What follows belongs to an exercise in optimizing a design on an open flow for small area; a production flow would make more cautious choices. Where RTL was checked, it was by simulation tests only, not by an equivalence proof against the original. The series may have gaps, and a smaller design here may also do less where the tests do not look. No functional check of the RTL was part of runs 3 to 8. No activity file was given, so power comes from the tool's default toggle rates.

Fig. 1: run 1, M1 wires
Bar = 50 um.
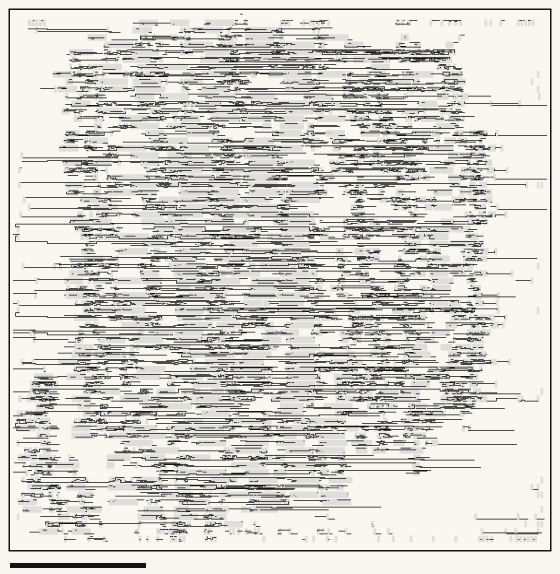
Fig. 2: run 1, the metal 2 layer
Bar = 50 um.
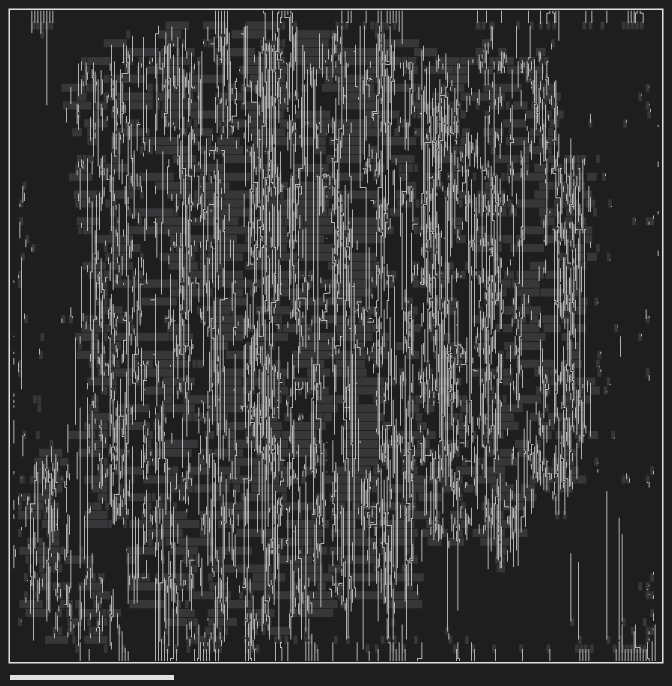
Fig. 3: run 1, signal wires on met3
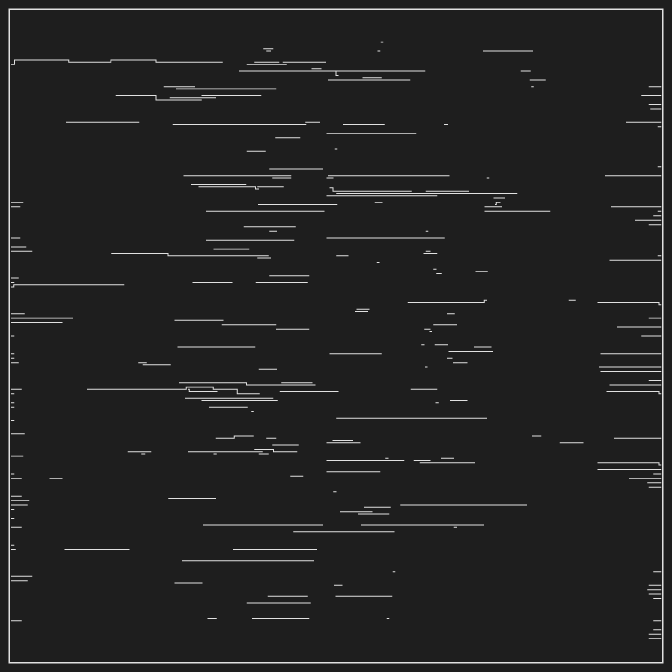
[flow/design.v]
module adder #
(
  parameter ADDER_BITS = 8
)
(
  input                         clock,
  input                         reset,
  input                         rd_fire,
  input                         rd_first,
  input        [ADDER_BITS-1:0] rd_data,
  output       [ADDER_BITS-1:0] c_data
);
  logic [ADDER_BITS-1:0] acc;
  always_ff @(posedge clock)
    if (reset)
      acc <= 'd0;
    else if (rd_fire)
      acc <= (rd_first ? '0 : acc) + rd_data;
  assign c_data = acc;
endmodule
module csr #
 (parameter HOST_ADDR_BITS = 8,
  parameter HOST_DATA_BITS = 32
)
(
  input                         clock,
  input                         reset,
  input                         host_req_valid,
  input                         host_req_opcode,
  input    [HOST_ADDR_BITS-1:0] host_req_addr,
  input    [HOST_DATA_BITS-1:0] host_req_value,
  output                        host_req_deq,
  output                        host_resp_valid,
  output logic [HOST_DATA_BITS-1:0] host_resp_bits,
  output                        launch,
  input                         finish,
  input    [HOST_DATA_BITS-1:0] cycles,
  output   [HOST_DATA_BITS-1:0] length,
  output   [HOST_DATA_BITS-1:0] a_addr,
  output   [HOST_DATA_BITS-1:0] b_addr,
  output   [HOST_DATA_BITS-1:0] c_addr
);
  localparam NUM_REG = 6;
  logic rsp;
  always_ff @(posedge clock)
    if (reset)
      rsp <= 1'b0;
    else
      rsp <= host_req_valid & ~host_req_opcode & ~rsp;
  assign host_req_deq = host_req_valid & ~rsp;
  logic [HOST_DATA_BITS-1:0] rf [NUM_REG-1:0];
  logic        [NUM_REG-1:0] sel;
  logic [HOST_DATA_BITS-1:0] wdata;
  assign wdata = reset ? '0 : host_req_value;
  genvar i;
  for (i = 0; i < NUM_REG; i++) begin : g_reg
    wire hit = host_req_valid & ~rsp & (host_req_addr == i*4);
    wire wen = hit & host_req_opcode;
    always_ff @(posedge clock)
      if (reset)
        sel[i] <= 1'b0;
      else
        sel[i] <= hit & ~host_req_opcode;
    if (i == 0) begin
      always_ff @(posedge clock)
        if (finish & ~reset)
          rf[i] <= 'd2;
        else if (reset | wen)
          rf[i] <= wdata;
    end else if (i == 1) begin
      always_ff @(posedge clock)
        if (finish & ~reset)
          rf[i] <= cycles;
        else if (reset | wen)
          rf[i] <= wdata;
    end else begin
      always_ff @(posedge clock)
        if (reset | wen)
          rf[i] <= wdata;
    end
  end
  always_comb begin
    host_resp_bits = '0;
    for (int k = 0; k < NUM_REG; k++)
      host_resp_bits = host_resp_bits | (rf[k] & {HOST_DATA_BITS{sel[k]}});
  end
  assign host_resp_valid = rsp;
  assign launch = rf[0][0];
  assign length = rf[2];
  assign a_addr = rf[3];
  assign b_addr = rf[4];
  assign c_addr = rf[5];
endmodule
module mmu #
(
  parameter MEM_LEN_BITS = 8,
  parameter MEM_ADDR_BITS = 32,
  parameter HOST_DATA_BITS = 32
)
(
  input                         clock,
  input                         reset,
  output                        mem_req_valid,
  output                        mem_req_opcode,
  output     [MEM_LEN_BITS-1:0] mem_req_len,
  output    [MEM_ADDR_BITS-1:0] mem_req_addr,
  output                        mem_wr_valid,
  input                         mem_rd_valid,
  output                        mem_rd_ready,
  input                         launch,
  output                        finish,
  output   [HOST_DATA_BITS-1:0] cycles,
  input    [HOST_DATA_BITS-1:0] length,
  input    [HOST_DATA_BITS-1:0] a_addr,
  input    [HOST_DATA_BITS-1:0] b_addr,
  input    [HOST_DATA_BITS-1:0] c_addr,
  output                        rd_fire,
  output                        rd_first
);
  typedef enum logic [2:0] {IDLE   = 3'b000,
                            REQ_A  = 3'b001,
                            DATA_A = 3'b010,
                            REQ_B  = 3'b011,
                            DATA_B = 3'b110,
                            REQ_C  = 3'b101,
                            DATA_C = 3'b111,
                            FIN    = 3'b100} state_t;
  state_t nstate, cstate;
  logic [HOST_DATA_BITS-1:0] cnt;
  logic [HOST_DATA_BITS-1:0] cnt_inc;
  logic [HOST_DATA_BITS-1:0] cyc;
  logic                      last;
  assign cnt_inc = cnt + 1'b1;
  assign last = cnt_inc == length;
  always_ff @(posedge clock)
    if (reset)
      cstate <= IDLE;
    else
      cstate <= nstate;
  always_comb begin
    nstate = cstate;
    case (cstate)
      IDLE:   if (launch) nstate = REQ_A;
      REQ_A:  nstate = DATA_A;
      DATA_A: if (mem_rd_valid) nstate = REQ_B;
      REQ_B:  nstate = DATA_B;
      DATA_B: if (mem_rd_valid) nstate = REQ_C;
      REQ_C:  nstate = DATA_C;
      DATA_C: if (last) nstate = FIN; else nstate = REQ_A;
      FIN:    nstate = IDLE;
      default: ;
    endcase
  end
  always_ff @(posedge clock)
    if (reset | cstate == IDLE)
      cnt <= '0;
    else if (cstate == DATA_C)
      cnt <= cnt_inc;
  always_ff @(posedge clock)
    if (reset | cstate == IDLE)
      cyc <= '1;
    else
      cyc <= cyc + 1'b1;
  assign cycles = cyc;
  assign finish = cstate == FIN;
  logic [HOST_DATA_BITS-1:0] base;
  assign base = (cstate == REQ_A) ? a_addr
              : (cstate == REQ_B) ? b_addr
              : c_addr;
  assign mem_req_valid = (cstate == REQ_A) | (cstate == REQ_B) | (cstate == REQ_C);
  assign mem_req_opcode = cstate == REQ_C;
  assign mem_req_len = 'd0;
  assign mem_req_addr = base + cnt;
  assign mem_rd_ready = (cstate == DATA_A) | (cstate == DATA_B);
  assign mem_wr_valid = cstate == DATA_C;
  assign rd_fire = mem_rd_ready & mem_rd_valid;
  assign rd_first = cstate == DATA_A;
endmodule
module accel #
( parameter HOST_ADDR_BITS = 8,
  parameter HOST_DATA_BITS = 32,
  parameter MEM_LEN_BITS = 8,
  parameter MEM_ADDR_BITS = 32,
  parameter MEM_DATA_BITS = 64
)
(
  input                         clock,
  input                         reset,
  input                         host_req_valid,
  input                         host_req_opcode,
  input    [HOST_ADDR_BITS-1:0] host_req_addr,
  input    [HOST_DATA_BITS-1:0] host_req_value,
  output                        host_req_deq,
  output                        host_resp_valid,
  output   [HOST_DATA_BITS-1:0] host_resp_bits,
  output                        mem_req_valid,
  output                        mem_req_opcode,
  output     [MEM_LEN_BITS-1:0] mem_req_len,
  output    [MEM_ADDR_BITS-1:0] mem_req_addr,
  output                        mem_wr_valid,
  output    [MEM_DATA_BITS-1:0] mem_wr_bits,
  input                         mem_rd_valid,
  input     [MEM_DATA_BITS-1:0] mem_rd_bits,
  output                        mem_rd_ready
);
  localparam ADDER_BITS = 8;
  logic                      launch;
  logic                      finish;
  logic [HOST_DATA_BITS-1:0] cycles;
  logic [HOST_DATA_BITS-1:0] length;
  logic [HOST_DATA_BITS-1:0] a_addr;
  logic [HOST_DATA_BITS-1:0] b_addr;
  logic [HOST_DATA_BITS-1:0] c_addr;
  logic                      rd_fire;
  logic                      rd_first;
  logic     [ADDER_BITS-1:0] c_data;
  csr #
  (
    .HOST_ADDR_BITS(HOST_ADDR_BITS),
    .HOST_DATA_BITS(HOST_DATA_BITS)
  )
  c
  (
    .clock           (clock),
    .reset           (reset),
    .host_req_valid  (host_req_valid),
    .host_req_opcode (host_req_opcode),
    .host_req_addr   (host_req_addr),
    .host_req_value  (host_req_value),
    .host_req_deq    (host_req_deq),
    .host_resp_valid (host_resp_valid),
    .host_resp_bits  (host_resp_bits),
    .launch          (launch),
    .finish          (finish),
    .cycles          (cycles),
    .length          (length),
    .a_addr          (a_addr),
    .b_addr          (b_addr),
    .c_addr          (c_addr)
  );
  adder #
  (
    .ADDER_BITS(ADDER_BITS)
  )
  a
  (
    .clock    (clock),
    .reset    (reset),
    .rd_fire  (rd_fire),
    .rd_first (rd_first),
    .rd_data  (mem_rd_bits[ADDER_BITS-1:0]),
    .c_data   (c_data)
  );
  mmu #
  (
    .MEM_LEN_BITS(MEM_LEN_BITS),
    .MEM_ADDR_BITS(MEM_ADDR_BITS),
    .HOST_DATA_BITS(HOST_DATA_BITS)
  )
  m
  (
    .clock          (clock),
    .reset          (reset),
    .mem_req_valid  (mem_req_valid),
    .mem_req_opcode (mem_req_opcode),
    .mem_req_len    (mem_req_len),
    .mem_req_addr   (mem_req_addr),
    .mem_wr_valid   (mem_wr_valid),
    .mem_rd_valid   (mem_rd_valid),
    .mem_rd_ready   (mem_rd_ready),
    .launch         (launch),
    .finish         (finish),
    .cycles         (cycles),
    .length         (length),
    .a_addr         (a_addr),
    .b_addr         (b_addr),
    .c_addr         (c_addr),
    .rd_fire        (rd_fire),
    .rd_first       (rd_first)
  );
  assign mem_wr_bits = {{(MEM_DATA_BITS-ADDER_BITS){1'b0}}, c_data};
endmodule
[flow/flow/run.sh]
#!/bin/bash
set -euo pipefail
bash standard.sh BUFFER_PORTS_ARGS="-buffer_cell sky130_fd_sc_hd__buf_1" finish > standard.log 2>&1
[flow/standard.sh]
#!/bin/bash
# synth_recipe.tcl (not shown) runs the flow's synth.tcl, then flattens the netlist and writes it again
# the make line also repeats each setting of config.mk as NAME=value (left out here)
make -C /OpenROAD-flow-scripts/flow DESIGN_CONFIG=/design/flow/config.mk WORK_HOME=/design/flow/orfs CLKGATE_MAP_FILE= SYNTH_SCRIPT=/design/flow/synth_recipe.tcl "${@:-finish}"
[flow/config.mk]
export PLATFORM = sky130hd
export DESIGN_NAME = accel
export DESIGN_NICKNAME = accel
export VERILOG_FILES = /design/flow/design.v
export SDC_FILE = /design/flow/constraint.sdc
export NUM_CORES = 4
export LEC_CHECK = 0
export CAP_MARGIN = 20
export CORE_MARGIN = 2
export CORE_UTILIZATION = 40
export SLEW_MARGIN = 20
[flow/constraint.sdc]
create_clock -name core_clock -period 5.0 [get_ports {clock}]
set_input_delay 1.0000 -clock core_clock [delete_from_list [all_inputs] [get_ports {clock}]]
set_output_delay 1.0000 -clock core_clock [all_outputs]
set_load 0.01 [all_outputs]
==> key figures, run 1 <==
Layout
  – Growth of design area from synthesis to finish: 14.95%
  – Fraction of layout cells with a size suffix above 1: 9.004%
  – Most common cell after layout, fill and taps aside: sky130_fd_sc_hd__nand2_1
  – Clock buffer cells: 37
  – Dominant kind of cell: multi-input combinational cells
  – Final instance area: 17520 um^2
  – Buffering overhead: 5.371%
  – Top Registers: c.rf (192), m.cnt (32), m.cyc (32)

Worst setup path
  – Start-to-end type of the worst setup path: reg2out
  – Stage delay of the slowest cell on the critical path: approximately 410 ps
  – Sum of buffers and inverters on the critical path: 4
  – Critical path launch point type: flip-flop
  – Peak fanout along the critical path: 8
  – CP max stage cell: sky130_fd_sc_hd__dfxtp_4
  – Data arrival time of the critical path: roughly 3800 ps
  – R2r setup slk: 1310 ps

Power and ir drop
  – Top power group: sequential cells
  – P per Cell Area: 302.1 nW/um^2
  – Peak supply drop: about 220 uV
  – Leakage power total: 0.006322 uW
  – Switching share of power: 23.41%
  – Relative contribution of combinational cells to total power: under 10%
  – Pint: 4053 uW

Drt
  – DRT Pass-1 Iters: 5
  – Wire length on met1: 19.64 mm
  – Number of design rule violations left after detail routing: 0

Logic synthesis
  – Leading area contributor after synthesis: sky130_fd_sc_hd__edfxtp_1
  – Dominant synthesized flop cell: sky130_fd_sc_hd__edfxtp_1
  – Cell with the most instances after synthesis: sky130_fd_sc_hd__nand2_1
  – Synthesized instance count: roughly 1600
  – Number of synthesized flops with an enable pin: 160
  – Xor/xnor cell area share of the yosys netlist: 6.436%
  – Number of warnings reported in the yosys synthesis log: 4
  – Compound-cell area share of the yosys netlist: 15.33%
  – Simple-Gate Fraction of Synth Area: 19.71%

Placement
  – Worst setup slack after placement: 159.1 ps
  – Number of port buffers: 130
  – Detailed placement HPWL: around 31 mm
  – Dpl cell area: 16080 um^2

Timing
  – Final min period: 4807 ps
  – Headroom to the max-slew limit: between 30% and 40%
  – Worst Tran Pin Value: 897.1 ps
  – Sum of negative setup slack: 0 ps

Die
  – Width of the die: 199.2 um
  – I/O pins: 251
  – Core outline area: 37580 um^2
  – Area enclosed by the die boundary: 39680 um^2
  – Well tap count: just over 500

Global routing
  – Maximum number of pins on one net before global-route repair: 49
  – GRT Residual Overflow: 0
  – Met3 track demand over resource in global routing: between 2 and 2.5%
  – Busiest layer in global routing: met2
  – Vias in the first global route: 11380

Clocking
  – Clock insertion delay at the later pin of the skew report: 550 ps
  – CTS root buf: sky130_fd_sc_hd__clkbuf_16
  – TritonCTS buffer count: 28
  – Setup Buffers After CTS: 3
  – Count of instances resized after the clock tree is built: 23

Outcome
  – Status: finished clean
-- Fig. 1 (at the start) --
- share of all routed wire: 46%
- nets with wire on the layer: 1692
- main direction: horizontal
- longest straight run: 66.7 um
via total after detailed routing: 12200
global routing usage on met1: 29.49%
total detailed-routing wirelength: 42.89 mm

-- Fig. 2 (at the start) --
- share of all routed wire: 46%
- main direction: vertical
met2 Usage GRT: 34.49%

-- Fig. 3 (at the start) --
- main direction: horizontal
- wire length on this layer: 2400 um
- nets with wire on the layer: 171
- longest straight run: 56.6 um

Fig. 4: run 1, clock nets
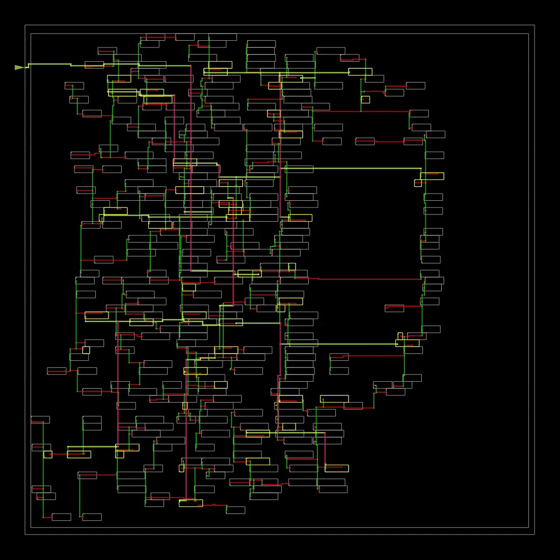

==> inputs of run 2 (changes only) <==
--- a/flow/config.mk
+++ b/flow/config.mk
@@ -9,3 +9,4 @@
 export CORE_MARGIN = 2
-export CORE_UTILIZATION = 40
+export CORE_UTILIZATION = 60
+export CTS_BUF_LIST = sky130_fd_sc_hd__clkbuf_4 sky130_fd_sc_hd__clkbuf_8
 export SLEW_MARGIN = 20
Fig. 5: run 2, clock nets
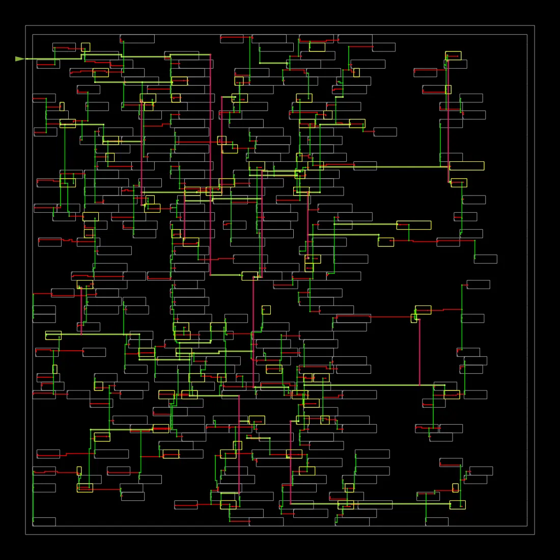
Clock buffer cells: 71
clock network power consumption: 2110 uW

Fig. 6: run 2, metal 4
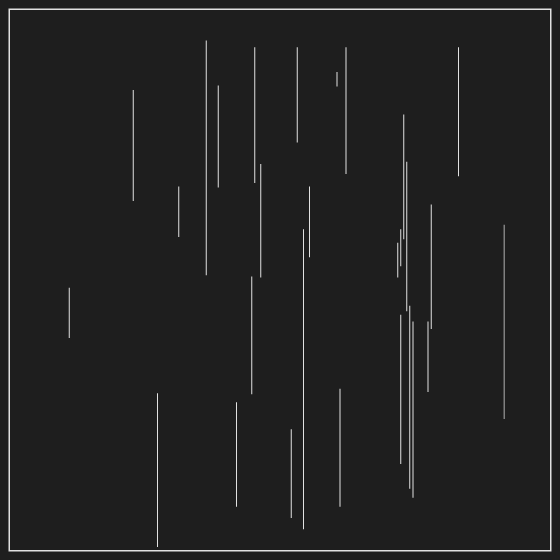
- nets with wire on the layer: 22
- main direction: vertical
- share of all routed wire: 2.4%
- longest straight run: 90.4 um
via total after detailed routing: 12530
total detailed-routing wirelength: 41.35 mm

Fig. 7: run 2, signal wires on met3
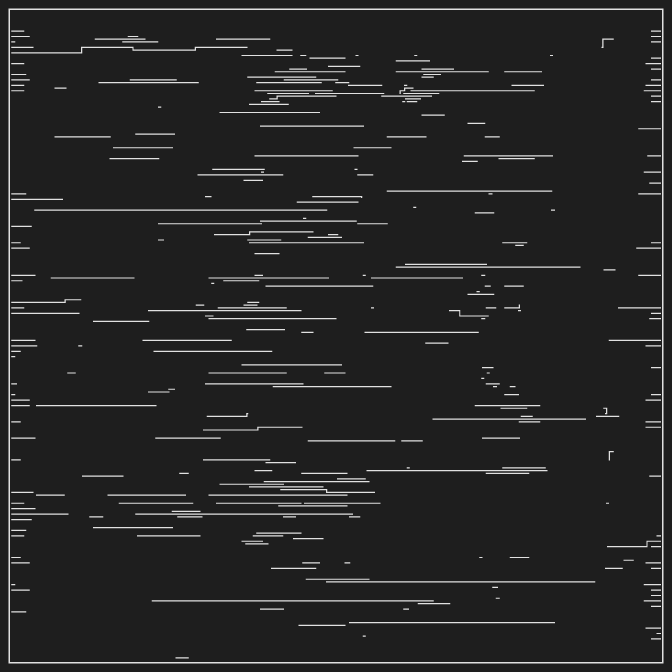
- wire length on this layer: 2840 um
- main direction: horizontal
- nets with wire on the layer: 207
- share of all routed wire: 6.9%
- longest straight run: 73.1 um
met3 track demand over resource in global routing: 4.063%

==> run 2 against run 1 <==
Still clean. Synthesized cell count unchanged. Wire length shrank 3.6%. Synthesized area stayed put. Non-clock buffer count is 7 lower. Register-to-register slack got worse by 60 ps. Total power down 4.4%. Global-route usage up 9.4 points. Combinational power fell by 2%. Sequential share of layout area is 1.1 points higher. Count of clock-buffer cells in the layout is 34 higher. Worst setup slack got worse by 120 ps. Cell count fell by 6.8%. Critical endpoint is now mem_req_addr[28]. Highest routed layer unchanged.
==> key figures, run 2 <==
Placement
  – Number of port buffers: 130 (unchanged)
  – Dpl cell area: 15820 um^2 (was 16080 um^2)
  – Cell Count Post-Placement: 2036 (was 2220)
  – Worst setup slack after placement: 204.1 ps (was 159.1 ps)
  – Detailed placement HPWL: 29.21 mm (was 31.25 mm)

Layout
  – Final instance area: 17070 um^2 (was 17520 um^2)
  – Flip-flop and latch share of the layout cell area: 41.59% (was 40.49%)
  – # nets final: 1917 (was 1906)
  – Growth of design area from synthesis to finish: 11.98% (was 14.95%)
  – Most common cell after layout, fill and taps aside: sky130_fd_sc_hd__nand2_1 (unchanged)
  – Signal inverters: 24 (unchanged)
  – Multi-input comb cells: 1251 (was 1250)
  – Buffering overhead: 4.956% (was 5.371%)
  – Top Registers: c.rf (192), m.cnt (32), m.cyc (32) (unchanged)
  – Dominant kind of cell: multi-input combinational cells (unchanged)

Logic synthesis
  – Synthesized instance count: 1636 (unchanged)
  – Compound-cell area share of the yosys netlist: 15.33% (unchanged)
  – Leading area contributor after synthesis: sky130_fd_sc_hd__edfxtp_1 (unchanged)
  – Number of synthesized flops with an enable pin: 160 (unchanged)
  – Xor/xnor cell area share of the yosys netlist: 6.436% (unchanged)
  – Dominant synthesized flop cell: sky130_fd_sc_hd__edfxtp_1 (unchanged)
  – Simple-Gate Fraction of Synth Area: 19.71% (unchanged)
  – Number of warnings reported in the yosys synthesis log: 4 (unchanged)
  – Cell with the most instances after synthesis: sky130_fd_sc_hd__nand2_1 (unchanged)

Timing
  – Worst Tran Pin Value: 1069 ps (was 897.1 ps)
  – Headroom to the max-slew limit: 28.73% (was 39.97%)
  – Sum of negative setup slack: 0 ps (unchanged)
  – Final min period: 4928 ps (was 4807 ps)

Power and ir drop
  – Peak supply drop: 218.4 uV (was 221.1 uV)
  – Switching share of power: 24.03% (was 23.41%)
  – Sw power: 1215 uW (was 1239 uW)
  – P per Cell Area: 296.3 nW/um^2 (was 302.1 nW/um^2)
  – Pint: 3842 uW (was 4053 uW)
  – Top power group: sequential cells (unchanged)
  – Relative contribution of combinational cells to total power: 7.6% (was 7.4%)
  – Leakage power total: 0.006271 uW (was 0.006322 uW)

Worst setup path
  – Critical path launch point type: flip-flop (unchanged)
  – Sum of buffers and inverters on the critical path: 2 (was 4)
  – Stage delay of the slowest cell on the critical path: 430 ps (was 410 ps)
  – CP max stage cell: sky130_fd_sc_hd__dfxtp_4 (unchanged)
  – Data arrival time of the critical path: 3930 ps (was 3810 ps)
  – R2r setup slk: 1250 ps (was 1310 ps)
  – Start-to-end type of the worst setup path: reg2out (unchanged)
  – Peak fanout along the critical path: 11 (was 8)
  – Most used cell, CP: sky130_fd_sc_hd__a221o_1

Die
  – Area enclosed by the die boundary: 26690 um^2 (was 39680 um^2)
  – Well tap count: 330 (was 511)
  – Core outline area: 25040 um^2 (was 37580 um^2)
  – Width of the die: 163.4 um (was 199.2 um)
  – I/O pins: 251 (unchanged)

Drt
  – Wire length on met1: 18.49 mm (was 19.64 mm)
  – Number of design rule violations left after detail routing: 0 (unchanged)

Global routing
  – GRT Residual Overflow: 0 (unchanged)
  – Maximum number of pins on one net before global-route repair: 85 (was 49)
  – Met2 Usage GRT: 47.08% (was 34.49%)
  – Vias in the first global route: 11420 (was 11380)
  – Busiest layer in global routing: met2 (unchanged)
  – Global routing usage on met1: 44.26% (was 29.49%)

Clocking
  – Count of instances resized after the clock tree is built: 15 (was 23)
  – Setup Buffers After CTS: 3 (unchanged)

Outcome
  – Status: finished clean (unchanged)
Fig. 8: run 2, M1 wires
Bar = 50 um.
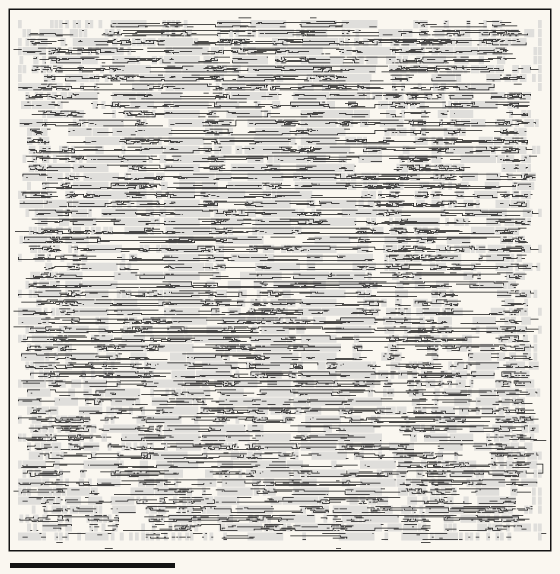

==> inputs of run 3 (changes only) <==
--- a/flow/design.v
+++ b/flow/design.v
@@ -172,3 +172,22 @@
   assign mem_req_len = 'd0;
-  assign mem_req_addr = base + cnt;
+  logic [HOST_DATA_BITS-1:0] ap, ag, gg, pp;
+  always_comb begin
+    ap = base ^ cnt;
+    ag = base & cnt;
+    gg = ag;
+    pp = ap;
+    for (int l = 0; l < $clog2(HOST_DATA_BITS); l++)
+      for (int i = 0; i < HOST_DATA_BITS; i++)
+        if ((i % (2 << l)) == (2 << l) - 1) begin
+          gg[i] = gg[i] | (pp[i] & gg[i - (1 << l)]);
+          pp[i] = pp[i] & pp[i - (1 << l)];
+        end
+    for (int l = $clog2(HOST_DATA_BITS) - 2; l >= 0; l--)
+      for (int i = 0; i < HOST_DATA_BITS; i++)
+        if (i >= (2 << l) && (i % (2 << l)) == (1 << l) - 1) begin
+          gg[i] = gg[i] | (pp[i] & gg[i - (1 << l)]);
+          pp[i] = pp[i] & pp[i - (1 << l)];
+        end
+  end
+  assign mem_req_addr = ap ^ {gg[HOST_DATA_BITS-2:0], 1'b0};
   assign mem_rd_ready = (cstate == DATA_A) | (cstate == DATA_B);
--- a/flow/config.mk
+++ b/flow/config.mk
@@ -9,4 +9,3 @@
 export CORE_MARGIN = 2
-export CORE_UTILIZATION = 60
-export CTS_BUF_LIST = sky130_fd_sc_hd__clkbuf_4 sky130_fd_sc_hd__clkbuf_8
+export CORE_UTILIZATION = 40
 export SLEW_MARGIN = 20
Fig. 9: run 3, M1 wires
Bar = 50 um.
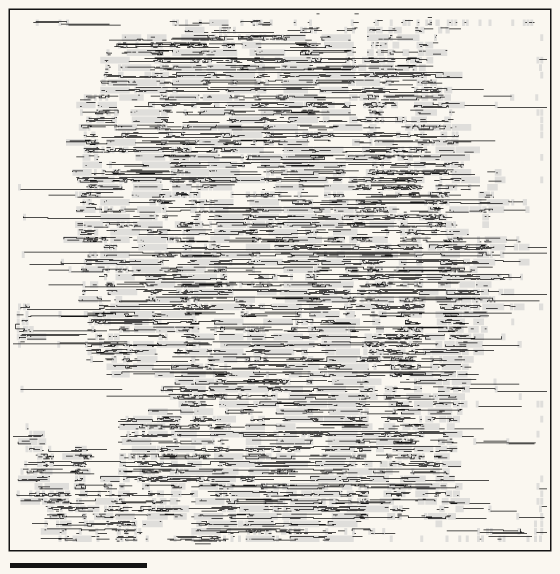
- share of all routed wire: 43%
- longest straight run: 116 um
- wire length on this layer: 19000 um
- main direction: horizontal
- nets with wire on the layer: 1662
total detailed-routing wirelength: 44.64 mm
via total after detailed routing: 12070
global routing usage on met1: 29.74%

Fig. 10: run 3, clock nets
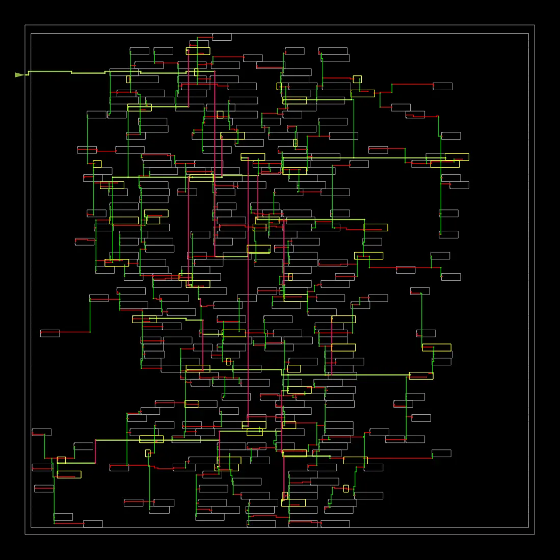
Clock buffer cells: 43
clock insertion delay at the later pin of the skew report: 590 ps
Worst Skew: 33.05 ps
clock network power consumption: 2420 uW
sequential cell count: 274

Fig. 11: run 3, signal wires on met3
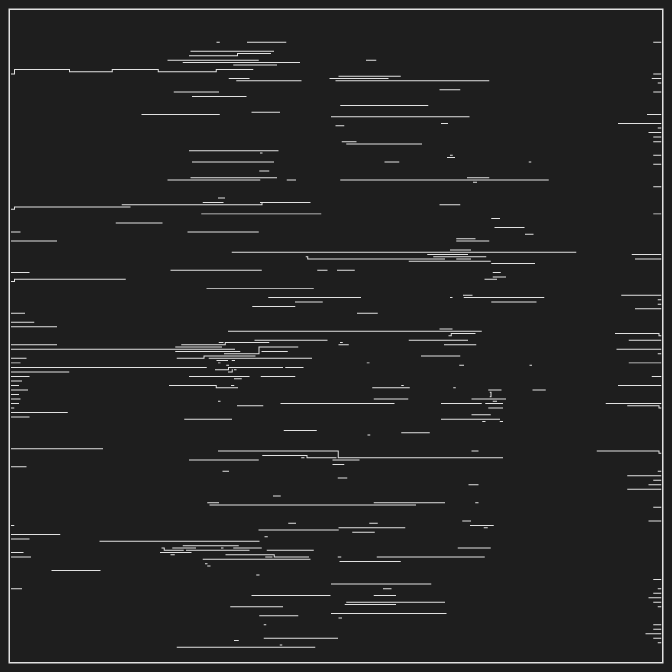
- longest straight run: 104 um
- nets with wire on the layer: 181
- main direction: horizontal
- wire length on this layer: 3220 um
met3 track demand over resource in global routing: 3.730%

==> run 3 against run 2 <==
Now fails the layout checks on negative setup slack. Total power up 6.3%. Wire length up 7.9%. Worst setup slack worse by 740 ps. Sequential share of layout area down 1.8 points. Via count down 3.7%. Clock power up 15%. Largest cell class unchanged.
==> key figures, run 3 <==
Clocking
  – TritonCTS buffer count: 30 (was 45)
  – Count of instances resized after the clock tree is built: 24 (was 15)
  – Setup Buffers After CTS: 4 (was 3)
  – CTS root buf: sky130_fd_sc_hd__clkbuf_16 (was sky130_fd_sc_hd__clkbuf_8)

Worst setup path
  – Data arrival time of the critical path: 4670 ps (was 3930 ps)
  – Start-to-end type of the worst setup path: reg2out (unchanged)
  – Sum of buffers and inverters on the critical path: 2 (unchanged)
  – Stage delay of the slowest cell on the critical path: 460 ps (was 430 ps)
  – R2r setup slk: 1120 ps (was 1250 ps)
  – Peak fanout along the critical path: 6 (was 11)
  – Capture point of the worst path: mem_req_addr[31] (was mem_req_addr[28])
  – CP max stage cell: sky130_fd_sc_hd__o41ai_4 (was sky130_fd_sc_hd__dfxtp_4)
  – Critical path launch point type: flip-flop (unchanged)

Die
  – Width of the die: 196.4 um (was 163.4 um)
  – Well tap count: 468 (was 330)
  – Row Count: 70 (was 58)
  – Core outline area: 36520 um^2 (was 25040 um^2)
  – I/O pins: 251 (unchanged)
  – Area enclosed by the die boundary: 38570 um^2 (was 26690 um^2)

Timing
  – Sum of negative setup slack: -6040 ps (was 0 ps)
  – Headroom to the max-slew limit: 30.04% (was 28.73%)
  – Final setup violation count: 16 (was 0)
  – Worst Tran Pin Value: 1049 ps (was 1069 ps)
  – Setup repair after global routing missed its margin: true (unchanged)
  – Post-route worst setup slack: -665.3 ps (was 71.97 ps)
  – Smallest hold slack: 456.4 ps (was 424.8 ps)
  – Final min period: 5665 ps (was 4928 ps)

Drt
  – Wire length on met1: 19.01 mm (was 18.49 mm)
  – Number of design rule violations left after detail routing: 0 (unchanged)
  – Routed met3 length: 3.221 mm (was 2.838 mm)
  – Iter 0 DRT Violations: 901 (was 924)
  – DRT Pass-1 Iters: 7 (was 5)
  – Highest routed metal layer: met5 (was met4)
  – Count of nets left with antenna violations after detail routing: 0 (unchanged)

Layout
  – Signal inverters: 37 (was 24)
  – Fraction of layout cells with a size suffix above 1: 15.03% (was 9.767%)
  – Multi-input comb cells: 1148 (was 1251)
  – Flip-flop and latch share of the layout cell area: 39.81% (was 41.59%)
  – Top Registers: c.rf (192), m.cnt (32), m.cyc (32) (unchanged)
  – Final instance area: 17840 um^2 (was 17070 um^2)
  – Growth of design area from synthesis to finish: 20.47% (was 11.98%)
  – # nets final: 1883 (was 1917)
  – Final standard cell count with taps included and fillers excluded: 2212 (was 2132)
  – Number of filler instances in the final layout: 3392 (was 2086)
  – Most common cell after layout, fill and taps aside: sky130_fd_sc_hd__nand2_1 (unchanged)
  – Buffering overhead: 8.046% (was 4.956%)
  – Dominant kind of cell: multi-input combinational cells (unchanged)

Power and ir drop
  – Peak supply drop: 234.7 uV (was 218.4 uV)
  – Leakage power total: 0.006928 uW (was 0.006271 uW)
  – Sw power: 1266 uW (was 1215 uW)
  – Switching share of power: 23.55% (was 24.03%)
  – Pint: 4109 uW (was 3842 uW)
  – Relative contribution of combinational cells to total power: 7.2% (was 7.6%)
  – P per Cell Area: 301.3 nW/um^2 (was 296.3 nW/um^2)
  – Top power group: sequential cells (unchanged)

Logic synthesis
  – Number of warnings reported in the yosys synthesis log: 4 (unchanged)
  – Leading area contributor after synthesis: sky130_fd_sc_hd__edfxtp_1 (unchanged)
  – Main combinational cell family by area after synthesis: simple AND/OR/NAND/NOR gates (unchanged)
  – Dominant synthesized flop cell: sky130_fd_sc_hd__edfxtp_1 (unchanged)
  – Commonest cells in the synthesized netlist: sky130_fd_sc_hd__nand2_1 (243), sky130_fd_sc_hd__edfxtp_1 (160), sky130_fd_sc_hd__dfxtp_1 (114) (was sky130_fd_sc_hd__nand2_1 (247), sky130_fd_sc_hd__edfxtp_1 (160), sky130_fd_sc_hd__a21oi_1 (122))
  – Compound-cell area share of the yosys netlist: 13.73% (was 15.33%)
  – Simple-Gate Fraction of Synth Area: 18.10% (was 19.71%)
  – Xor/xnor cell area share of the yosys netlist: 6.152% (was 6.436%)
  – Cell with the most instances after synthesis: sky130_fd_sc_hd__nand2_1 (unchanged)
  – Number of synthesized flops with an enable pin: 160 (unchanged)
  – Synthesized instance count: 1543 (was 1636)

Global routing
  – Maximum number of pins on one net before global-route repair: 53 (was 85)
  – GRT Residual Overflow: 0 (unchanged)
  – Global-route wire length before repair: 66.24 mm (was 62.58 mm)
  – Met2 Usage GRT: 37.38% (was 47.08%)
  – Vias in the first global route: 11480 (was 11420)
  – Busiest layer in global routing: met2 (unchanged)

Worst hold path
  – Worst hold path class: reg2reg (unchanged)

Placement
  – Dpl cell area: 16000 um^2 (was 15820 um^2)
  – Detailed placement HPWL: 30.07 mm (was 29.21 mm)
  – Worst setup slack after placement: -303.7 ps (was 204.1 ps)
  – Cell Count Post-Placement: 2127 (was 2036)
  – Number of port buffers: 130 (unchanged)

Outcome
  – Status: finished with violations (was finished clean)
  – Layout check failures: negative setup slack
Fig. 12: run 3, metal 4
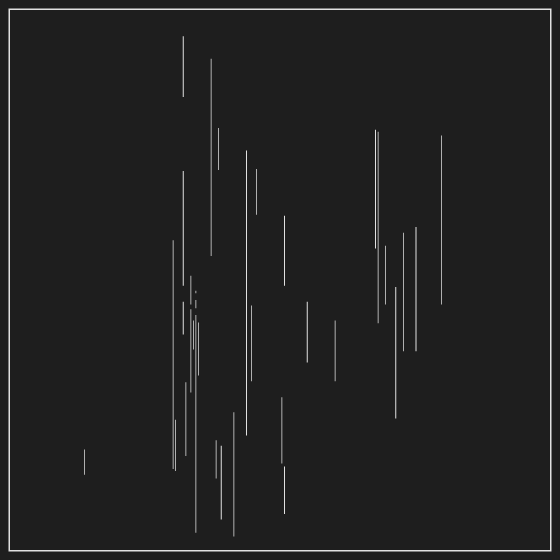

==> inputs of run 4 (changes only) <==
==> flow/run.sh (new file) <==
#!/bin/bash
# synth_recipe.tcl (not shown) runs the flow's synth.tcl, then flattens the netlist and writes it again
# the make line also repeats each setting of config.mk as NAME=value (left out here)
make -C /OpenROAD-flow-scripts/flow DESIGN_CONFIG=/design/flow/config.mk WORK_HOME=/design/flow/orfs CLKGATE_MAP_FILE= SYNTH_SCRIPT=/design/flow/synth_recipe.tcl finish
removed: flow/flow/run.sh
removed: flow/standard.sh
Fig. 13: run 4, metal 4
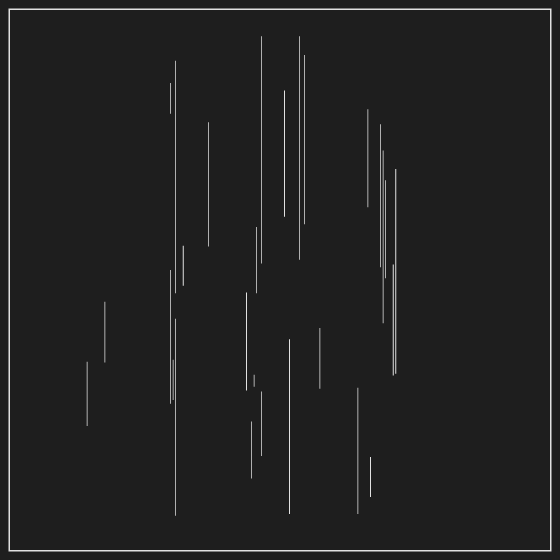
- nets with wire on the layer: 20
- wire length on this layer: 1150 um
- longest straight run: 84.3 um
- main direction: vertical
- share of all routed wire: 2.7%
via total after detailed routing: 12020
total detailed-routing wirelength: 43.62 mm

Fig. 14: run 4, M1 wires
Bar = 50 um.
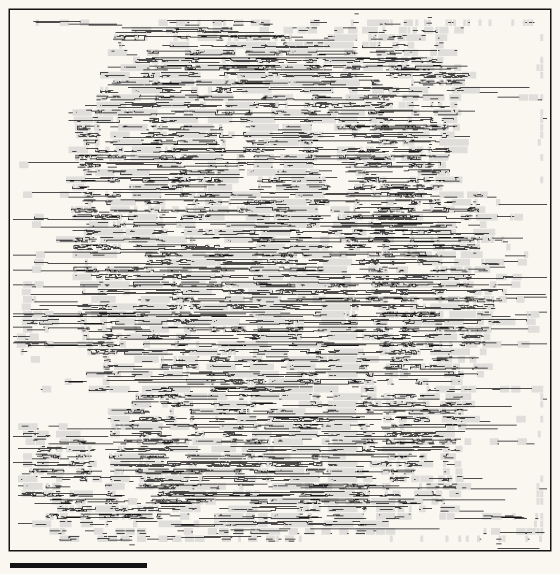
- wire length on this layer: 19500 um
- longest straight run: 98.4 um
- nets with wire on the layer: 1658
- main direction: horizontal

Fig. 15: run 4, signal wires on met3
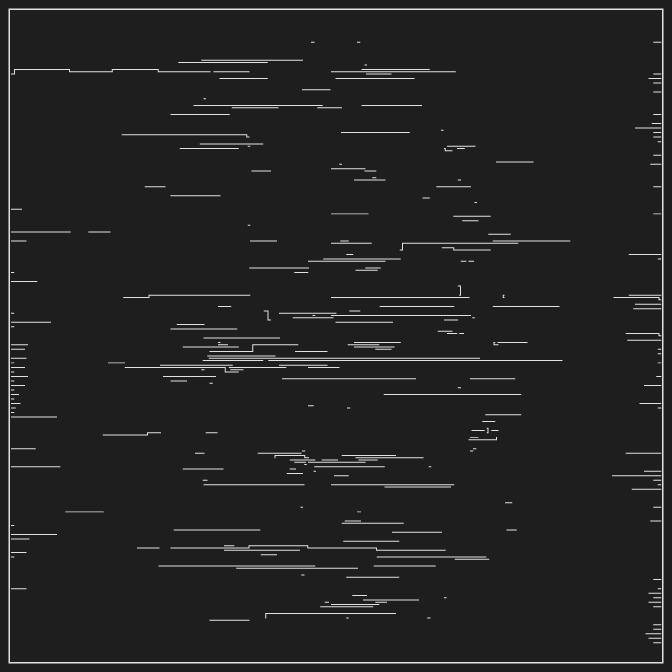
- main direction: horizontal
- wire length on this layer: 2690 um
- share of all routed wire: 6.2%
- longest straight run: 88.3 um
met3 track demand over resource in global routing: 2.909%

==> run 4 against run 3 <==
Via count decreased by 0.41%. Synthesized cell count unchanged. Sequential cell count unchanged. Core utilization increased by 0.79 points. The layout still fails its checks (negative setup slack). Global-route usage decreased by 0.085 points. Sequential share of layout area decreased by 0.64 points. Register-to-register slack improved by 40 ps. Critical endpoint unchanged. Synthesized area unchanged. Largest power group unchanged. Worst setup slack improved by 64 ps. Critical path depth unchanged.
==> key figures, run 4 <==
Layout
  – Final standard cell count with taps included and fillers excluded: 2210 (was 2212)
  – Signal inverters: 37 (unchanged)
  – Clock buffer cells: 35 (was 43)
  – Top Registers: c.rf (192), m.cnt (32), m.cyc (32) (unchanged)
  – Sequential cell count: 274 (unchanged)
  – Number of filler instances in the final layout: 3375 (was 3392)
  – Multi-input comb cells: 1148 (unchanged)
  – Final instance area: 18130 um^2 (was 17840 um^2)
  – Fraction of area in multi-input gates: 39.92% (was 41.92%)
  – # nets final: 1884 (was 1883)
  – Most common cell after layout, fill and taps aside: sky130_fd_sc_hd__nand2_1 (unchanged)
  – Flip-flop count of the largest register, all copies and words added: 192 (unchanged)
  – Growth of design area from synthesis to finish: 22.43% (was 20.47%)
  – Flip-flop and latch share of the layout cell area: 39.17% (was 39.81%)
  – Dominant kind of cell: multi-input combinational cells (unchanged)
  – Buffering overhead: 11.31% (was 8.046%)
  – Fraction of layout cells with a size suffix above 1: 11.94% (was 15.03%)

Timing
  – Endpoints failing hold: 0 (unchanged)
  – Worst Skew: 9.448 ps (was 33.05 ps)
  – Final setup violation count: 18 (was 16)
  – Headroom to the max-slew limit: 36.13% (was 30.04%)
  – Sum of negative setup slack: -5854 ps (was -6040 ps)
  – Setup repair after global routing missed its margin: true (unchanged)
  – Period utilisation layout: 112.0% (was 113.3%)
  – Max Transition Viols Final: 0 (unchanged)
  – Final min period: 5602 ps (was 5665 ps)
  – Worst Tran Pin Value: 958.1 ps (was 1049 ps)
  – Smallest hold slack: 455.5 ps (was 456.4 ps)
  – Post-route worst setup slack: -601.6 ps (was -665.3 ps)

Worst setup path
  – Stage delay of the slowest cell on the critical path: 410 ps (was 460 ps)
  – Reg-to-reg startpoint: m.cnt[4]$_SDFFE_PP0P_ (was m.cnt[3]$_SDFFE_PP0P_)
  – Start-to-end type of the worst setup path: reg2out (unchanged)
  – R2r endpoint: m.cstate[0]$_SDFFE_PP0P_ (unchanged)
  – Data arrival time of the critical path: 4600 ps (was 4670 ps)
  – Path length in cells of the critical path: 19 (unchanged)
  – Critical path launch point type: flip-flop (unchanged)
  – Sum of buffers and inverters on the critical path: 2 (unchanged)
  – Capture point of the worst path: mem_req_addr[31] (unchanged)
  – Peak fanout along the critical path: 6 (unchanged)
  – Worst-path cell chain: nand2b_4, nor2_4, nand2_1, o21ai_2, ha_2, inv_2, fa_2, nand2b_4, a21oi_4, o2111ai_4, o41ai_4, a2111oi_2, or3_4, o21a_1, o21a_1, fa_2, xor2_2, xnor2_1, buf_2 (was nand2b_4, nor2_4, nand2_2, o21ai_2, ha_2, inv_2, fa_2, nand2b_4, a21oi_4, o2111ai_4, o41ai_4, a2111oi_2, or3_4, o21a_1, o21a_1, fa_2, xor2_2, xnor2_1, buf_2)
  – CP endpoint kind: primary output (unchanged)
  – R2r setup slk: 1160 ps (was 1120 ps)
  – CP max stage cell: sky130_fd_sc_hd__o41ai_4 (unchanged)

Logic synthesis
  – Share of synthesized area spent on multiplexers: 2.299% (unchanged)
  – Cell with the most instances after synthesis: sky130_fd_sc_hd__nand2_1 (unchanged)
  – Number of warnings reported in the yosys synthesis log: 4 (unchanged)
  – Commonest cells in the synthesized netlist: sky130_fd_sc_hd__nand2_1 (243), sky130_fd_sc_hd__edfxtp_1 (160), sky130_fd_sc_hd__dfxtp_1 (114) (unchanged)
  – Simple-Gate Fraction of Synth Area: 18.10% (unchanged)
  – Main combinational cell family by area after synthesis: simple AND/OR/NAND/NOR gates (unchanged)
  – Dominant synthesized flop cell: sky130_fd_sc_hd__edfxtp_1 (unchanged)
  – Synthesized instance count: 1543 (unchanged)
  – Xor/xnor cell area share of the yosys netlist: 6.152% (unchanged)
  – Fraction of registers with async set/reset: 0% (unchanged)
  – Flops & latches, synth: 274 (unchanged)
  – Leading area contributor after synthesis: sky130_fd_sc_hd__edfxtp_1 (unchanged)
  – Number of synthesized flops with an enable pin: 160 (unchanged)
  – Compound-cell area share of the yosys netlist: 13.73% (unchanged)

Placement
  – Worst setup slack after placement: -654.6 ps (was -303.7 ps)
  – Detailed placement HPWL: 30.50 mm (was 30.07 mm)
  – Dpl cell area: 16990 um^2 (was 16000 um^2)
  – Cell Count Post-Placement: 2153 (was 2127)
  – Number of port buffers: 130 (unchanged)

Drt
  – Per-cell via count in the routed design: 5.439 (was 5.457)
  – Iter 0 DRT Violations: 1094 (was 901)
  – DRT Pass-1 Iters: 6 (was 7)
  – Highest routed metal layer: met4 (was met5)
  – Routed met3 length: 2.692 mm (was 3.221 mm)
  – Number of design rule violations left after detail routing: 0 (unchanged)
  – Count of nets left with antenna violations after detail routing: 0 (unchanged)
  – Wire length on met1: 19.54 mm (was 19.01 mm)

Global routing
  – GRT Residual Overflow: 0 (unchanged)
  – Initial antenna violation count: 0 (was 2)
  – Met2 Usage GRT: 36.68% (was 37.38%)
  – Global routing usage on met1: 30.65% (was 29.74%)
  – Busiest layer in global routing: met2 (unchanged)
  – Maximum number of pins on one net before global-route repair: 37 (was 53)
  – Global-route wire length before repair: 66.28 mm (was 66.24 mm)
  – Vias in the first global route: 11570 (was 11480)

Die
  – Core outline area: 36520 um^2 (unchanged)
  – Area enclosed by the die boundary: 38570 um^2 (unchanged)
  – Starting utilization of the core area: 40.54% (unchanged)
  – Well tap count: 468 (unchanged)
  – I/O pins: 251 (unchanged)
  – Row Count: 70 (unchanged)
  – Width of the die: 196.4 um (unchanged)

Power and ir drop
  – P per Cell Area: 290.3 nW/um^2 (was 301.3 nW/um^2)
  – Switching share of power: 22.89% (was 23.55%)
  – Clock network power consumption: 2280 uW (was 2420 uW)
  – Relative contribution of combinational cells to total power: 7.9% (was 7.2%)
  – Top power group: sequential cells (unchanged)
  – Pint: 4057 uW (was 4109 uW)
  – Sw power: 1204 uW (was 1266 uW)
  – Leakage power total: 0.007126 uW (was 0.006928 uW)
  – Peak supply drop: 283.4 uV (was 234.7 uV)

Clocking
  – CTS root buf: sky130_fd_sc_hd__clkbuf_16 (unchanged)
  – Count of instances resized after the clock tree is built: 42 (was 24)
  – Clock insertion delay at the later pin of the skew report: 540 ps (was 590 ps)
  – TritonCTS buffer count: 29 (was 30)
  – H-tree depth: 1 (unchanged)
  – Setup Buffers After CTS: 3 (was 4)

Outcome
  – Status: finished with violations (unchanged)
  – Layout check failures: negative setup slack (unchanged)

Worst hold path
  – Launch point of the worst hold path: m.cyc[0]$_SDFF_PP1_ (was c.rf[0][5]$_SDFFE_PP0P_)
  – Worst hold path class: reg2reg (unchanged)
Fig. 16: run 4, the metal 2 layer
Bar = 50 um.
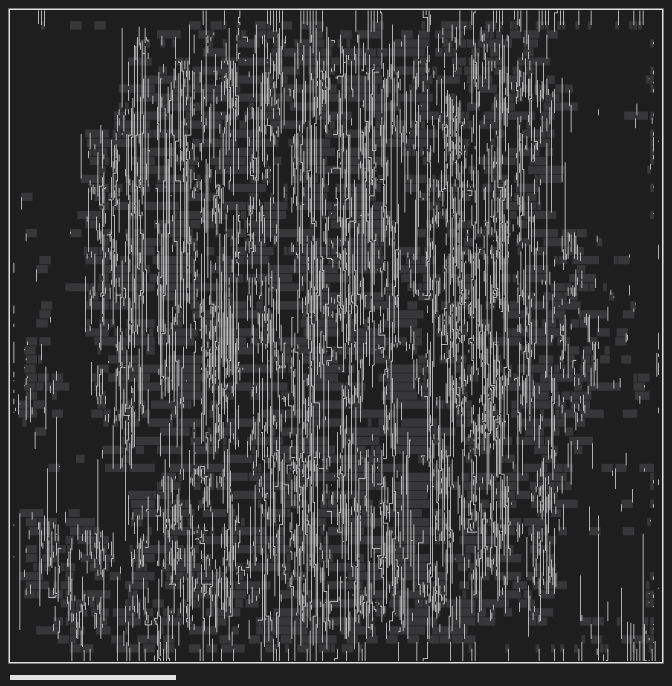

==> inputs of run 5 (changes only) <==
--- a/flow/design.v
+++ b/flow/design.v
@@ -154,3 +154,3 @@
   always_ff @(posedge clock)
-    if (reset | cstate == IDLE)
+    if (reset | cstate == IDLE | cstate == FIN)
       cnt <= '0;
@@ -165,6 +165,30 @@
   assign finish = cstate == FIN;
+  localparam H = HOST_DATA_BITS / 2;
+  logic                      nxt_b, nxt_c, nxt_inc;
   logic [HOST_DATA_BITS-1:0] base;
-  assign base = (cstate == REQ_A) ? a_addr
-              : (cstate == REQ_B) ? b_addr
-              : c_addr;
+  logic                      lo_carry;
+  logic              [H-1:0] lo_sum;
+  logic [HOST_DATA_BITS-1:H] hi_sum;
+  logic                      carry_q;
+  logic [HOST_DATA_BITS-1:0] raddr;
+  assign nxt_b = (cstate == REQ_A) | (cstate == DATA_A);
+  assign nxt_c = (cstate == REQ_B) | (cstate == DATA_B);
+  assign nxt_inc = (cstate == REQ_C) | (cstate == DATA_C);
+  assign base = nxt_b ? b_addr : nxt_c ? c_addr : a_addr;
+  logic [HOST_DATA_BITS:0] cy;
+  logic [HOST_DATA_BITS-1:0] sum;
+  always_comb begin
+    cy[0] = nxt_inc;
+    for (int i = 0; i < HOST_DATA_BITS; i++) begin
+      sum[i] = base[i] ^ cnt[i] ^ ((i == H) ? carry_q : cy[i]);
+      cy[i+1] = (base[i] & cnt[i]) | (((i == H) ? carry_q : cy[i]) & (base[i] ^ cnt[i]));
+    end
+  end
+  assign lo_carry = cy[H];
+  assign lo_sum = sum[H-1:0];
+  assign hi_sum = sum[HOST_DATA_BITS-1:H];
+  always_ff @(posedge clock) begin
+    carry_q <= lo_carry;
+    raddr <= {hi_sum, lo_sum};
+  end
   assign mem_req_valid = (cstate == REQ_A) | (cstate == REQ_B) | (cstate == REQ_C);
@@ -172,22 +196,3 @@
   assign mem_req_len = 'd0;
-  logic [HOST_DATA_BITS-1:0] ap, ag, gg, pp;
-  always_comb begin
-    ap = base ^ cnt;
-    ag = base & cnt;
-    gg = ag;
-    pp = ap;
-    for (int l = 0; l < $clog2(HOST_DATA_BITS); l++)
-      for (int i = 0; i < HOST_DATA_BITS; i++)
-        if ((i % (2 << l)) == (2 << l) - 1) begin
-          gg[i] = gg[i] | (pp[i] & gg[i - (1 << l)]);
-          pp[i] = pp[i] & pp[i - (1 << l)];
-        end
-    for (int l = $clog2(HOST_DATA_BITS) - 2; l >= 0; l--)
-      for (int i = 0; i < HOST_DATA_BITS; i++)
-        if (i >= (2 << l) && (i % (2 << l)) == (1 << l) - 1) begin
-          gg[i] = gg[i] | (pp[i] & gg[i - (1 << l)]);
-          pp[i] = pp[i] & pp[i - (1 << l)];
-        end
-  end
-  assign mem_req_addr = ap ^ {gg[HOST_DATA_BITS-2:0], 1'b0};
+  assign mem_req_addr = raddr;
   assign mem_rd_ready = (cstate == DATA_A) | (cstate == DATA_B);
Fig. 17: run 5, the metal 2 layer
Bar = 50 um.
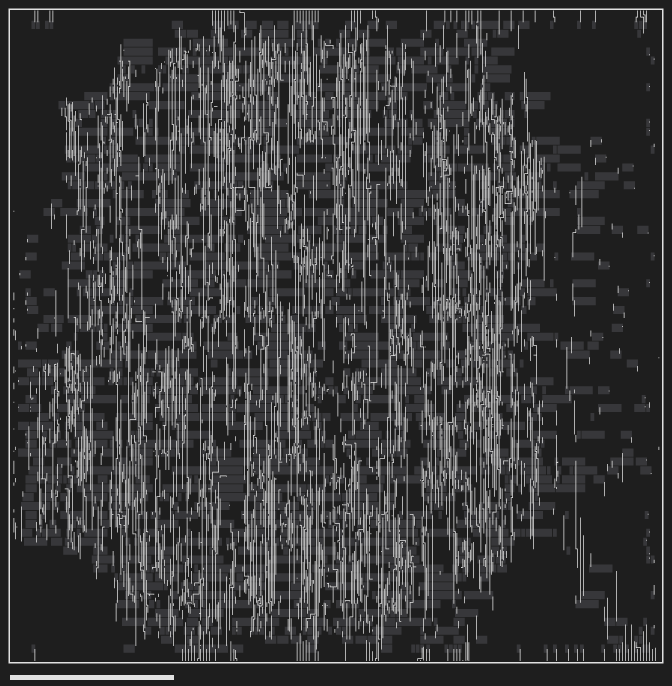
- longest straight run: 74.5 um
- main direction: vertical
- share of all routed wire: 44%
- nets with wire on the layer: 1425
- wire length on this layer: 19200 um
total detailed-routing wirelength: 43.62 mm
via total after detailed routing: 11570

Fig. 18: run 5, clock nets
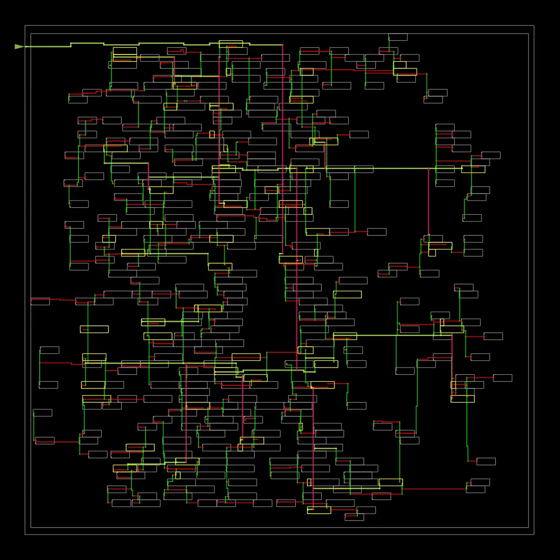
Worst Skew: 19.48 ps
sequential cell count: 307

==> run 5 against run 4 <==
Still fails the layout checks on negative setup slack. Worst setup slack lost 1100 ps. Sequential share of layout area grew 2.8 points. Die area up 2.7%. Via count fell by 3.8%. Synthesized cell count decreased by 1.6%. Fmax is 17% lower. Sequential cell count rose by 33. Global-route usage decreased by 0.11 points. Total power grew 16%. Synthesized area up 2.8%. Clock skew increased by 10 ps.
==> key figures, run 5 <==
Outcome
  – Status: finished with violations (unchanged)
  – Layout check failures: negative setup slack (unchanged)

Layout
  – Flip-flop and latch share of the layout cell area: 42.01% (was 39.17%)
  – Fraction of layout cells with a size suffix above 1: 11.77% (was 11.94%)
  – Flip-flop count of the largest register, all copies and words added: 192 (unchanged)
  – Signal inverters: 74 (was 37)
  – Clock buffer cells: 51 (was 35)
  – Final standard cell count with taps included and fillers excluded: 2202 (was 2210)
  – Multi-input comb cells: 1053 (was 1148)
  – Dominant kind of cell: flip-flops and latches (was multi-input combinational cells)
  – Final instance area: 18470 um^2 (was 18130 um^2)
  – Buffering overhead: 9.608% (was 11.31%)
  – Number of filler instances in the final layout: 3416 (was 3375)

Drt
  – Wire length on met1: 20.35 mm (was 19.54 mm)
  – Per-cell via count in the routed design: 5.254 (was 5.439)
  – Iter 0 DRT Violations: 974 (was 1094)
  – DRT Pass-1 Iters: 5 (was 6)
  – Highest routed metal layer: met4 (unchanged)
  – Count of nets left with antenna violations after detail routing: 0 (unchanged)
  – Number of design rule violations left after detail routing: 0 (unchanged)

Power and ir drop
  – Top power group: sequential cells (unchanged)
  – Relative contribution of combinational cells to total power: 6.3% (was 7.9%)
  – Switching share of power: 22.24% (was 22.89%)
  – P per Cell Area: 330.6 nW/um^2 (was 290.3 nW/um^2)
  – Leakage power total: 0.006828 uW (was 0.007126 uW)
  – Pint: 4748 uW (was 4057 uW)

Worst hold path
  – Launch point of the worst hold path: m.cyc[0]$_SDFF_PP1_ (unchanged)

Timing
  – Post-route worst setup slack: -1720 ps (was -601.6 ps)
  – Max Transition Viols Final: 0 (unchanged)
  – Final min period: 6720 ps (was 5602 ps)
  – Period utilisation layout: 134.4% (was 112.0%)
  – Headroom to the max-slew limit: 34.25% (was 36.13%)
  – Final setup violation count: 13 (was 18)
  – Sum of negative setup slack: -13670 ps (was -5854 ps)
  – Setup repair after global routing missed its margin: true (unchanged)

Global routing
  – Initial antenna violation count: 0 (unchanged)
  – GRT Residual Overflow: 0 (unchanged)
  – Busiest layer in global routing: met2 (unchanged)
  – Met3 track demand over resource in global routing: 4.171% (was 2.909%)
  – Maximum number of pins on one net before global-route repair: 82 (was 37)
  – Vias in the first global route: 11170 (was 11570)
  – Global-route wire length before repair: 66.47 mm (was 66.28 mm)

Clocking
  – H-tree depth: 2 (was 1)
  – Count of instances resized after the clock tree is built: 1 (was 42)
  – CTS root buf: sky130_fd_sc_hd__clkbuf_16 (unchanged)
  – Clock insertion delay at the later pin of the skew report: 520 ps (was 540 ps)
  – TritonCTS buffer count: 36 (was 29)
  – Setup Buffers After CTS: 1 (was 3)

Die
  – Core outline area: 37580 um^2 (was 36520 um^2)
  – Width of the die: 199.0 um (was 196.4 um)
  – Area enclosed by the die boundary: 39610 um^2 (was 38570 um^2)
  – Row Count: 71 (was 70)
  – I/O pins: 251 (unchanged)

Logic synthesis
  – Fraction of registers with async set/reset: 0% (unchanged)
  – Compound-cell area share of the yosys netlist: 11.94% (was 13.73%)
  – Number of synthesized flops with an enable pin: 160 (unchanged)
  – Dominant synthesized flop cell: sky130_fd_sc_hd__edfxtp_1 (unchanged)
  – Leading area contributor after synthesis: sky130_fd_sc_hd__edfxtp_1 (unchanged)
  – Main combinational cell family by area after synthesis: simple AND/OR/NAND/NOR gates (unchanged)
  – Cell with the most instances after synthesis: sky130_fd_sc_hd__nand2_1 (unchanged)
  – Xor/xnor cell area share of the yosys netlist: 5.239% (was 6.152%)
  – Simple-Gate Fraction of Synth Area: 17.21% (was 18.10%)

Worst setup path
  – Most used cell, CP: sky130_fd_sc_hd__fa_2
  – Path length in cells of the critical path: 24 (was 19)
  – R2r endpoint: m.raddr[15]$_DFF_P_ (was m.cstate[0]$_SDFFE_PP0P_)
  – Data arrival time of the critical path: 7110 ps (was 4600 ps)
  – Reg-to-reg startpoint: m.cstate[0]$_SDFFE_PP0P_ (was m.cnt[4]$_SDFFE_PP0P_)
  – R2r setup slk: -1720 ps (was 1160 ps)
  – Peak fanout along the critical path: 4 (was 6)
  – Worst-path cell chain: xor2_1, nand2_2, mux2i_1, nor2_1, a21oi_2, fa_2, fa_2, fa_2, fa_2, fa_2, fa_2, fa_2, fa_2, fa_2, fa_2, fa_2, fa_2, fa_2, inv_2, fa_2, inv_2, fa_2, inv_2, fa_1 (was nand2b_4, nor2_4, nand2_1, o21ai_2, ha_2, inv_2, fa_2, nand2b_4, a21oi_4, o2111ai_4, o41ai_4, a2111oi_2, or3_4, o21a_1, o21a_1, fa_2, xor2_2, xnor2_1, buf_2)
  – Stage delay of the slowest cell on the critical path: 390 ps (was 410 ps)
  – Critical path launch point type: flip-flop (unchanged)
  – Capture point of the worst path: m.raddr[15]$_DFF_P_ (was mem_req_addr[31])
  – CP max stage cell: sky130_fd_sc_hd__fa_1 (was sky130_fd_sc_hd__o41ai_4)

Placement
  – Worst setup slack after placement: -1705 ps (was -654.6 ps)
  – Detailed placement HPWL: 30.33 mm (was 30.50 mm)
Fig. 19: run 5, signal wires on met3
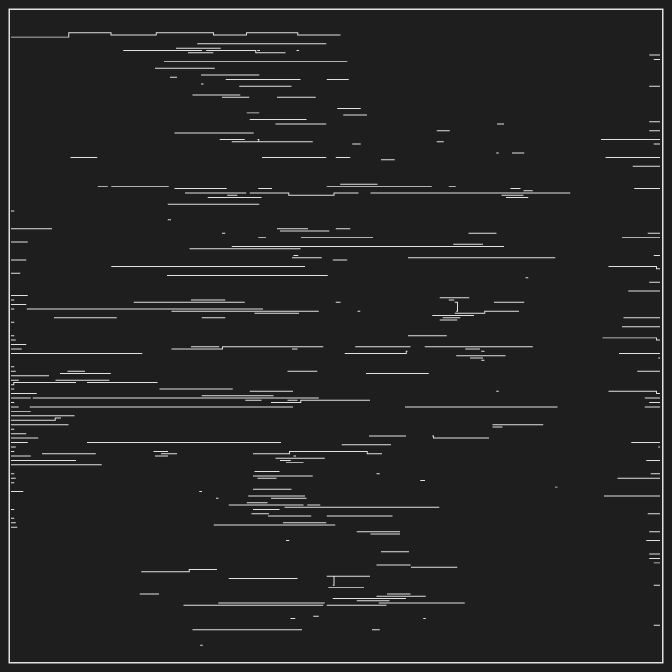
- longest straight run: 86.9 um
- share of all routed wire: 7.6%
- nets with wire on the layer: 194
- main direction: horizontal
- wire length on this layer: 3310 um

Fig. 20: run 5, metal 4
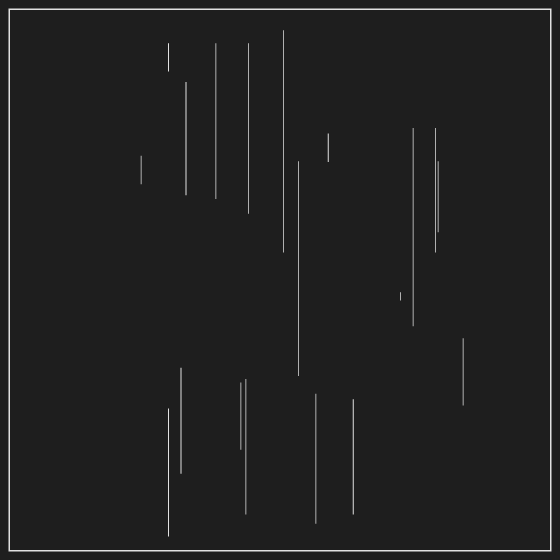

==> inputs of run 6 (changes only) <==
--- a/flow/design.v
+++ b/flow/design.v
@@ -53,3 +53,4 @@
   logic [HOST_DATA_BITS-1:0] wdata;
-  assign wdata = reset ? '0 : host_req_value;
+  logic                      done;
+  assign wdata = reset ? '0 : finish ? cycles : host_req_value;
   genvar i;
@@ -63,15 +64,18 @@
         sel[i] <= hit & ~host_req_opcode;
-    if (i == 0) begin
-      always_ff @(posedge clock)
-        if (finish & ~reset)
-          rf[i] <= 'd2;
-        else if (reset | wen)
+    if (i == 0) begin : g_ctrl
+      always_ff @(posedge clock)
+        if (reset)
+          done <= 1'b0;
+        else if (finish)
+          done <= 1'b1;
+        else if (wen)
+          done <= 1'b0;
+      always_ff @(posedge clock)
+        if (reset | wen)
           rf[i] <= wdata;
-    end else if (i == 1) begin
-      always_ff @(posedge clock)
-        if (finish & ~reset)
-          rf[i] <= cycles;
-        else if (reset | wen)
+    end else if (i == 1) begin : g_cycles
+      always_ff @(posedge clock)
+        if (reset | finish | wen)
           rf[i] <= wdata;
-    end else begin
+    end else begin : g_plain
       always_ff @(posedge clock)
@@ -81,5 +85,9 @@
   end
+  logic sel0_val, sel0_done;
+  assign sel0_val = sel[0] & ~done;
+  assign sel0_done = sel[0] & done;
   always_comb begin
-    host_resp_bits = '0;
-    for (int k = 0; k < NUM_REG; k++)
+    host_resp_bits = (rf[0] & {HOST_DATA_BITS{sel0_val}})
+                   | {{(HOST_DATA_BITS-2){1'b0}}, sel0_done, 1'b0};
+    for (int k = 1; k < NUM_REG; k++)
       host_resp_bits = host_resp_bits | (rf[k] & {HOST_DATA_BITS{sel[k]}});
@@ -87,3 +95,3 @@
   assign host_resp_valid = rsp;
-  assign launch = rf[0][0];
+  assign launch = rf[0][0] & ~done;
   assign length = rf[2];
@@ -154,3 +162,3 @@
   always_ff @(posedge clock)
-    if (reset | cstate == IDLE | cstate == FIN)
+    if (reset | cstate == IDLE)
       cnt <= '0;
@@ -165,30 +173,6 @@
   assign finish = cstate == FIN;
-  localparam H = HOST_DATA_BITS / 2;
-  logic                      nxt_b, nxt_c, nxt_inc;
   logic [HOST_DATA_BITS-1:0] base;
-  logic                      lo_carry;
-  logic              [H-1:0] lo_sum;
-  logic [HOST_DATA_BITS-1:H] hi_sum;
-  logic                      carry_q;
-  logic [HOST_DATA_BITS-1:0] raddr;
-  assign nxt_b = (cstate == REQ_A) | (cstate == DATA_A);
-  assign nxt_c = (cstate == REQ_B) | (cstate == DATA_B);
-  assign nxt_inc = (cstate == REQ_C) | (cstate == DATA_C);
-  assign base = nxt_b ? b_addr : nxt_c ? c_addr : a_addr;
-  logic [HOST_DATA_BITS:0] cy;
-  logic [HOST_DATA_BITS-1:0] sum;
-  always_comb begin
-    cy[0] = nxt_inc;
-    for (int i = 0; i < HOST_DATA_BITS; i++) begin
-      sum[i] = base[i] ^ cnt[i] ^ ((i == H) ? carry_q : cy[i]);
-      cy[i+1] = (base[i] & cnt[i]) | (((i == H) ? carry_q : cy[i]) & (base[i] ^ cnt[i]));
-    end
-  end
-  assign lo_carry = cy[H];
-  assign lo_sum = sum[H-1:0];
-  assign hi_sum = sum[HOST_DATA_BITS-1:H];
-  always_ff @(posedge clock) begin
-    carry_q <= lo_carry;
-    raddr <= {hi_sum, lo_sum};
-  end
+  assign base = (cstate == REQ_A) ? a_addr
+              : (cstate == REQ_B) ? b_addr
+              : c_addr;
   assign mem_req_valid = (cstate == REQ_A) | (cstate == REQ_B) | (cstate == REQ_C);
@@ -196,3 +180,3 @@
   assign mem_req_len = 'd0;
-  assign mem_req_addr = raddr;
+  assign mem_req_addr = base + cnt;
   assign mem_rd_ready = (cstate == DATA_A) | (cstate == DATA_B);
==> flow/flow/run.sh (new file) <==
#!/bin/bash
set -euo pipefail
bash standard.sh BUFFER_PORTS_ARGS="-buffer_cell sky130_fd_sc_hd__buf_1" finish > standard.log 2>&1
==> flow/standard.sh (new file) <==
#!/bin/bash
# synth_recipe.tcl (not shown) runs the flow's synth.tcl, then flattens the netlist and writes it again
# the make line also repeats each setting of config.mk as NAME=value (left out here)
make -C /OpenROAD-flow-scripts/flow DESIGN_CONFIG=/design/flow/config.mk WORK_HOME=/design/flow/orfs CLKGATE_MAP_FILE= SYNTH_SCRIPT=/design/flow/synth_recipe.tcl "${@:-finish}"
--- a/flow/config.mk
+++ b/flow/config.mk
@@ -9,3 +9,3 @@
 export CORE_MARGIN = 2
-export CORE_UTILIZATION = 40
+export CORE_UTILIZATION = 60
 export SLEW_MARGIN = 20
removed: flow/run.sh
Fig. 21: run 6, metal 4
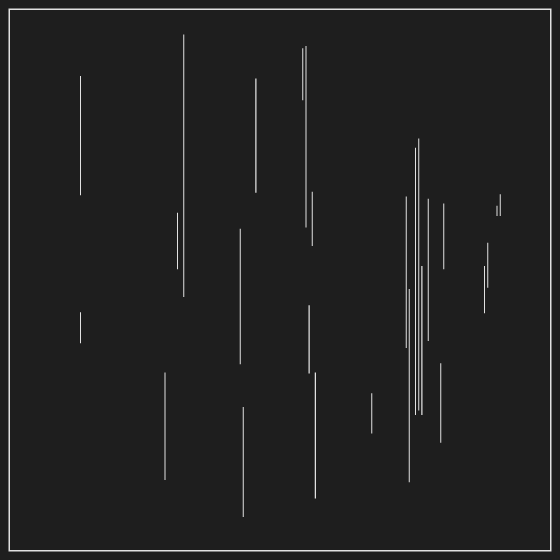
- wire length on this layer: 845 um
- share of all routed wire: 2.3%
via total after detailed routing: 10920
total detailed-routing wirelength: 37.11 mm

Fig. 22: run 6, clock nets
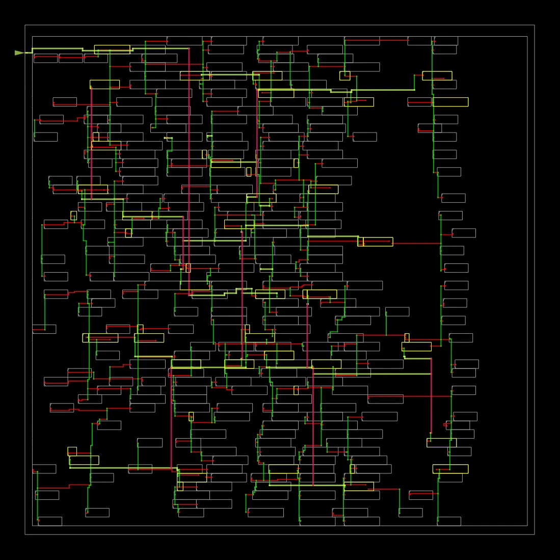
Worst Skew: 14.14 ps
Clock buffer cells: 34
clock insertion delay at the later pin of the skew report: 540 ps

Fig. 23: run 6, signal wires on met3
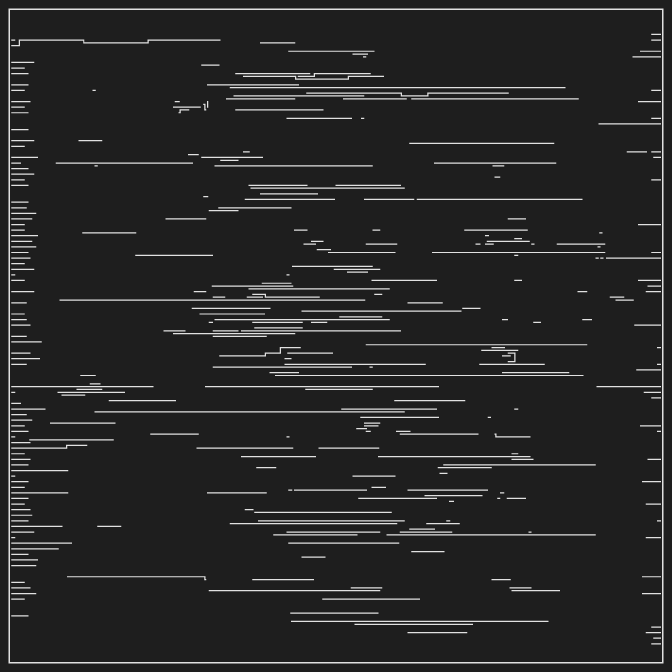
- nets with wire on the layer: 228
- wire length on this layer: 3470 um
met3 track demand over resource in global routing: 5.199%

==> run 6 against run 5 <==
The run now finishes clean. Count of clock-buffer cells in the layout down 17. Synthesized cell count down 11%. Die area down 36%. Largest power group unchanged. Critical path type is now reg2out. Total power down 8.7%. Core utilization up 19 points.
==> key figures, run 6 <==
Logic synthesis
  – Xor/xnor cell area share of the yosys netlist: 7.510% (was 5.239%)
  – Share of synthesized area spent on multiplexers: 2.652% (was 2.171%)
  – Simple-Gate Fraction of Synth Area: 14.08% (was 17.21%)
  – Main combinational cell family by area after synthesis: compound AO/OA/AOI/OAI gates (was simple AND/OR/NAND/NOR gates)
  – Commonest cells in the synthesized netlist: sky130_fd_sc_hd__edfxtp_1 (192), sky130_fd_sc_hd__nand2_1 (159), sky130_fd_sc_hd__nor2_1 (88) (was sky130_fd_sc_hd__nand2_1 (210), sky130_fd_sc_hd__edfxtp_1 (160), sky130_fd_sc_hd__dfxtp_1 (147))
  – Number of synthesized flops with an enable pin: 192 (was 160)
  – Cell with the most instances after synthesis: sky130_fd_sc_hd__edfxtp_1 (was sky130_fd_sc_hd__nand2_1)
  – Number of warnings reported in the yosys synthesis log: 4 (unchanged)
  – Leading area contributor after synthesis: sky130_fd_sc_hd__edfxtp_1 (unchanged)
  – Synthesized instance count: 1346 (was 1518)
  – Compound-cell area share of the yosys netlist: 14.48% (was 11.94%)
  – Fraction of registers with async set/reset: 0% (unchanged)
  – Dominant synthesized flop cell: sky130_fd_sc_hd__edfxtp_1 (unchanged)

Layout
  – Fraction of layout cells with a size suffix above 1: 7.306% (was 11.77%)
  – Flip-flop and latch share of the layout cell area: 46.21% (was 42.01%)
  – Number of filler instances in the final layout: 1904 (was 3416)
  – Fraction of area in multi-input gates: 40.18% (was 36.39%)
  – Final standard cell count with taps included and fillers excluded: 1811 (was 2202)
  – Buffering overhead: 4.696% (was 9.608%)
  – Most common cell after layout, fill and taps aside: sky130_fd_sc_hd__edfxtp_1 (was sky130_fd_sc_hd__nand2_1)
  – Final instance area: 16090 um^2 (was 18470 um^2)
  – Flip-flop count of the largest register, all copies and words added: 192 (unchanged)
  – # nets final: 1621 (was 1814)
  – Signal inverters: 27 (was 74)
  – Multi-input comb cells: 982 (was 1053)
  – Top Registers: c.rf (192), m.cnt (32), m.cyc (32)
  – Sequential cell count: 275 (was 307)

Power and ir drop
  – P per Cell Area: 346.3 nW/um^2 (was 330.6 nW/um^2)
  – Relative contribution of combinational cells to total power: 13.7% (was 6.3%)
  – Leakage power total: 0.006008 uW (was 0.006828 uW)
  – Switching share of power: 25.78% (was 22.24%)
  – Sw power: 1437 uW (was 1358 uW)
  – Clock network power consumption: 2130 uW (was 2850 uW)
  – Top power group: sequential cells (unchanged)
  – Pint: 4136 uW (was 4748 uW)
  – Peak supply drop: 286.5 uV (was 186.9 uV)
  – Clock network power share: 38.3% (was 46.7%)

Timing
  – Endpoints failing hold: 0 (unchanged)
  – Final min period: 4808 ps (was 6720 ps)
  – Max Transition Viols Final: 0 (unchanged)
  – Smallest hold slack: 436.2 ps (was 451.6 ps)
  – Worst Tran Pin Value: 1016 ps (was 982.5 ps)
  – Headroom to the max-slew limit: 32.10% (was 34.25%)
  – Sum of negative setup slack: 0 ps (was -13670 ps)
  – Post-route worst setup slack: 192.3 ps (was -1720 ps)

Die
  – Starting utilization of the core area: 61.11% (was 40.49%)
  – Width of the die: 158.6 um (was 199.0 um)
  – Core outline area: 23470 um^2 (was 37580 um^2)
  – Area enclosed by the die boundary: 25160 um^2 (was 39610 um^2)
  – I/O pins: 251 (unchanged)

Worst setup path
  – CP max stage cell: sky130_fd_sc_hd__dfxtp_2 (was sky130_fd_sc_hd__fa_1)
  – Data arrival time of the critical path: 3810 ps (was 7110 ps)
  – Capture point of the worst path: mem_req_addr[25] (was m.raddr[15]$_DFF_P_)
  – Reg-to-reg startpoint: m.cnt[0]$_SDFFE_PP0P_ (was m.cstate[0]$_SDFFE_PP0P_)
  – Start-to-end type of the worst setup path: reg2out (was reg2reg)
  – R2r endpoint: m.cstate[2]$_SDFFE_PP0P_ (was m.raddr[15]$_DFF_P_)
  – Peak fanout along the critical path: 18 (was 4)
  – Most used cell, CP: sky130_fd_sc_hd__a21oi_1 (was sky130_fd_sc_hd__fa_2)
  – R2r setup slk: 1350 ps (was -1720 ps)
  – Worst-path cell chain: buf_12, mux2i_1, o21ai_2, ha_2, a2111oi_1, o21ai_1, nand4_1, buf_4, a21oi_1, nor4_1, o21bai_1, a21oi_1, xnor2_1, buf_1 (was xor2_1, nand2_2, mux2i_1, nor2_1, a21oi_2, fa_2, fa_2, fa_2, fa_2, fa_2, fa_2, fa_2, fa_2, fa_2, fa_2, fa_2, fa_2, fa_2, inv_2, fa_2, inv_2, fa_2, inv_2, fa_1)
  – Critical path launch point type: flip-flop (unchanged)
  – Sum of buffers and inverters on the critical path: 3 (unchanged)
  – CP endpoint kind: primary output (was flip-flop)
  – Path length in cells of the critical path: 14 (was 24)

Clocking
  – TritonCTS buffer count: 28 (was 36)
  – Count of instances resized after the clock tree is built: 10 (was 1)
  – CTS root buf: sky130_fd_sc_hd__clkbuf_16 (unchanged)
  – Largest buffer count on any clock path: 3 (unchanged)
  – Setup Buffers After CTS: 0 (was 1)

Placement
  – Number of port buffers: 130 (unchanged)
  – Cell Count Post-Placement: 1755 (was 2136)
  – Dpl cell area: 15030 um^2 (was 17150 um^2)
  – Worst setup slack after placement: 325.2 ps (was -1705 ps)
  – Detailed placement HPWL: 24.85 mm (was 30.33 mm)

Global routing
  – Initial antenna violation count: 0 (unchanged)
  – Maximum number of pins on one net before global-route repair: 53 (was 82)
  – Busiest layer in global routing: met2 (unchanged)
  – Vias in the first global route: 9981 (was 11170)
  – Global-route wire length before repair: 54.54 mm (was 66.47 mm)
  – GRT Residual Overflow: 0 (unchanged)
  – Global routing usage on met1: 41.49% (was 32.71%)

Drt
  – Number of design rule violations left after detail routing: 0 (unchanged)
  – Iter 0 DRT Violations: 1364 (was 974)
  – Count of nets left with antenna violations after detail routing: 0 (unchanged)
  – Highest routed metal layer: met4 (unchanged)
  – Routed met3 length: 3.467 mm (was 3.313 mm)
  – Wire length on met1: 15.99 mm (was 20.35 mm)
  – DRT Pass-1 Iters: 6 (was 5)
  – Per-cell via count in the routed design: 6.030 (was 5.254)

Worst hold path
  – Launch point of the worst hold path: m.cyc[0]$_SDFF_PP1_ (unchanged)
  – Capture endpoint of the worst hold path: m.cyc[0]$_SDFF_PP1_ (unchanged)
  – Worst hold path class: reg2reg (unchanged)

Outcome
  – Status: finished clean (was finished with violations)
Fig. 24: run 6, M1 wires
Bar = 50 um.
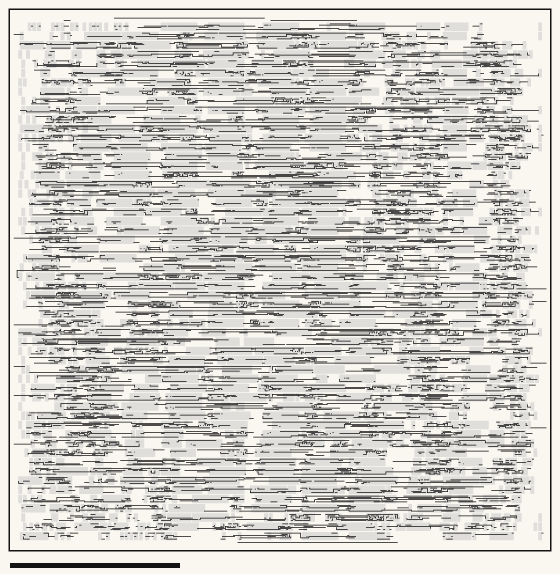

==> inputs of run 7 (changes only) <==
--- a/flow/config.mk
+++ b/flow/config.mk
@@ -10,2 +10,4 @@
 export CORE_UTILIZATION = 60
+export CTS_CLUSTER_DIAMETER = 100
+export CTS_CLUSTER_SIZE = 25
 export SLEW_MARGIN = 20
Fig. 25: run 7, M1 wires
Bar = 50 um.
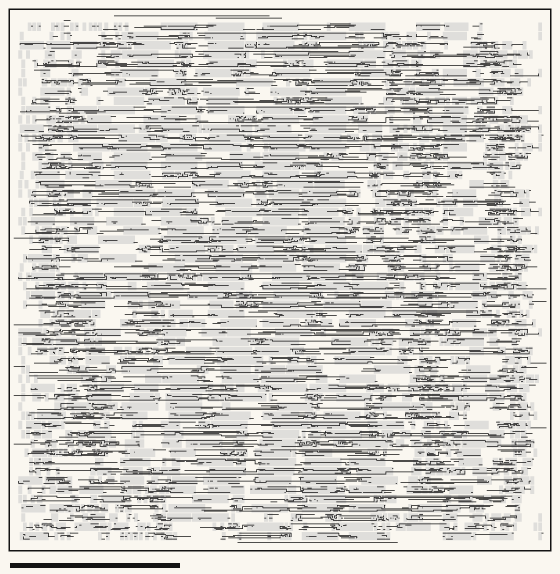
- longest straight run: 83.3 um
- main direction: horizontal
- share of all routed wire: 44%
- nets with wire on the layer: 1385

Fig. 26: run 7, signal wires on met3
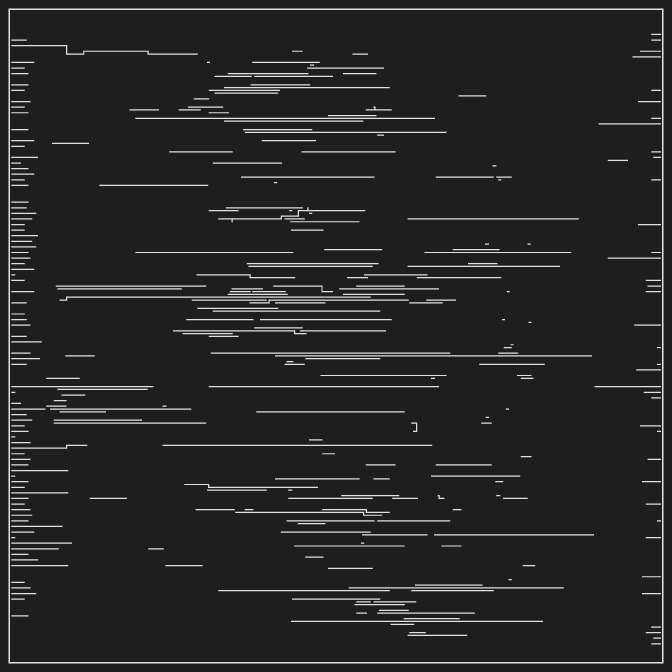
- nets with wire on the layer: 215
- longest straight run: 76.8 um
- share of all routed wire: 9.3%
- main direction: horizontal
- wire length on this layer: 3370 um

==> run 7 against run 6 <==
First-iteration DRC count decreased by 11%. Count of clock-buffer cells in the layout decreased by 10. Register-to-register slack gained 30 ps. Highest routed layer unchanged. Cell count fell by 1.6%. Clock skew fell by 0.87 ps. Largest cell class unchanged. Design area fell by 3.4%. Fmax down 0.61%. Largest power group unchanged. Critical path type unchanged.
==> key figures, run 7 <==
Layout
  – # nets final: 1606 (was 1621)
  – Fraction of area in multi-input gates: 41.48% (was 40.18%)
  – Flip-flop and latch share of the layout cell area: 47.85% (was 46.21%)
  – Sequential cell count: 275 (unchanged)
  – Clock buffer cells: 24 (was 34)
  – Number of filler instances in the final layout: 1968 (was 1904)

Drt
  – Count of nets left with antenna violations after detail routing: 0 (unchanged)
  – Wire length on met1: 15.85 mm (was 15.99 mm)
  – Via total after detailed routing: 10720 (was 10920)
  – Number of design rule violations left after detail routing: 0 (unchanged)
  – Per-cell via count in the routed design: 6.016 (was 6.030)
  – Highest routed metal layer: met4 (unchanged)

Outcome
  – Status: finished clean (unchanged)

Logic synthesis
  – Number of warnings reported in the yosys synthesis log: 4 (unchanged)
  – Cell with the most instances after synthesis: sky130_fd_sc_hd__edfxtp_1 (unchanged)
  – Compound-cell area share of the yosys netlist: 14.48% (unchanged)
  – Commonest cells in the synthesized netlist: sky130_fd_sc_hd__edfxtp_1 (192), sky130_fd_sc_hd__nand2_1 (159), sky130_fd_sc_hd__nor2_1 (88) (unchanged)
  – Share of synthesized area spent on multiplexers: 2.652% (unchanged)
  – Main combinational cell family by area after synthesis: compound AO/OA/AOI/OAI gates (unchanged)

Global routing
  – GRT Residual Overflow: 0 (unchanged)
  – Maximum number of pins on one net before global-route repair: 53 (unchanged)
  – Global-route wire length before repair: 53.26 mm (was 54.54 mm)
  – Busiest layer in global routing: met2 (unchanged)

Worst hold path
  – Worst hold path class: reg2reg (unchanged)
  – Capture endpoint of the worst hold path: m.cyc[0]$_SDFF_PP1_ (unchanged)

Die
  – Starting utilization of the core area: 61.11% (unchanged)
  – I/O pins: 251 (unchanged)
  – Core outline area: 23470 um^2 (unchanged)
  – Width of the die: 158.6 um (unchanged)
  – Well tap count: 319 (unchanged)
  – Area enclosed by the die boundary: 25160 um^2 (unchanged)

Worst setup path
  – R2r endpoint: m.cstate[2]$_SDFFE_PP0P_ (unchanged)
  – CP max stage cell: sky130_fd_sc_hd__dfxtp_2 (unchanged)
  – Reg-to-reg startpoint: m.cnt[0]$_SDFFE_PP0P_ (unchanged)
  – Critical path launch point type: flip-flop (unchanged)
  – Capture point of the worst path: mem_req_addr[25] (unchanged)

Timing
  – Sum of negative setup slack: 0 ps (unchanged)
  – Max Transition Viols Final: 0 (unchanged)
  – Headroom to the max-slew limit: 32.76% (was 32.10%)
  – Final setup violation count: 0 (unchanged)
  – Final min period: 4837 ps (was 4808 ps)
  – Post-route worst setup slack: 163.0 ps (was 192.3 ps)

Power and ir drop
  – Switching share of power: 26.60% (was 25.78%)
  – Sw power: 1245 uW (was 1437 uW)
  – Pint: 3434 uW (was 4136 uW)
  – Clock network power share: 26.7% (was 38.3%)

Placement
  – Detailed placement HPWL: 24.85 mm (unchanged)
  – Worst setup slack after placement: 325.2 ps (unchanged)
  – Number of port buffers: 130 (unchanged)

Clocking
  – Largest buffer count on any clock path: 3 (unchanged)
  – Count of instances resized after the clock tree is built: 5 (was 10)
Fig. 27: run 7, the metal 2 layer
Bar = 50 um.
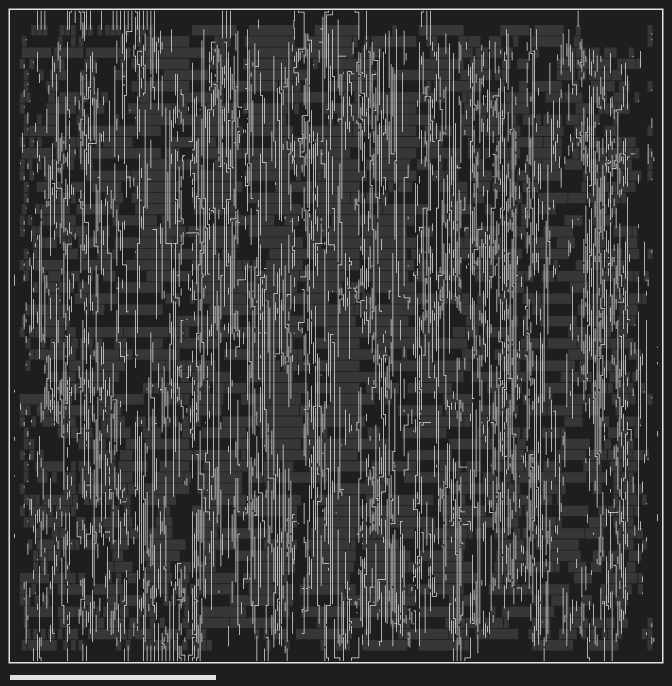
- main direction: vertical
- nets with wire on the layer: 1286
- longest straight run: 66.8 um

Fig. 28: run 7, clock nets
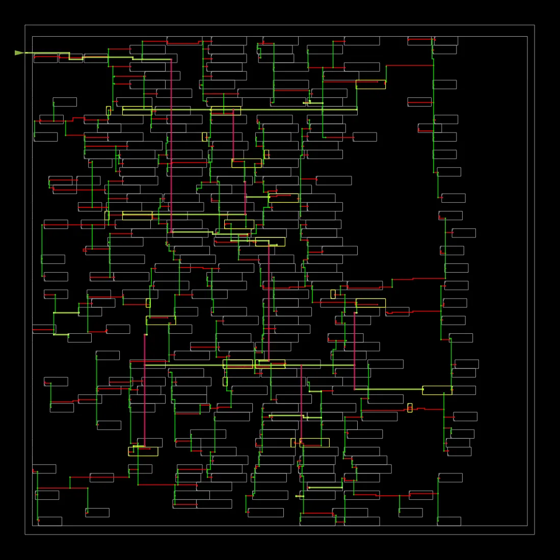

==> inputs of run 8 (changes only) <==
--- a/flow/design.v
+++ b/flow/design.v
@@ -180,3 +180,15 @@
   assign mem_req_len = 'd0;
-  assign mem_req_addr = base + cnt;
+  logic [HOST_DATA_BITS-1:0] ap, gg, pp;
+  always_comb begin
+    ap = base ^ cnt;
+    gg = base & cnt;
+    pp = ap;
+    for (int l = 0; l < $clog2(HOST_DATA_BITS); l++)
+      for (int i = 0; i < HOST_DATA_BITS; i++)
+        if (((i >> l) & 1) == 1) begin
+          gg[i] = gg[i] | (pp[i] & gg[((i >> l) << l) - 1]);
+          pp[i] = pp[i] & pp[((i >> l) << l) - 1];
+        end
+  end
+  assign mem_req_addr = ap ^ {gg[HOST_DATA_BITS-2:0], 1'b0};
   assign mem_rd_ready = (cstate == DATA_A) | (cstate == DATA_B);
--- a/flow/config.mk
+++ b/flow/config.mk
@@ -10,4 +10,2 @@
 export CORE_UTILIZATION = 60
-export CTS_CLUSTER_DIAMETER = 100
-export CTS_CLUSTER_SIZE = 25
 export SLEW_MARGIN = 20
Fig. 29: run 8, clock nets
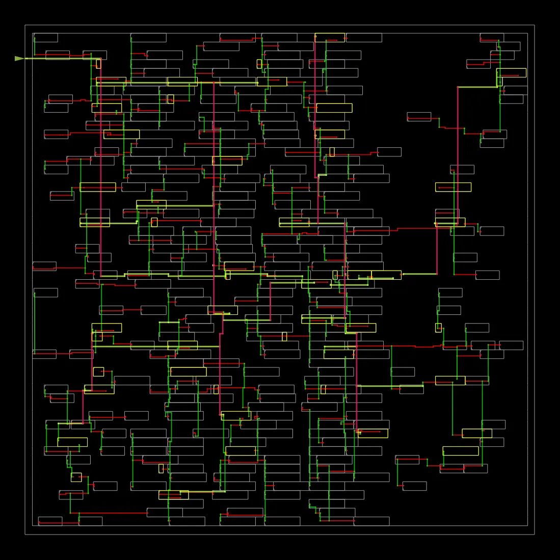
TritonCTS buffer count: 29
sequential cell count: 275

Fig. 30: run 8, the metal 2 layer
Bar = 50 um.
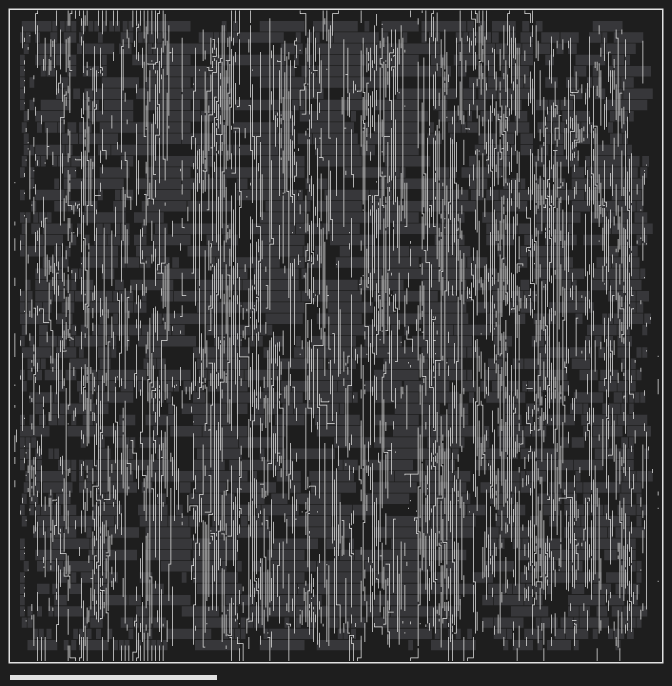
- share of all routed wire: 46%
- nets with wire on the layer: 1260
- wire length on this layer: 16800 um
- main direction: vertical
met2 Usage GRT: 45.66%
total detailed-routing wirelength: 36.77 mm
via total after detailed routing: 10560

==> run 8 against run 7 <==
The layout now fails its checks (negative setup slack). Clock power rose by 82%. Design area increased by 4.7%. Die area down 1.3%. Cell count shrank 0.56%. Worst setup slack got worse by 250 ps. Sequential power hardly changed. Global-route usage grew 1.2 points. Sequential share of layout area fell by 2.1 points. Count of clock-buffer cells in the layout is 10 higher. Largest cell class unchanged.
==> key figures, run 8 <==
Power and ir drop
  – Switching share of power: 25.39% (was 26.60%)
  – Relative contribution of combinational cells to total power: 12.9% (was 16.2%)
  – Leakage power total: 0.006378 uW (was 0.005744 uW)
  – Peak supply drop: 261.5 uV (was 232.7 uV)
  – Clock network power consumption: 2280 uW (was 1250 uW)
  – P per Cell Area: 349.6 nW/um^2 (was 301.1 nW/um^2)
  – Clock network power share: 40.0% (was 26.7%)
  – Top power group: sequential cells (unchanged)
  – Sw power: 1444 uW (was 1245 uW)
  – Pint: 4244 uW (was 3434 uW)

Global routing
  – Met3 track demand over resource in global routing: 4.462% (was 4.056%)
  – Busiest layer in global routing: met2 (unchanged)
  – Global-route wire length before repair: 54.90 mm (was 53.26 mm)
  – Vias in the first global route: 9785 (was 9699)
  – GRT Residual Overflow: 0 (unchanged)
  – Maximum number of pins on one net before global-route repair: 47 (was 53)

Layout
  – Fraction of area in multi-input gates: 39.30% (was 41.48%)
  – Final instance area: 16270 um^2 (was 15540 um^2)
  – Fraction of layout cells with a size suffix above 1: 11.98% (was 5.126%)
  – Buffering overhead: 5.797% (was 4.815%)
  – Growth of design area from synthesis to finish: 14.97% (was 8.331%)
  – Final standard cell count with taps included and fillers excluded: 1772 (was 1782)
  – Multi-input comb cells: 921 (was 982)
  – Flip-flop and latch share of the layout cell area: 45.72% (was 47.85%)
  – Most common cell after layout, fill and taps aside: sky130_fd_sc_hd__edfxtp_1 (unchanged)
  – Dominant kind of cell: flip-flops and latches (unchanged)
  – # nets final: 1586 (was 1606)
  – Signal inverters: 24 (was 27)
  – Clock buffer cells: 34 (was 24)
  – Top Registers: c.rf (192), m.cnt (32), m.cyc (32) (unchanged)
  – Flip-flop count of the largest register, all copies and words added: 192 (unchanged)
  – Number of filler instances in the final layout: 1791 (was 1968)

Worst setup path
  – CP max stage cell: sky130_fd_sc_hd__o21ai_0 (was sky130_fd_sc_hd__dfxtp_2)
  – Path length in cells of the critical path: 15 (was 14)
  – Reg-to-reg startpoint: m.cnt[3]$_SDFFE_PP0P_ (was m.cnt[0]$_SDFFE_PP0P_)
  – Worst-path cell chain: nand3b_1, buf_6, buf_8, mux2i_1, o21ai_0, ha_1, a21boi_0, nor2_1, o21ai_4, a211o_1, a2111oi_4, o31ai_2, a21oi_1, xnor2_1, buf_2 (was buf_12, mux2i_1, o21ai_1, ha_1, a2111oi_1, o21ai_1, nand4_1, buf_4, a21oi_1, nor4_1, o21bai_1, a21oi_1, xnor2_1, buf_1)
  – Stage delay of the slowest cell on the critical path: 390 ps (was 430 ps)
  – R2r endpoint: m.cstate[0]$_SDFFE_PP0P_ (was m.cstate[2]$_SDFFE_PP0P_)
  – Sum of buffers and inverters on the critical path: 3 (unchanged)
  – Capture point of the worst path: mem_req_addr[22] (was mem_req_addr[25])
  – Start-to-end type of the worst setup path: reg2out (unchanged)
  – Data arrival time of the critical path: 4080 ps (was 3840 ps)
  – R2r setup slk: 1510 ps (was 1380 ps)
  – Peak fanout along the critical path: 9 (was 18)
  – CP endpoint kind: primary output (unchanged)
  – Critical path launch point type: flip-flop (unchanged)

Drt
  – Highest routed metal layer: met4 (unchanged)
  – Wire length on met1: 16.02 mm (was 15.85 mm)
  – WL met2: 16.77 mm (was 16.26 mm)
  – Count of nets left with antenna violations after detail routing: 0 (unchanged)
  – DRT Pass-1 Iters: 7 (unchanged)
  – Per-cell via count in the routed design: 5.960 (was 6.016)
  – DR WL/cell: 20.75 um (was 20.33 um)
  – Routed met3 length: 3.296 mm (was 3.367 mm)
  – Iter 0 DRT Violations: 1251 (was 1218)
  – Number of design rule violations left after detail routing: 0 (unchanged)

Timing
  – Max Transition Viols Final: 0 (unchanged)
  – Final setup violation count: 5 (was 0)
  – Setup repair after global routing missed its margin: true
  – Period utilisation layout: 101.7% (was 96.74%)
  – Worst Skew: 9.221 ps (was 13.28 ps)
  – Headroom to the max-slew limit: 32.87% (was 32.76%)
  – Worst Tran Pin Value: 1005 ps (was 1006 ps)
  – Endpoints failing hold: 0 (unchanged)
  – Sum of negative setup slack: -136.4 ps (was 0 ps)
  – Smallest hold slack: 426.3 ps (was 440.9 ps)
  – Post-route worst setup slack: -83.97 ps (was 163.0 ps)
  – Final min period: 5084 ps (was 4837 ps)

Logic synthesis
  – Flops & latches, synth: 275 (unchanged)
  – Share of synthesized area spent on multiplexers: 2.334% (was 2.652%)
  – Leading area contributor after synthesis: sky130_fd_sc_hd__edfxtp_1 (unchanged)
  – Simple-Gate Fraction of Synth Area: 13.99% (was 14.08%)
  – Cell with the most instances after synthesis: sky130_fd_sc_hd__edfxtp_1 (unchanged)
  – Number of warnings reported in the yosys synthesis log: 4 (unchanged)
  – Synthesized instance count: 1282 (was 1346)
  – Top post-synthesis cells by area: sky130_fd_sc_hd__edfxtp_1 (41%), sky130_fd_sc_hd__dfxtp_1 (12%), sky130_fd_sc_hd__a222oi_1 (4.5%) (was sky130_fd_sc_hd__edfxtp_1 (40%), sky130_fd_sc_hd__dfxtp_1 (12%), sky130_fd_sc_hd__a222oi_1 (4.4%))
  – Dominant synthesized flop cell: sky130_fd_sc_hd__edfxtp_1 (unchanged)
  – Main combinational cell family by area after synthesis: simple AND/OR/NAND/NOR gates (was compound AO/OA/AOI/OAI gates)
  – Commonest cells in the synthesized netlist: sky130_fd_sc_hd__edfxtp_1 (192), sky130_fd_sc_hd__nand2_1 (125), sky130_fd_sc_hd__nor2_1 (90) (was sky130_fd_sc_hd__edfxtp_1 (192), sky130_fd_sc_hd__nand2_1 (159), sky130_fd_sc_hd__nor2_1 (88))
  – Cell area after technology mapping: 14150 um^2 (was 14340 um^2)
  – Fraction of registers with async set/reset: 0% (unchanged)
  – Xor/xnor cell area share of the yosys netlist: 6.930% (was 7.510%)
  – Compound-cell area share of the yosys netlist: 13.77% (was 14.48%)

Placement
  – Detailed placement HPWL: 24.58 mm (was 24.85 mm)
  – Number of port buffers: 130 (unchanged)
  – Dpl cell area: 14860 um^2 (was 15030 um^2)
  – Worst setup slack after placement: 85.54 ps (was 325.2 ps)
  – Cell Count Post-Placement: 1706 (was 1755)

Worst hold path
  – Capture endpoint of the worst hold path: m.cyc[0]$_SDFF_PP1_ (unchanged)
  – Launch point of the worst hold path: m.cyc[0]$_SDFF_PP1_ (unchanged)
  – Worst hold path class: reg2reg (unchanged)

Die
  – Width of the die: 157.6 um (was 158.6 um)
  – Starting utilization of the core area: 60.67% (was 61.11%)
  – Core outline area: 23330 um^2 (was 23470 um^2)
  – Row Count: 56 (unchanged)
  – I/O pins: 251 (unchanged)
  – Area enclosed by the die boundary: 24840 um^2 (was 25160 um^2)
  – Well tap count: 319 (unchanged)

Outcome
  – Status: finished with violations (was finished clean)
  – Layout check failures: negative setup slack

Clocking
  – Clock insertion delay at the later pin of the skew report: 560 ps (was 490 ps)
  – H-tree depth: 1 (unchanged)
  – Count of instances resized after the clock tree is built: 40 (was 5)
  – Setup Buffers After CTS: 8 (was 0)
  – Largest buffer count on any clock path: 3 (unchanged)
  – CTS root buf: sky130_fd_sc_hd__clkbuf_16 (unchanged)
Fig. 31: run 8, M1 wires
Bar = 50 um.
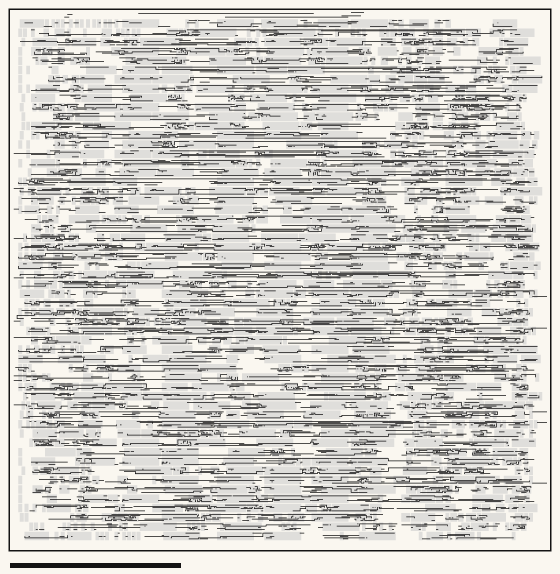
- longest straight run: 84.6 um
- nets with wire on the layer: 1371
- wire length on this layer: 16000 um
- main direction: horizontal
global routing usage on met1: 43.36%

Fig. 32: run 8, metal 4
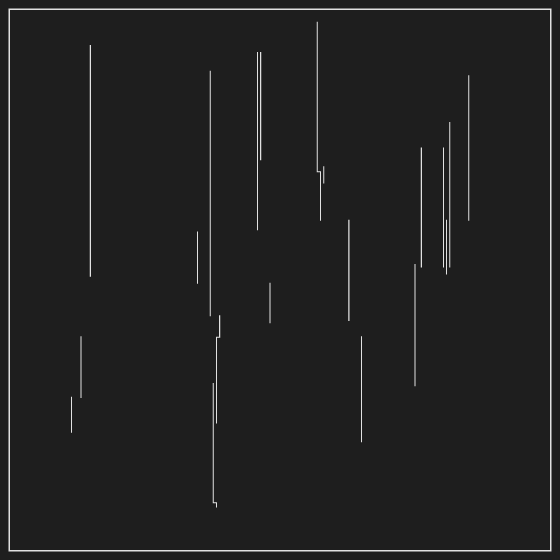

==> inputs of run 9 (changes only) <==
--- a/flow/design.v
+++ b/flow/design.v
@@ -140,4 +140,24 @@
   logic                      last;
-  assign cnt_inc = cnt + 1'b1;
-  assign last = cnt_inc == length;
+  localparam H = HOST_DATA_BITS / 2;
+  logic cnt_wrap;
+  logic cyc_wrap;
+  logic last_q;
+  logic [HOST_DATA_BITS-1:0] cnt_cy, cyc_cy, cyc_inc;
+  assign cnt_cy[0] = 1'b1;
+  assign cyc_cy[0] = 1'b1;
+  assign cnt_cy[H] = cnt_wrap;
+  assign cyc_cy[H] = cyc_wrap;
+  for (genvar i = 1; i < HOST_DATA_BITS; i++) begin : g_cy
+    if (i != H) begin : g_rc
+      assign cnt_cy[i] = cnt_cy[i-1] & cnt[i-1];
+      assign cyc_cy[i] = cyc_cy[i-1] & cyc[i-1];
+    end
+  end
+  assign cnt_inc = cnt ^ cnt_cy;
+  assign cyc_inc = cyc ^ cyc_cy;
+  always_ff @(posedge clock) begin
+    cnt_wrap <= &cnt[H-1:0];
+    last_q <= cnt_inc == length;
+  end
+  assign last = last_q;
   always_ff @(posedge clock)
@@ -167,6 +187,9 @@
   always_ff @(posedge clock)
-    if (reset | cstate == IDLE)
+    if (reset | cstate == IDLE) begin
       cyc <= '1;
-    else
-      cyc <= cyc + 1'b1;
+      cyc_wrap <= 1'b1;
+    end else begin
+      cyc <= cyc_inc;
+      cyc_wrap <= (&cyc[H-1:1]) & ~cyc[0];
+    end
   assign cycles = cyc;
@@ -180,15 +203,3 @@
   assign mem_req_len = 'd0;
-  logic [HOST_DATA_BITS-1:0] ap, gg, pp;
-  always_comb begin
-    ap = base ^ cnt;
-    gg = base & cnt;
-    pp = ap;
-    for (int l = 0; l < $clog2(HOST_DATA_BITS); l++)
-      for (int i = 0; i < HOST_DATA_BITS; i++)
-        if (((i >> l) & 1) == 1) begin
-          gg[i] = gg[i] | (pp[i] & gg[((i >> l) << l) - 1]);
-          pp[i] = pp[i] & pp[((i >> l) << l) - 1];
-        end
-  end
-  assign mem_req_addr = ap ^ {gg[HOST_DATA_BITS-2:0], 1'b0};
+  assign mem_req_addr = base + cnt;
   assign mem_rd_ready = (cstate == DATA_A) | (cstate == DATA_B);
--- a/flow/config.mk
+++ b/flow/config.mk
@@ -10,2 +10,4 @@
 export CORE_UTILIZATION = 60
+export CTS_CLUSTER_DIAMETER = 120
+export CTS_CLUSTER_SIZE = 32
 export SLEW_MARGIN = 20
Fig. 33: run 9, metal 4
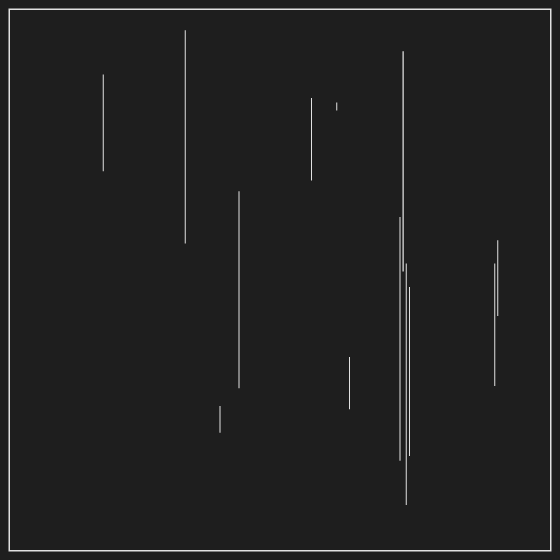
- share of all routed wire: 1.5%
- nets with wire on the layer: 12
- main direction: vertical
- longest straight run: 70.7 um

Fig. 34: run 9, the metal 2 layer
Bar = 50 um.
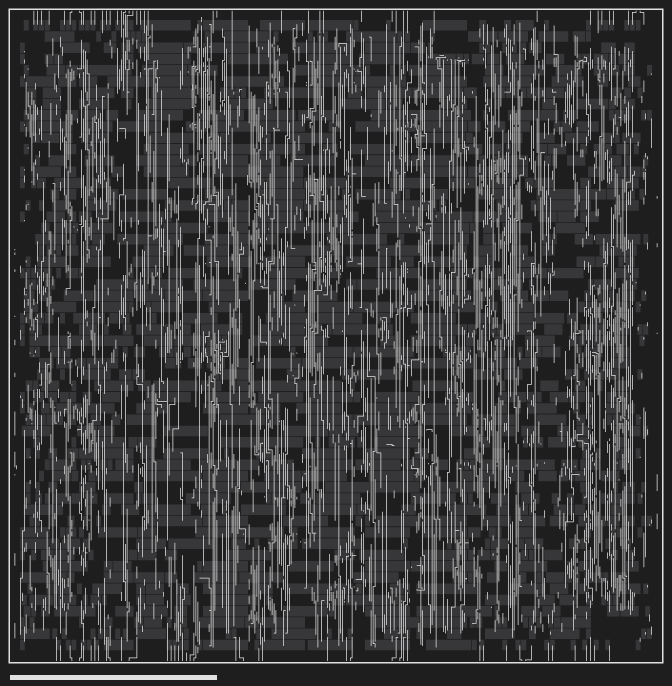
- share of all routed wire: 46%
- nets with wire on the layer: 1245
- wire length on this layer: 15600 um
via total after detailed routing: 9847
total detailed-routing wirelength: 33.72 mm
met2 Usage GRT: 43.98%

Fig. 35: run 9, signal wires on met3
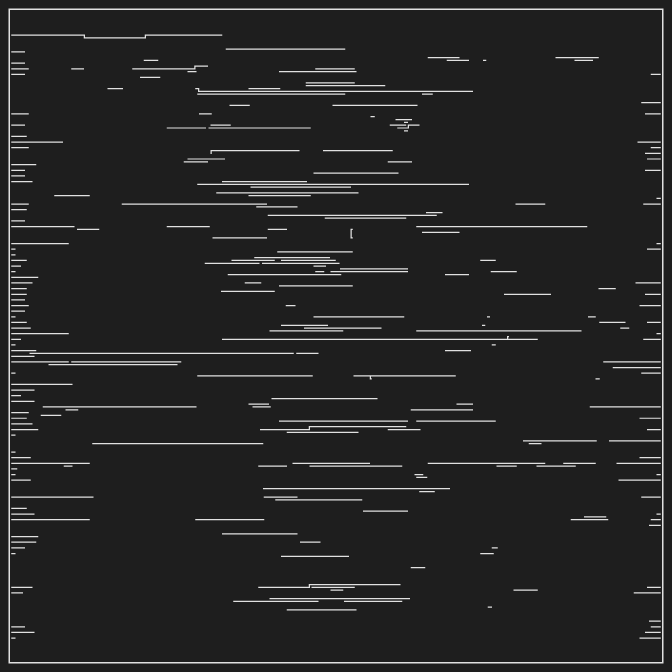
- nets with wire on the layer: 199
- main direction: horizontal
- longest straight run: 75.9 um
- share of all routed wire: 7.8%
- wire length on this layer: 2630 um
met3 track demand over resource in global routing: 3.304%

==> run 9 against run 8 <==
Now clean on timing, DRC and antenna. Via count fell by 6.8%. Design area fell by 7.1%. Clock skew rose by 9.0 ps. Largest power group unchanged. Worst setup slack better by 370 ps. Critical path type unchanged. Wire length fell by 8.3%. Core utilization is 4.8 points lower.
==> key figures, run 9 <==
Power and ir drop
  – Switching share of power: 25.69% (was 25.39%)
  – Top power group: sequential cells (unchanged)
  – Clock network power consumption: 1180 uW (was 2280 uW)
  – Leakage power total: 0.005797 uW (was 0.006378 uW)
  – Peak supply drop: 237.2 uV (was 261.5 uV)
  – Relative contribution of combinational cells to total power: 13.8% (was 12.9%)
  – Clock network power share: 26.3% (was 40.0%)
  – Sw power: 1154 uW (was 1444 uW)
  – P per Cell Area: 297.2 nW/um^2 (was 349.6 nW/um^2)
  – Pint: 3339 uW (was 4244 uW)

Drt
  – DRT Pass-1 Iters: 6 (was 7)
  – Routed met3 length: 2.628 mm (was 3.296 mm)
  – DR WL/cell: 20.42 um (was 20.75 um)
  – Count of nets left with antenna violations after detail routing: 0 (unchanged)
  – Wire length on met1: 14.97 mm (was 16.02 mm)
  – Highest routed metal layer: met4 (unchanged)
  – WL met2: 15.62 mm (was 16.77 mm)
  – Number of design rule violations left after detail routing: 0 (unchanged)
  – Iter 0 DRT Violations: 1246 (was 1251)

Worst setup path
  – Data arrival time of the critical path: 3720 ps (was 4080 ps)
  – Reg-to-reg startpoint: m.cnt[0]$_SDFFE_PP0P_ (was m.cnt[3]$_SDFFE_PP0P_)
  – Worst-path cell chain: nand2b_2, buf_4, nand2_1, o21ai_0, ha_1, a2111oi_2, o21ai_2, a31oi_4, o21ai_2, o221ai_2, a31oi_1, xnor2_1, buf_1 (was nand3b_1, buf_6, buf_8, mux2i_1, o21ai_0, ha_1, a21boi_0, nor2_1, o21ai_4, a211o_1, a2111oi_4, o31ai_2, a21oi_1, xnor2_1, buf_2)
  – Most used cell, CP: sky130_fd_sc_hd__o21ai_2
  – R2r setup slk: 670 ps (was 1510 ps)
  – Sum of buffers and inverters on the critical path: 2 (was 3)
  – R2r endpoint: m.last_q$_DFF_P_ (was m.cstate[0]$_SDFFE_PP0P_)
  – Peak fanout along the critical path: 14 (was 9)
  – Start-to-end type of the worst setup path: reg2out (unchanged)
  – Critical path launch point type: flip-flop (unchanged)
  – Capture point of the worst path: mem_req_addr[31] (was mem_req_addr[22])
  – Stage delay of the slowest cell on the critical path: 400 ps (was 390 ps)
  – Path length in cells of the critical path: 13 (was 15)
  – CP max stage cell: sky130_fd_sc_hd__a2111oi_2 (was sky130_fd_sc_hd__o21ai_0)
  – CP endpoint kind: primary output (unchanged)

Outcome
  – Status: finished clean (was finished with violations)

Timing
  – Headroom to the max-slew limit: 33.98% (was 32.87%)
  – Endpoints failing hold: 0 (unchanged)
  – Post-route worst setup slack: 284.4 ps (was -83.97 ps)
  – Fmax: 212.1 MHz (was 196.7 MHz)
  – Max Transition Viols Final: 0 (unchanged)
  – Sum of negative setup slack: 0 ps (was -136.4 ps)
  – Worst Tran Pin Value: 984.3 ps (was 1005 ps)
  – Smallest hold slack: 461.7 ps (was 426.3 ps)
  – Final min period: 4716 ps (was 5084 ps)
  – Period utilisation layout: 94.31% (was 101.7%)
  – Setup repair after global routing missed its margin: false (was true)

Die
  – I/O pins: 251 (unchanged)
  – Core outline area: 23260 um^2 (was 23330 um^2)
  – Width of the die: 157.3 um (was 157.6 um)
  – Row Count: 56 (unchanged)
  – Starting utilization of the core area: 60.64% (was 60.67%)
  – Well tap count: 319 (unchanged)

Logic synthesis
  – Main combinational cell family by area after synthesis: compound AO/OA/AOI/OAI gates (was simple AND/OR/NAND/NOR gates)
  – Cell with the most instances after synthesis: sky130_fd_sc_hd__edfxtp_1 (unchanged)
  – Fraction of registers with async set/reset: 0% (unchanged)
  – Synthesized instance count: 1227 (was 1282)
  – Share of synthesized area spent on multiplexers: 2.350% (was 2.334%)
  – Simple-Gate Fraction of Synth Area: 11.00% (was 13.99%)
  – Leading area contributor after synthesis: sky130_fd_sc_hd__edfxtp_1 (unchanged)
  – Dominant synthesized flop cell: sky130_fd_sc_hd__edfxtp_1 (unchanged)
  – Xor/xnor cell area share of the yosys netlist: 4.222% (was 6.930%)
  – Commonest cells in the synthesized netlist: sky130_fd_sc_hd__edfxtp_1 (192), sky130_fd_sc_hd__nand2_1 (168), sky130_fd_sc_hd__ha_1 (96) (was sky130_fd_sc_hd__edfxtp_1 (192), sky130_fd_sc_hd__nand2_1 (125), sky130_fd_sc_hd__nor2_1 (90))
  – Flops & latches, synth: 278 (was 275)
  – Cell area after technology mapping: 14110 um^2 (was 14150 um^2)

Layout
  – Fraction of layout cells with a size suffix above 1: 6.156% (was 11.98%)
  – Growth of design area from synthesis to finish: 7.157% (was 14.97%)
  – Multi-input gate area: 6176 um^2 (was 6395 um^2)
  – Multi-input comb cells: 873 (was 921)
  – Clock-cell share of area: 2.375% (was 6.182%)
  – Final standard cell count with taps included and fillers excluded: 1651 (was 1772)
  – Dominant kind of cell: flip-flops and latches (unchanged)
  – Signal inverters: 14 (was 24)
  – # nets final: 1533 (was 1586)
  – Buffering overhead: 4.188% (was 5.797%)
  – Number of filler instances in the final layout: 1902 (was 1791)
  – Fraction of area in multi-input gates: 40.85% (was 39.30%)
  – Final instance area: 15120 um^2 (was 16270 um^2)
  – Clock buffer cells: 19 (was 34)
  – Top Registers: c.rf (192), m.cnt (32), m.cyc (32) (unchanged)
  – Flip-flop and latch share of the layout cell area: 49.59% (was 45.72%)
  – Most common cell after layout, fill and taps aside: sky130_fd_sc_hd__edfxtp_1 (unchanged)

Placement
  – Detailed placement HPWL: 23.81 mm (was 24.58 mm)
  – Worst setup slack after placement: 689.3 ps (was 85.54 ps)
  – Dpl cell area: 14750 um^2 (was 14860 um^2)
  – Cell Count Post-Placement: 1631 (was 1706)

Global routing
  – GRT Residual Overflow: 0 (unchanged)
  – Maximum number of pins on one net before global-route repair: 45 (was 47)
  – All-layer global routing usage: 27.04% (was 29.28%)
  – Global routing usage on met1: 39.36% (was 43.36%)
  – Initial antenna violation count: 0 (unchanged)
  – Global-route wire length before repair: 50.92 mm (was 54.90 mm)
  – Busiest layer in global routing: met2 (unchanged)

Clocking
  – Setup Buffers After CTS: 0 (was 8)
  – Largest buffer count on any clock path: 3 (unchanged)
  – H-tree depth: 1 (unchanged)
  – Count of instances resized after the clock tree is built: 0 (was 40)
  – Number of sinks on the clock net: 278 (was 275)
  – TritonCTS buffer count: 12 (was 29)
  – Clock-pin slew on the worst setup and hold paths: 120 ps (was 60 ps)
  – Clock insertion delay at the later pin of the skew report: 490 ps (was 560 ps)

Worst hold path
  – Worst hold path class: reg2reg (unchanged)
  – Launch point of the worst hold path: m.cyc[0]$_SDFF_PP1_ (unchanged)
Fig. 36: run 9, clock nets
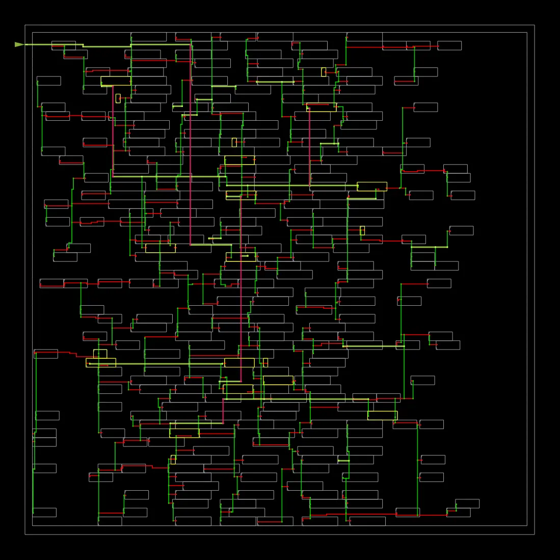

==> inputs of run 10 (changes only) <==
--- a/flow/config.mk
+++ b/flow/config.mk
@@ -10,4 +10,4 @@
 export CORE_UTILIZATION = 60
-export CTS_CLUSTER_DIAMETER = 120
-export CTS_CLUSTER_SIZE = 32
+export CTS_CLUSTER_DIAMETER = 100
+export CTS_CLUSTER_SIZE = 25
 export SLEW_MARGIN = 20
Fig. 37: run 10, clock nets
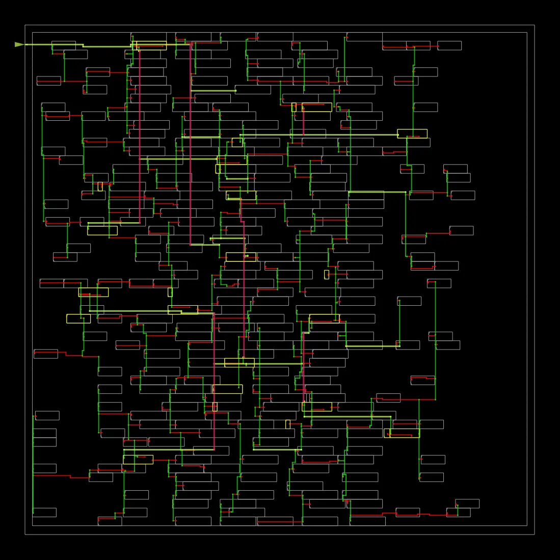
number of sinks on the clock net: 278
sequential cell count: 278

Fig. 38: run 10, metal 4
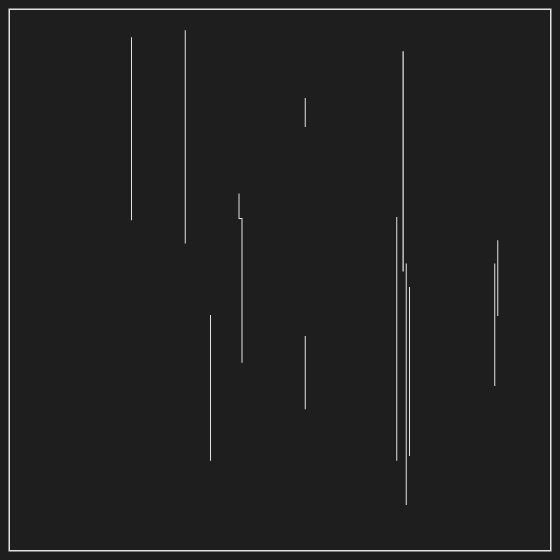
- wire length on this layer: 547 um
- nets with wire on the layer: 10
- longest straight run: 70.7 um
- main direction: vertical
- share of all routed wire: 1.6%
total detailed-routing wirelength: 33.86 mm
via total after detailed routing: 9854

==> run 10 against run 9 <==
Still clean. Register-to-register slack lost 20 ps. Sequential cell count is the same. Core utilization grew 0.34 points. Cell count grew 0.36%.
==> key figures, run 10 <==
Outcome
  – Status: finished clean (unchanged)

Drt
  – WL met2: 15.76 mm (was 15.62 mm)
  – DR WL/cell: 20.43 um (was 20.42 um)
  – DRT Pass-1 Iters: 9 (was 6)
  – Count of nets left with antenna violations after detail routing: 0 (unchanged)
  – Wire length on met1: 14.77 mm (was 14.97 mm)

Layout
  – Multi-input comb cells: 873 (unchanged)
  – Multi-input gate area: 6176 um^2 (unchanged)
  – Flip-flop and latch share of the layout cell area: 49.33% (was 49.59%)
  – Top Registers: c.rf (192), m.cnt (32), m.cyc (32) (unchanged)
  – Signal inverters: 14 (unchanged)
  – Final standard cell count with taps included and fillers excluded: 1657 (was 1651)
  – Dominant kind of cell: flip-flops and latches (unchanged)
  – Most common cell after layout, fill and taps aside: sky130_fd_sc_hd__edfxtp_1 (unchanged)
  – Buffering overhead: 4.166% (was 4.188%)

Global routing
  – Met2 Usage GRT: 44.52% (was 43.98%)
  – Maximum number of pins on one net before global-route repair: 45 (unchanged)

Power and ir drop
  – Sw power: 1199 uW (was 1154 uW)
  – Clock network power share: 28.4% (was 26.3%)
  – Switching share of power: 25.93% (was 25.69%)
  – Leakage power total: 0.005837 uW (was 0.005797 uW)
  – Pint: 3426 uW (was 3339 uW)
  – P per Cell Area: 304.3 nW/um^2 (was 297.2 nW/um^2)

Logic synthesis
  – Commonest cells in the synthesized netlist: sky130_fd_sc_hd__edfxtp_1 (192), sky130_fd_sc_hd__nand2_1 (168), sky130_fd_sc_hd__ha_1 (96) (unchanged)
  – Leading area contributor after synthesis: sky130_fd_sc_hd__edfxtp_1 (unchanged)
  – Xor/xnor cell area share of the yosys netlist: 4.222% (unchanged)
  – Number of synthesized flops with an enable pin: 192 (unchanged)
  – Fraction of registers with async set/reset: 0% (unchanged)
  – Cell area after technology mapping: 14110 um^2 (unchanged)
  – Flops & latches, synth: 278 (unchanged)
  – Dominant synthesized flop cell: sky130_fd_sc_hd__edfxtp_1 (unchanged)
  – Top post-synthesis cells by area: sky130_fd_sc_hd__edfxtp_1 (41%), sky130_fd_sc_hd__dfxtp_1 (12%), sky130_fd_sc_hd__ha_1 (8.5%) (unchanged)

Worst setup path
  – R2r setup slk: 650 ps (was 670 ps)
  – Path length in cells of the critical path: 13 (unchanged)
  – Sum of buffers and inverters on the critical path: 2 (unchanged)
  – Reg-to-reg startpoint: m.cnt[0]$_SDFFE_PP0P_ (unchanged)
  – Stage delay of the slowest cell on the critical path: 400 ps (about the same)
  – Capture point of the worst path: mem_req_addr[31] (unchanged)

Die
  – Area enclosed by the die boundary: 24750 um^2 (unchanged)
  – Well tap count: 319 (unchanged)
  – I/O pins: 251 (unchanged)
  – Width of the die: 157.3 um (unchanged)

Worst hold path
  – Worst hold path class: reg2reg (unchanged)
  – Capture endpoint of the worst hold path: m.cyc[0]$_SDFF_PP1_ (unchanged)

Clocking
  – TritonCTS buffer count: 15 (was 12)
  – CTS root buf: sky130_fd_sc_hd__clkbuf_16 (unchanged)
  – Setup Buffers After CTS: 0 (unchanged)

Timing
  – Final min period: 4711 ps (was 4716 ps)
  – Smallest hold slack: 458.2 ps (was 461.7 ps)
  – Worst Skew: 21.17 ps (was 18.27 ps)
  – Fmax: 212.3 MHz (was 212.1 MHz)

Placement
  – Dpl cell area: 14750 um^2 (unchanged)
Fig. 39: run 10, M1 wires
Bar = 50 um.
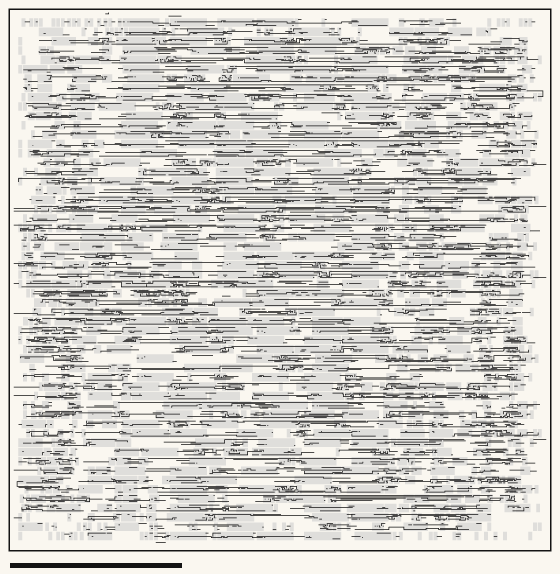
- main direction: horizontal
- wire length on this layer: 14800 um
global routing usage on met1: 39.08%

Fig. 40: run 10, the metal 2 layer
Bar = 50 um.
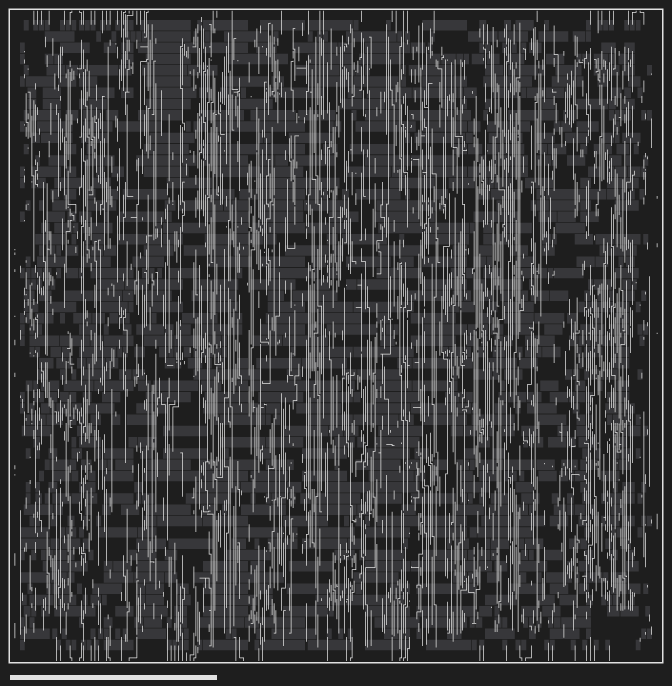

==> inputs of run 11 (changes only) <==
==> flow/flow/run.sh (replaced) <==
#!/bin/bash
set -euo pipefail
bash standard.sh BUFFER_PORTS_ARGS="-buffer_cell sky130_fd_sc_hd__buf_1" SKIP_REPAIR_TIE_FANOUT=1 finish > standard.log 2>&1
Fig. 41: run 11, the metal 2 layer
Bar = 50 um.
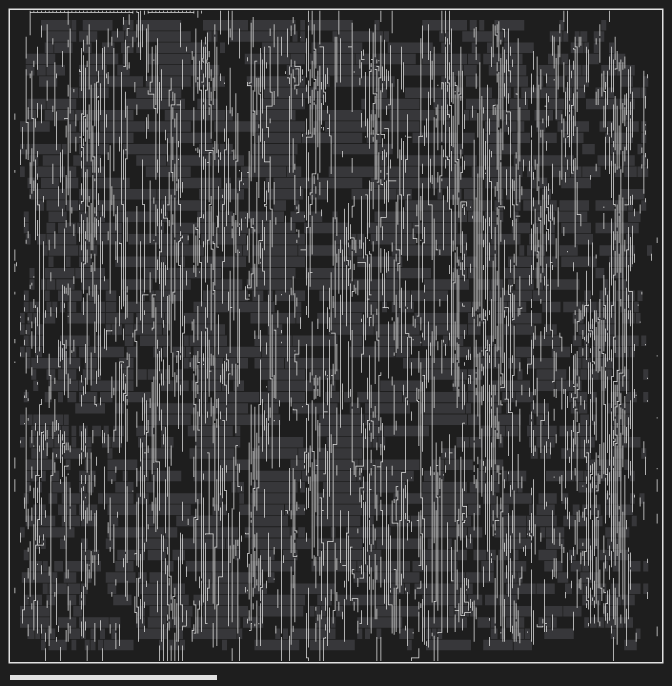
- main direction: vertical
- longest straight run: 65.3 um
- share of all routed wire: 46%

Fig. 42: run 11, signal wires on met3
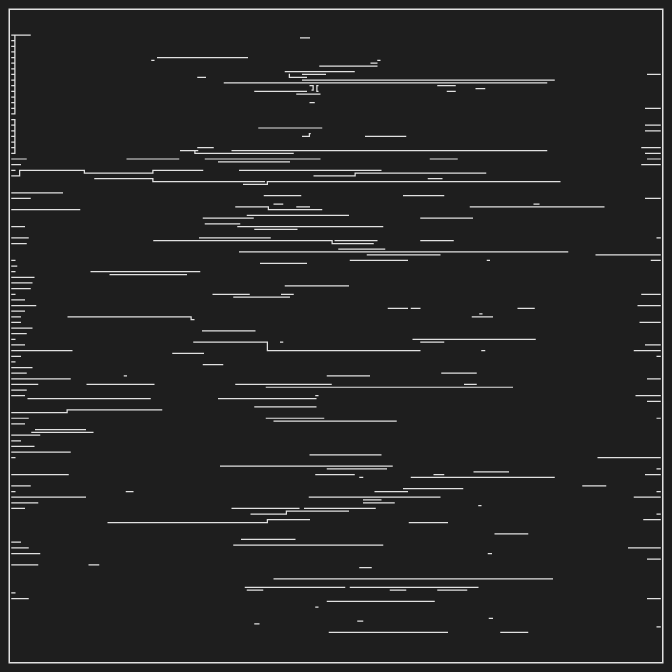
- wire length on this layer: 2630 um
- nets with wire on the layer: 172
- longest straight run: 79.1 um
total detailed-routing wirelength: 33.85 mm
met3 track demand over resource in global routing: 4.268%

Fig. 43: run 11, clock nets
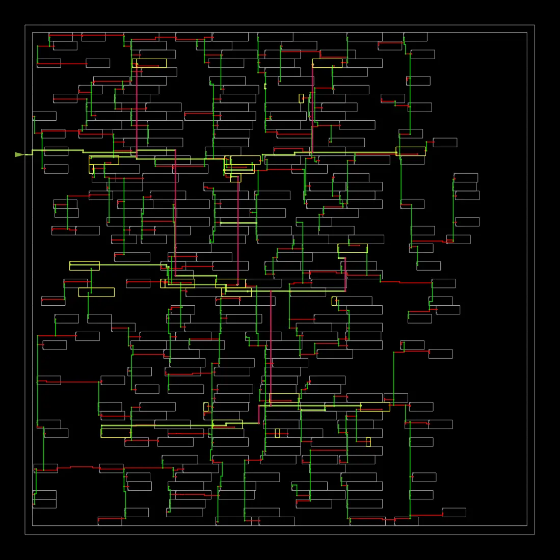
clock insertion delay at the later pin of the skew report: 500 ps
clock network power consumption: 1310 uW
Clock buffer cells: 24
TritonCTS buffer count: 15

==> run 11 against run 10 <==
Register-to-register slack better by 100 ps. Combinational power about the same. Via count down 1.4%. Sequential cell count did not move. Wire length hardly changed. Worst hold slack worse by 3.5 ps. Total power about the same. Critical endpoint is now mem_req_addr[30]. Die area is the same. Synthesized area did not move. Core utilization shrank 0.96 points.
==> key figures, run 11 <==
Outcome
  – Status: finished clean (unchanged)

Clocking
  – H-tree depth: 1 (unchanged)
  – Clock-pin slew on the worst setup and hold paths: 100 ps (about the same)
  – Largest buffer count on any clock path: 3 (unchanged)
  – CTS root buf: sky130_fd_sc_hd__clkbuf_16 (unchanged)
  – Setup Buffers After CTS: 0 (unchanged)
  – Count of instances resized after the clock tree is built: 0 (unchanged)

Drt
  – Wire length on met1: 15.15 mm (was 14.77 mm)
  – DRT Pass-1 Iters: 7 (was 9)
  – Iter 0 DRT Violations: 1291 (was 1172)
  – Routed met3 length: 2.634 mm (was 2.777 mm)
  – Via total after detailed routing: 9717 (was 9854)
  – Count of nets left with antenna violations after detail routing: 0 (unchanged)
  – Per-cell via count in the routed design: 6.092 (was 5.947)
  – WL met2: 15.45 mm (was 15.76 mm)

Worst setup path
  – R2r endpoint: m.last_q$_DFF_P_ (unchanged)
  – Capture point of the worst path: mem_req_addr[30] (was mem_req_addr[31])
  – Sum of buffers and inverters on the critical path: 2 (unchanged)
  – Data arrival time of the critical path: 3760 ps (was 3710 ps)
  – Stage delay of the slowest cell on the critical path: 530 ps (was 400 ps)
  – R2r setup slk: 750 ps (was 650 ps)
  – CP endpoint kind: primary output (unchanged)
  – Most used cell, CP: sky130_fd_sc_hd__o21ai_0 (was sky130_fd_sc_hd__o21ai_2)
  – CP max stage cell: sky130_fd_sc_hd__dfxtp_4 (was sky130_fd_sc_hd__a2111oi_2)
  – Start-to-end type of the worst setup path: reg2out (unchanged)

Worst hold path
  – Worst hold path class: reg2reg (unchanged)
  – Capture endpoint of the worst hold path: m.cyc[0]$_SDFF_PP1_ (unchanged)
  – Launch point of the worst hold path: m.cyc[0]$_SDFF_PP1_ (unchanged)

Logic synthesis
  – Number of synthesized flops with an enable pin: 192 (unchanged)
  – Share of synthesized area spent on multiplexers: 2.350% (unchanged)
  – Compound-cell area share of the yosys netlist: 15.08% (unchanged)
  – Synthesized instance count: 1227 (unchanged)
  – Cell area after technology mapping: 14110 um^2 (unchanged)
  – Fraction of registers with async set/reset: 0% (unchanged)
  – Xor/xnor cell area share of the yosys netlist: 4.222% (unchanged)
  – Number of warnings reported in the yosys synthesis log: 4 (unchanged)
  – Dominant synthesized flop cell: sky130_fd_sc_hd__edfxtp_1 (unchanged)

Timing
  – Sum of negative setup slack: 0 ps (unchanged)
  – Final setup violation count: 0 (unchanged)
  – Fmax: 210.0 MHz (was 212.3 MHz)
  – Final min period: 4761 ps (was 4711 ps)
  – Period utilisation layout: 95.22% (was 94.22%)
  – Headroom to the max-slew limit: 31.66% (was 33.57%)
  – Smallest hold slack: 454.7 ps (was 458.2 ps)
  – Endpoints failing hold: 0 (unchanged)
  – Worst Tran Pin Value: 1023 ps (was 994.4 ps)
  – Post-route worst setup slack: 239.2 ps (was 289.0 ps)
  – Worst Skew: 27.53 ps (was 21.17 ps)
  – Max Transition Viols Final: 0 (unchanged)

Layout
  – Multi-input gate area: 5939 um^2 (was 6176 um^2)
  – Fraction of area in multi-input gates: 39.67% (was 40.64%)
  – Flip-flop count of the largest register, all copies and words added: 192 (unchanged)
  – Dominant kind of cell: flip-flops and latches (unchanged)
  – Clock-cell share of area: 2.992% (was 2.890%)
  – Fraction of layout cells with a size suffix above 1: 6.740% (was 6.428%)
  – Final instance area: 14970 um^2 (was 15200 um^2)
  – Flip-flop and latch share of the layout cell area: 50.07% (was 49.33%)
  – Growth of design area from synthesis to finish: 6.137% (was 7.725%)
  – Sequential cell count: 278 (unchanged)
  – Final standard cell count with taps included and fillers excluded: 1595 (was 1657)
  – Most common cell after layout, fill and taps aside: sky130_fd_sc_hd__edfxtp_1 (unchanged)
  – Signal inverters: 14 (unchanged)
  – Multi-input comb cells: 810 (was 873)
  – # nets final: 1474 (was 1536)
  – Top Registers: c.rf (192), m.cnt (32), m.cyc (32) (unchanged)

Placement
  – Detailed placement HPWL: 23.52 mm (was 23.81 mm)
  – Worst setup slack after placement: 604.1 ps (was 689.3 ps)
  – Dpl cell area: 14520 um^2 (was 14750 um^2)
  – Cell Count Post-Placement: 1569 (was 1631)

Power and ir drop
  – Clock network power share: 28.3% (was 28.4%)
  – Peak supply drop: 285.0 uV (was 272.6 uV)
  – P per Cell Area: 308.9 nW/um^2 (was 304.3 nW/um^2)
  – Leakage power total: 0.005634 uW (was 0.005837 uW)
  – Sw power: 1197 uW (was 1199 uW)
  – Pint: 3428 uW (was 3426 uW)

Die
  – I/O pins: 251 (unchanged)
  – Area enclosed by the die boundary: 24750 um^2 (unchanged)
  – Core outline area: 23260 um^2 (unchanged)
  – Starting utilization of the core area: 60.64% (unchanged)
  – Well tap count: 319 (unchanged)

Global routing
  – Vias in the first global route: 9229 (was 9247)
  – Global routing usage on met1: 40.15% (was 39.08%)
  – Initial antenna violation count: 0 (unchanged)
  – Met2 Usage GRT: 43.67% (was 44.52%)
  – All-layer global routing usage: 27.43% (was 27.18%)
  – Busiest layer in global routing: met2 (unchanged)
  – Maximum number of pins on one net before global-route repair: 65 (was 45)
  – GRT Residual Overflow: 0 (unchanged)

==> what the ideal ports hide <==
The results above use ideal ports. As a check the final layouts listed here were re-extracted and re-timed, cells and wires unchanged. Step 1: set_driving_cell puts a clkbuf_16 on clock and a buf_2 on each other input, an assumption about the parent block. Step 2 times the ports against the registers' clock, not the clock port: input delays grow and output delays shrink by t, the midpoint of the rising clock arrivals with the driver on. a / b / c = no drivers / after step 1 / after step 2; a / b = the first two.
run	t (ns)	slack for setup (ns)
run 1	0.597	0.193 / 0.141 / 0.738
run 2	0.603	0.072 / 0.025 / 0.628
run 3	0.627	-0.665 / -0.716 / -0.090
run 4	0.595	-0.602 / -0.655 / -0.060
run 5	0.570	-1.720 / -1.720 / -1.720
run 6	0.585	0.192 / 0.142 / 0.728
run 7	0.528	0.163 / 0.116 / 0.644
run 8	0.603	-0.084 / -0.134 / 0.469
run 9	0.527	0.284 / 0.238 / 0.670
run 10	0.534	0.289 / 0.243 / 0.645
run 11	0.527	0.239 / 0.198 / 0.725
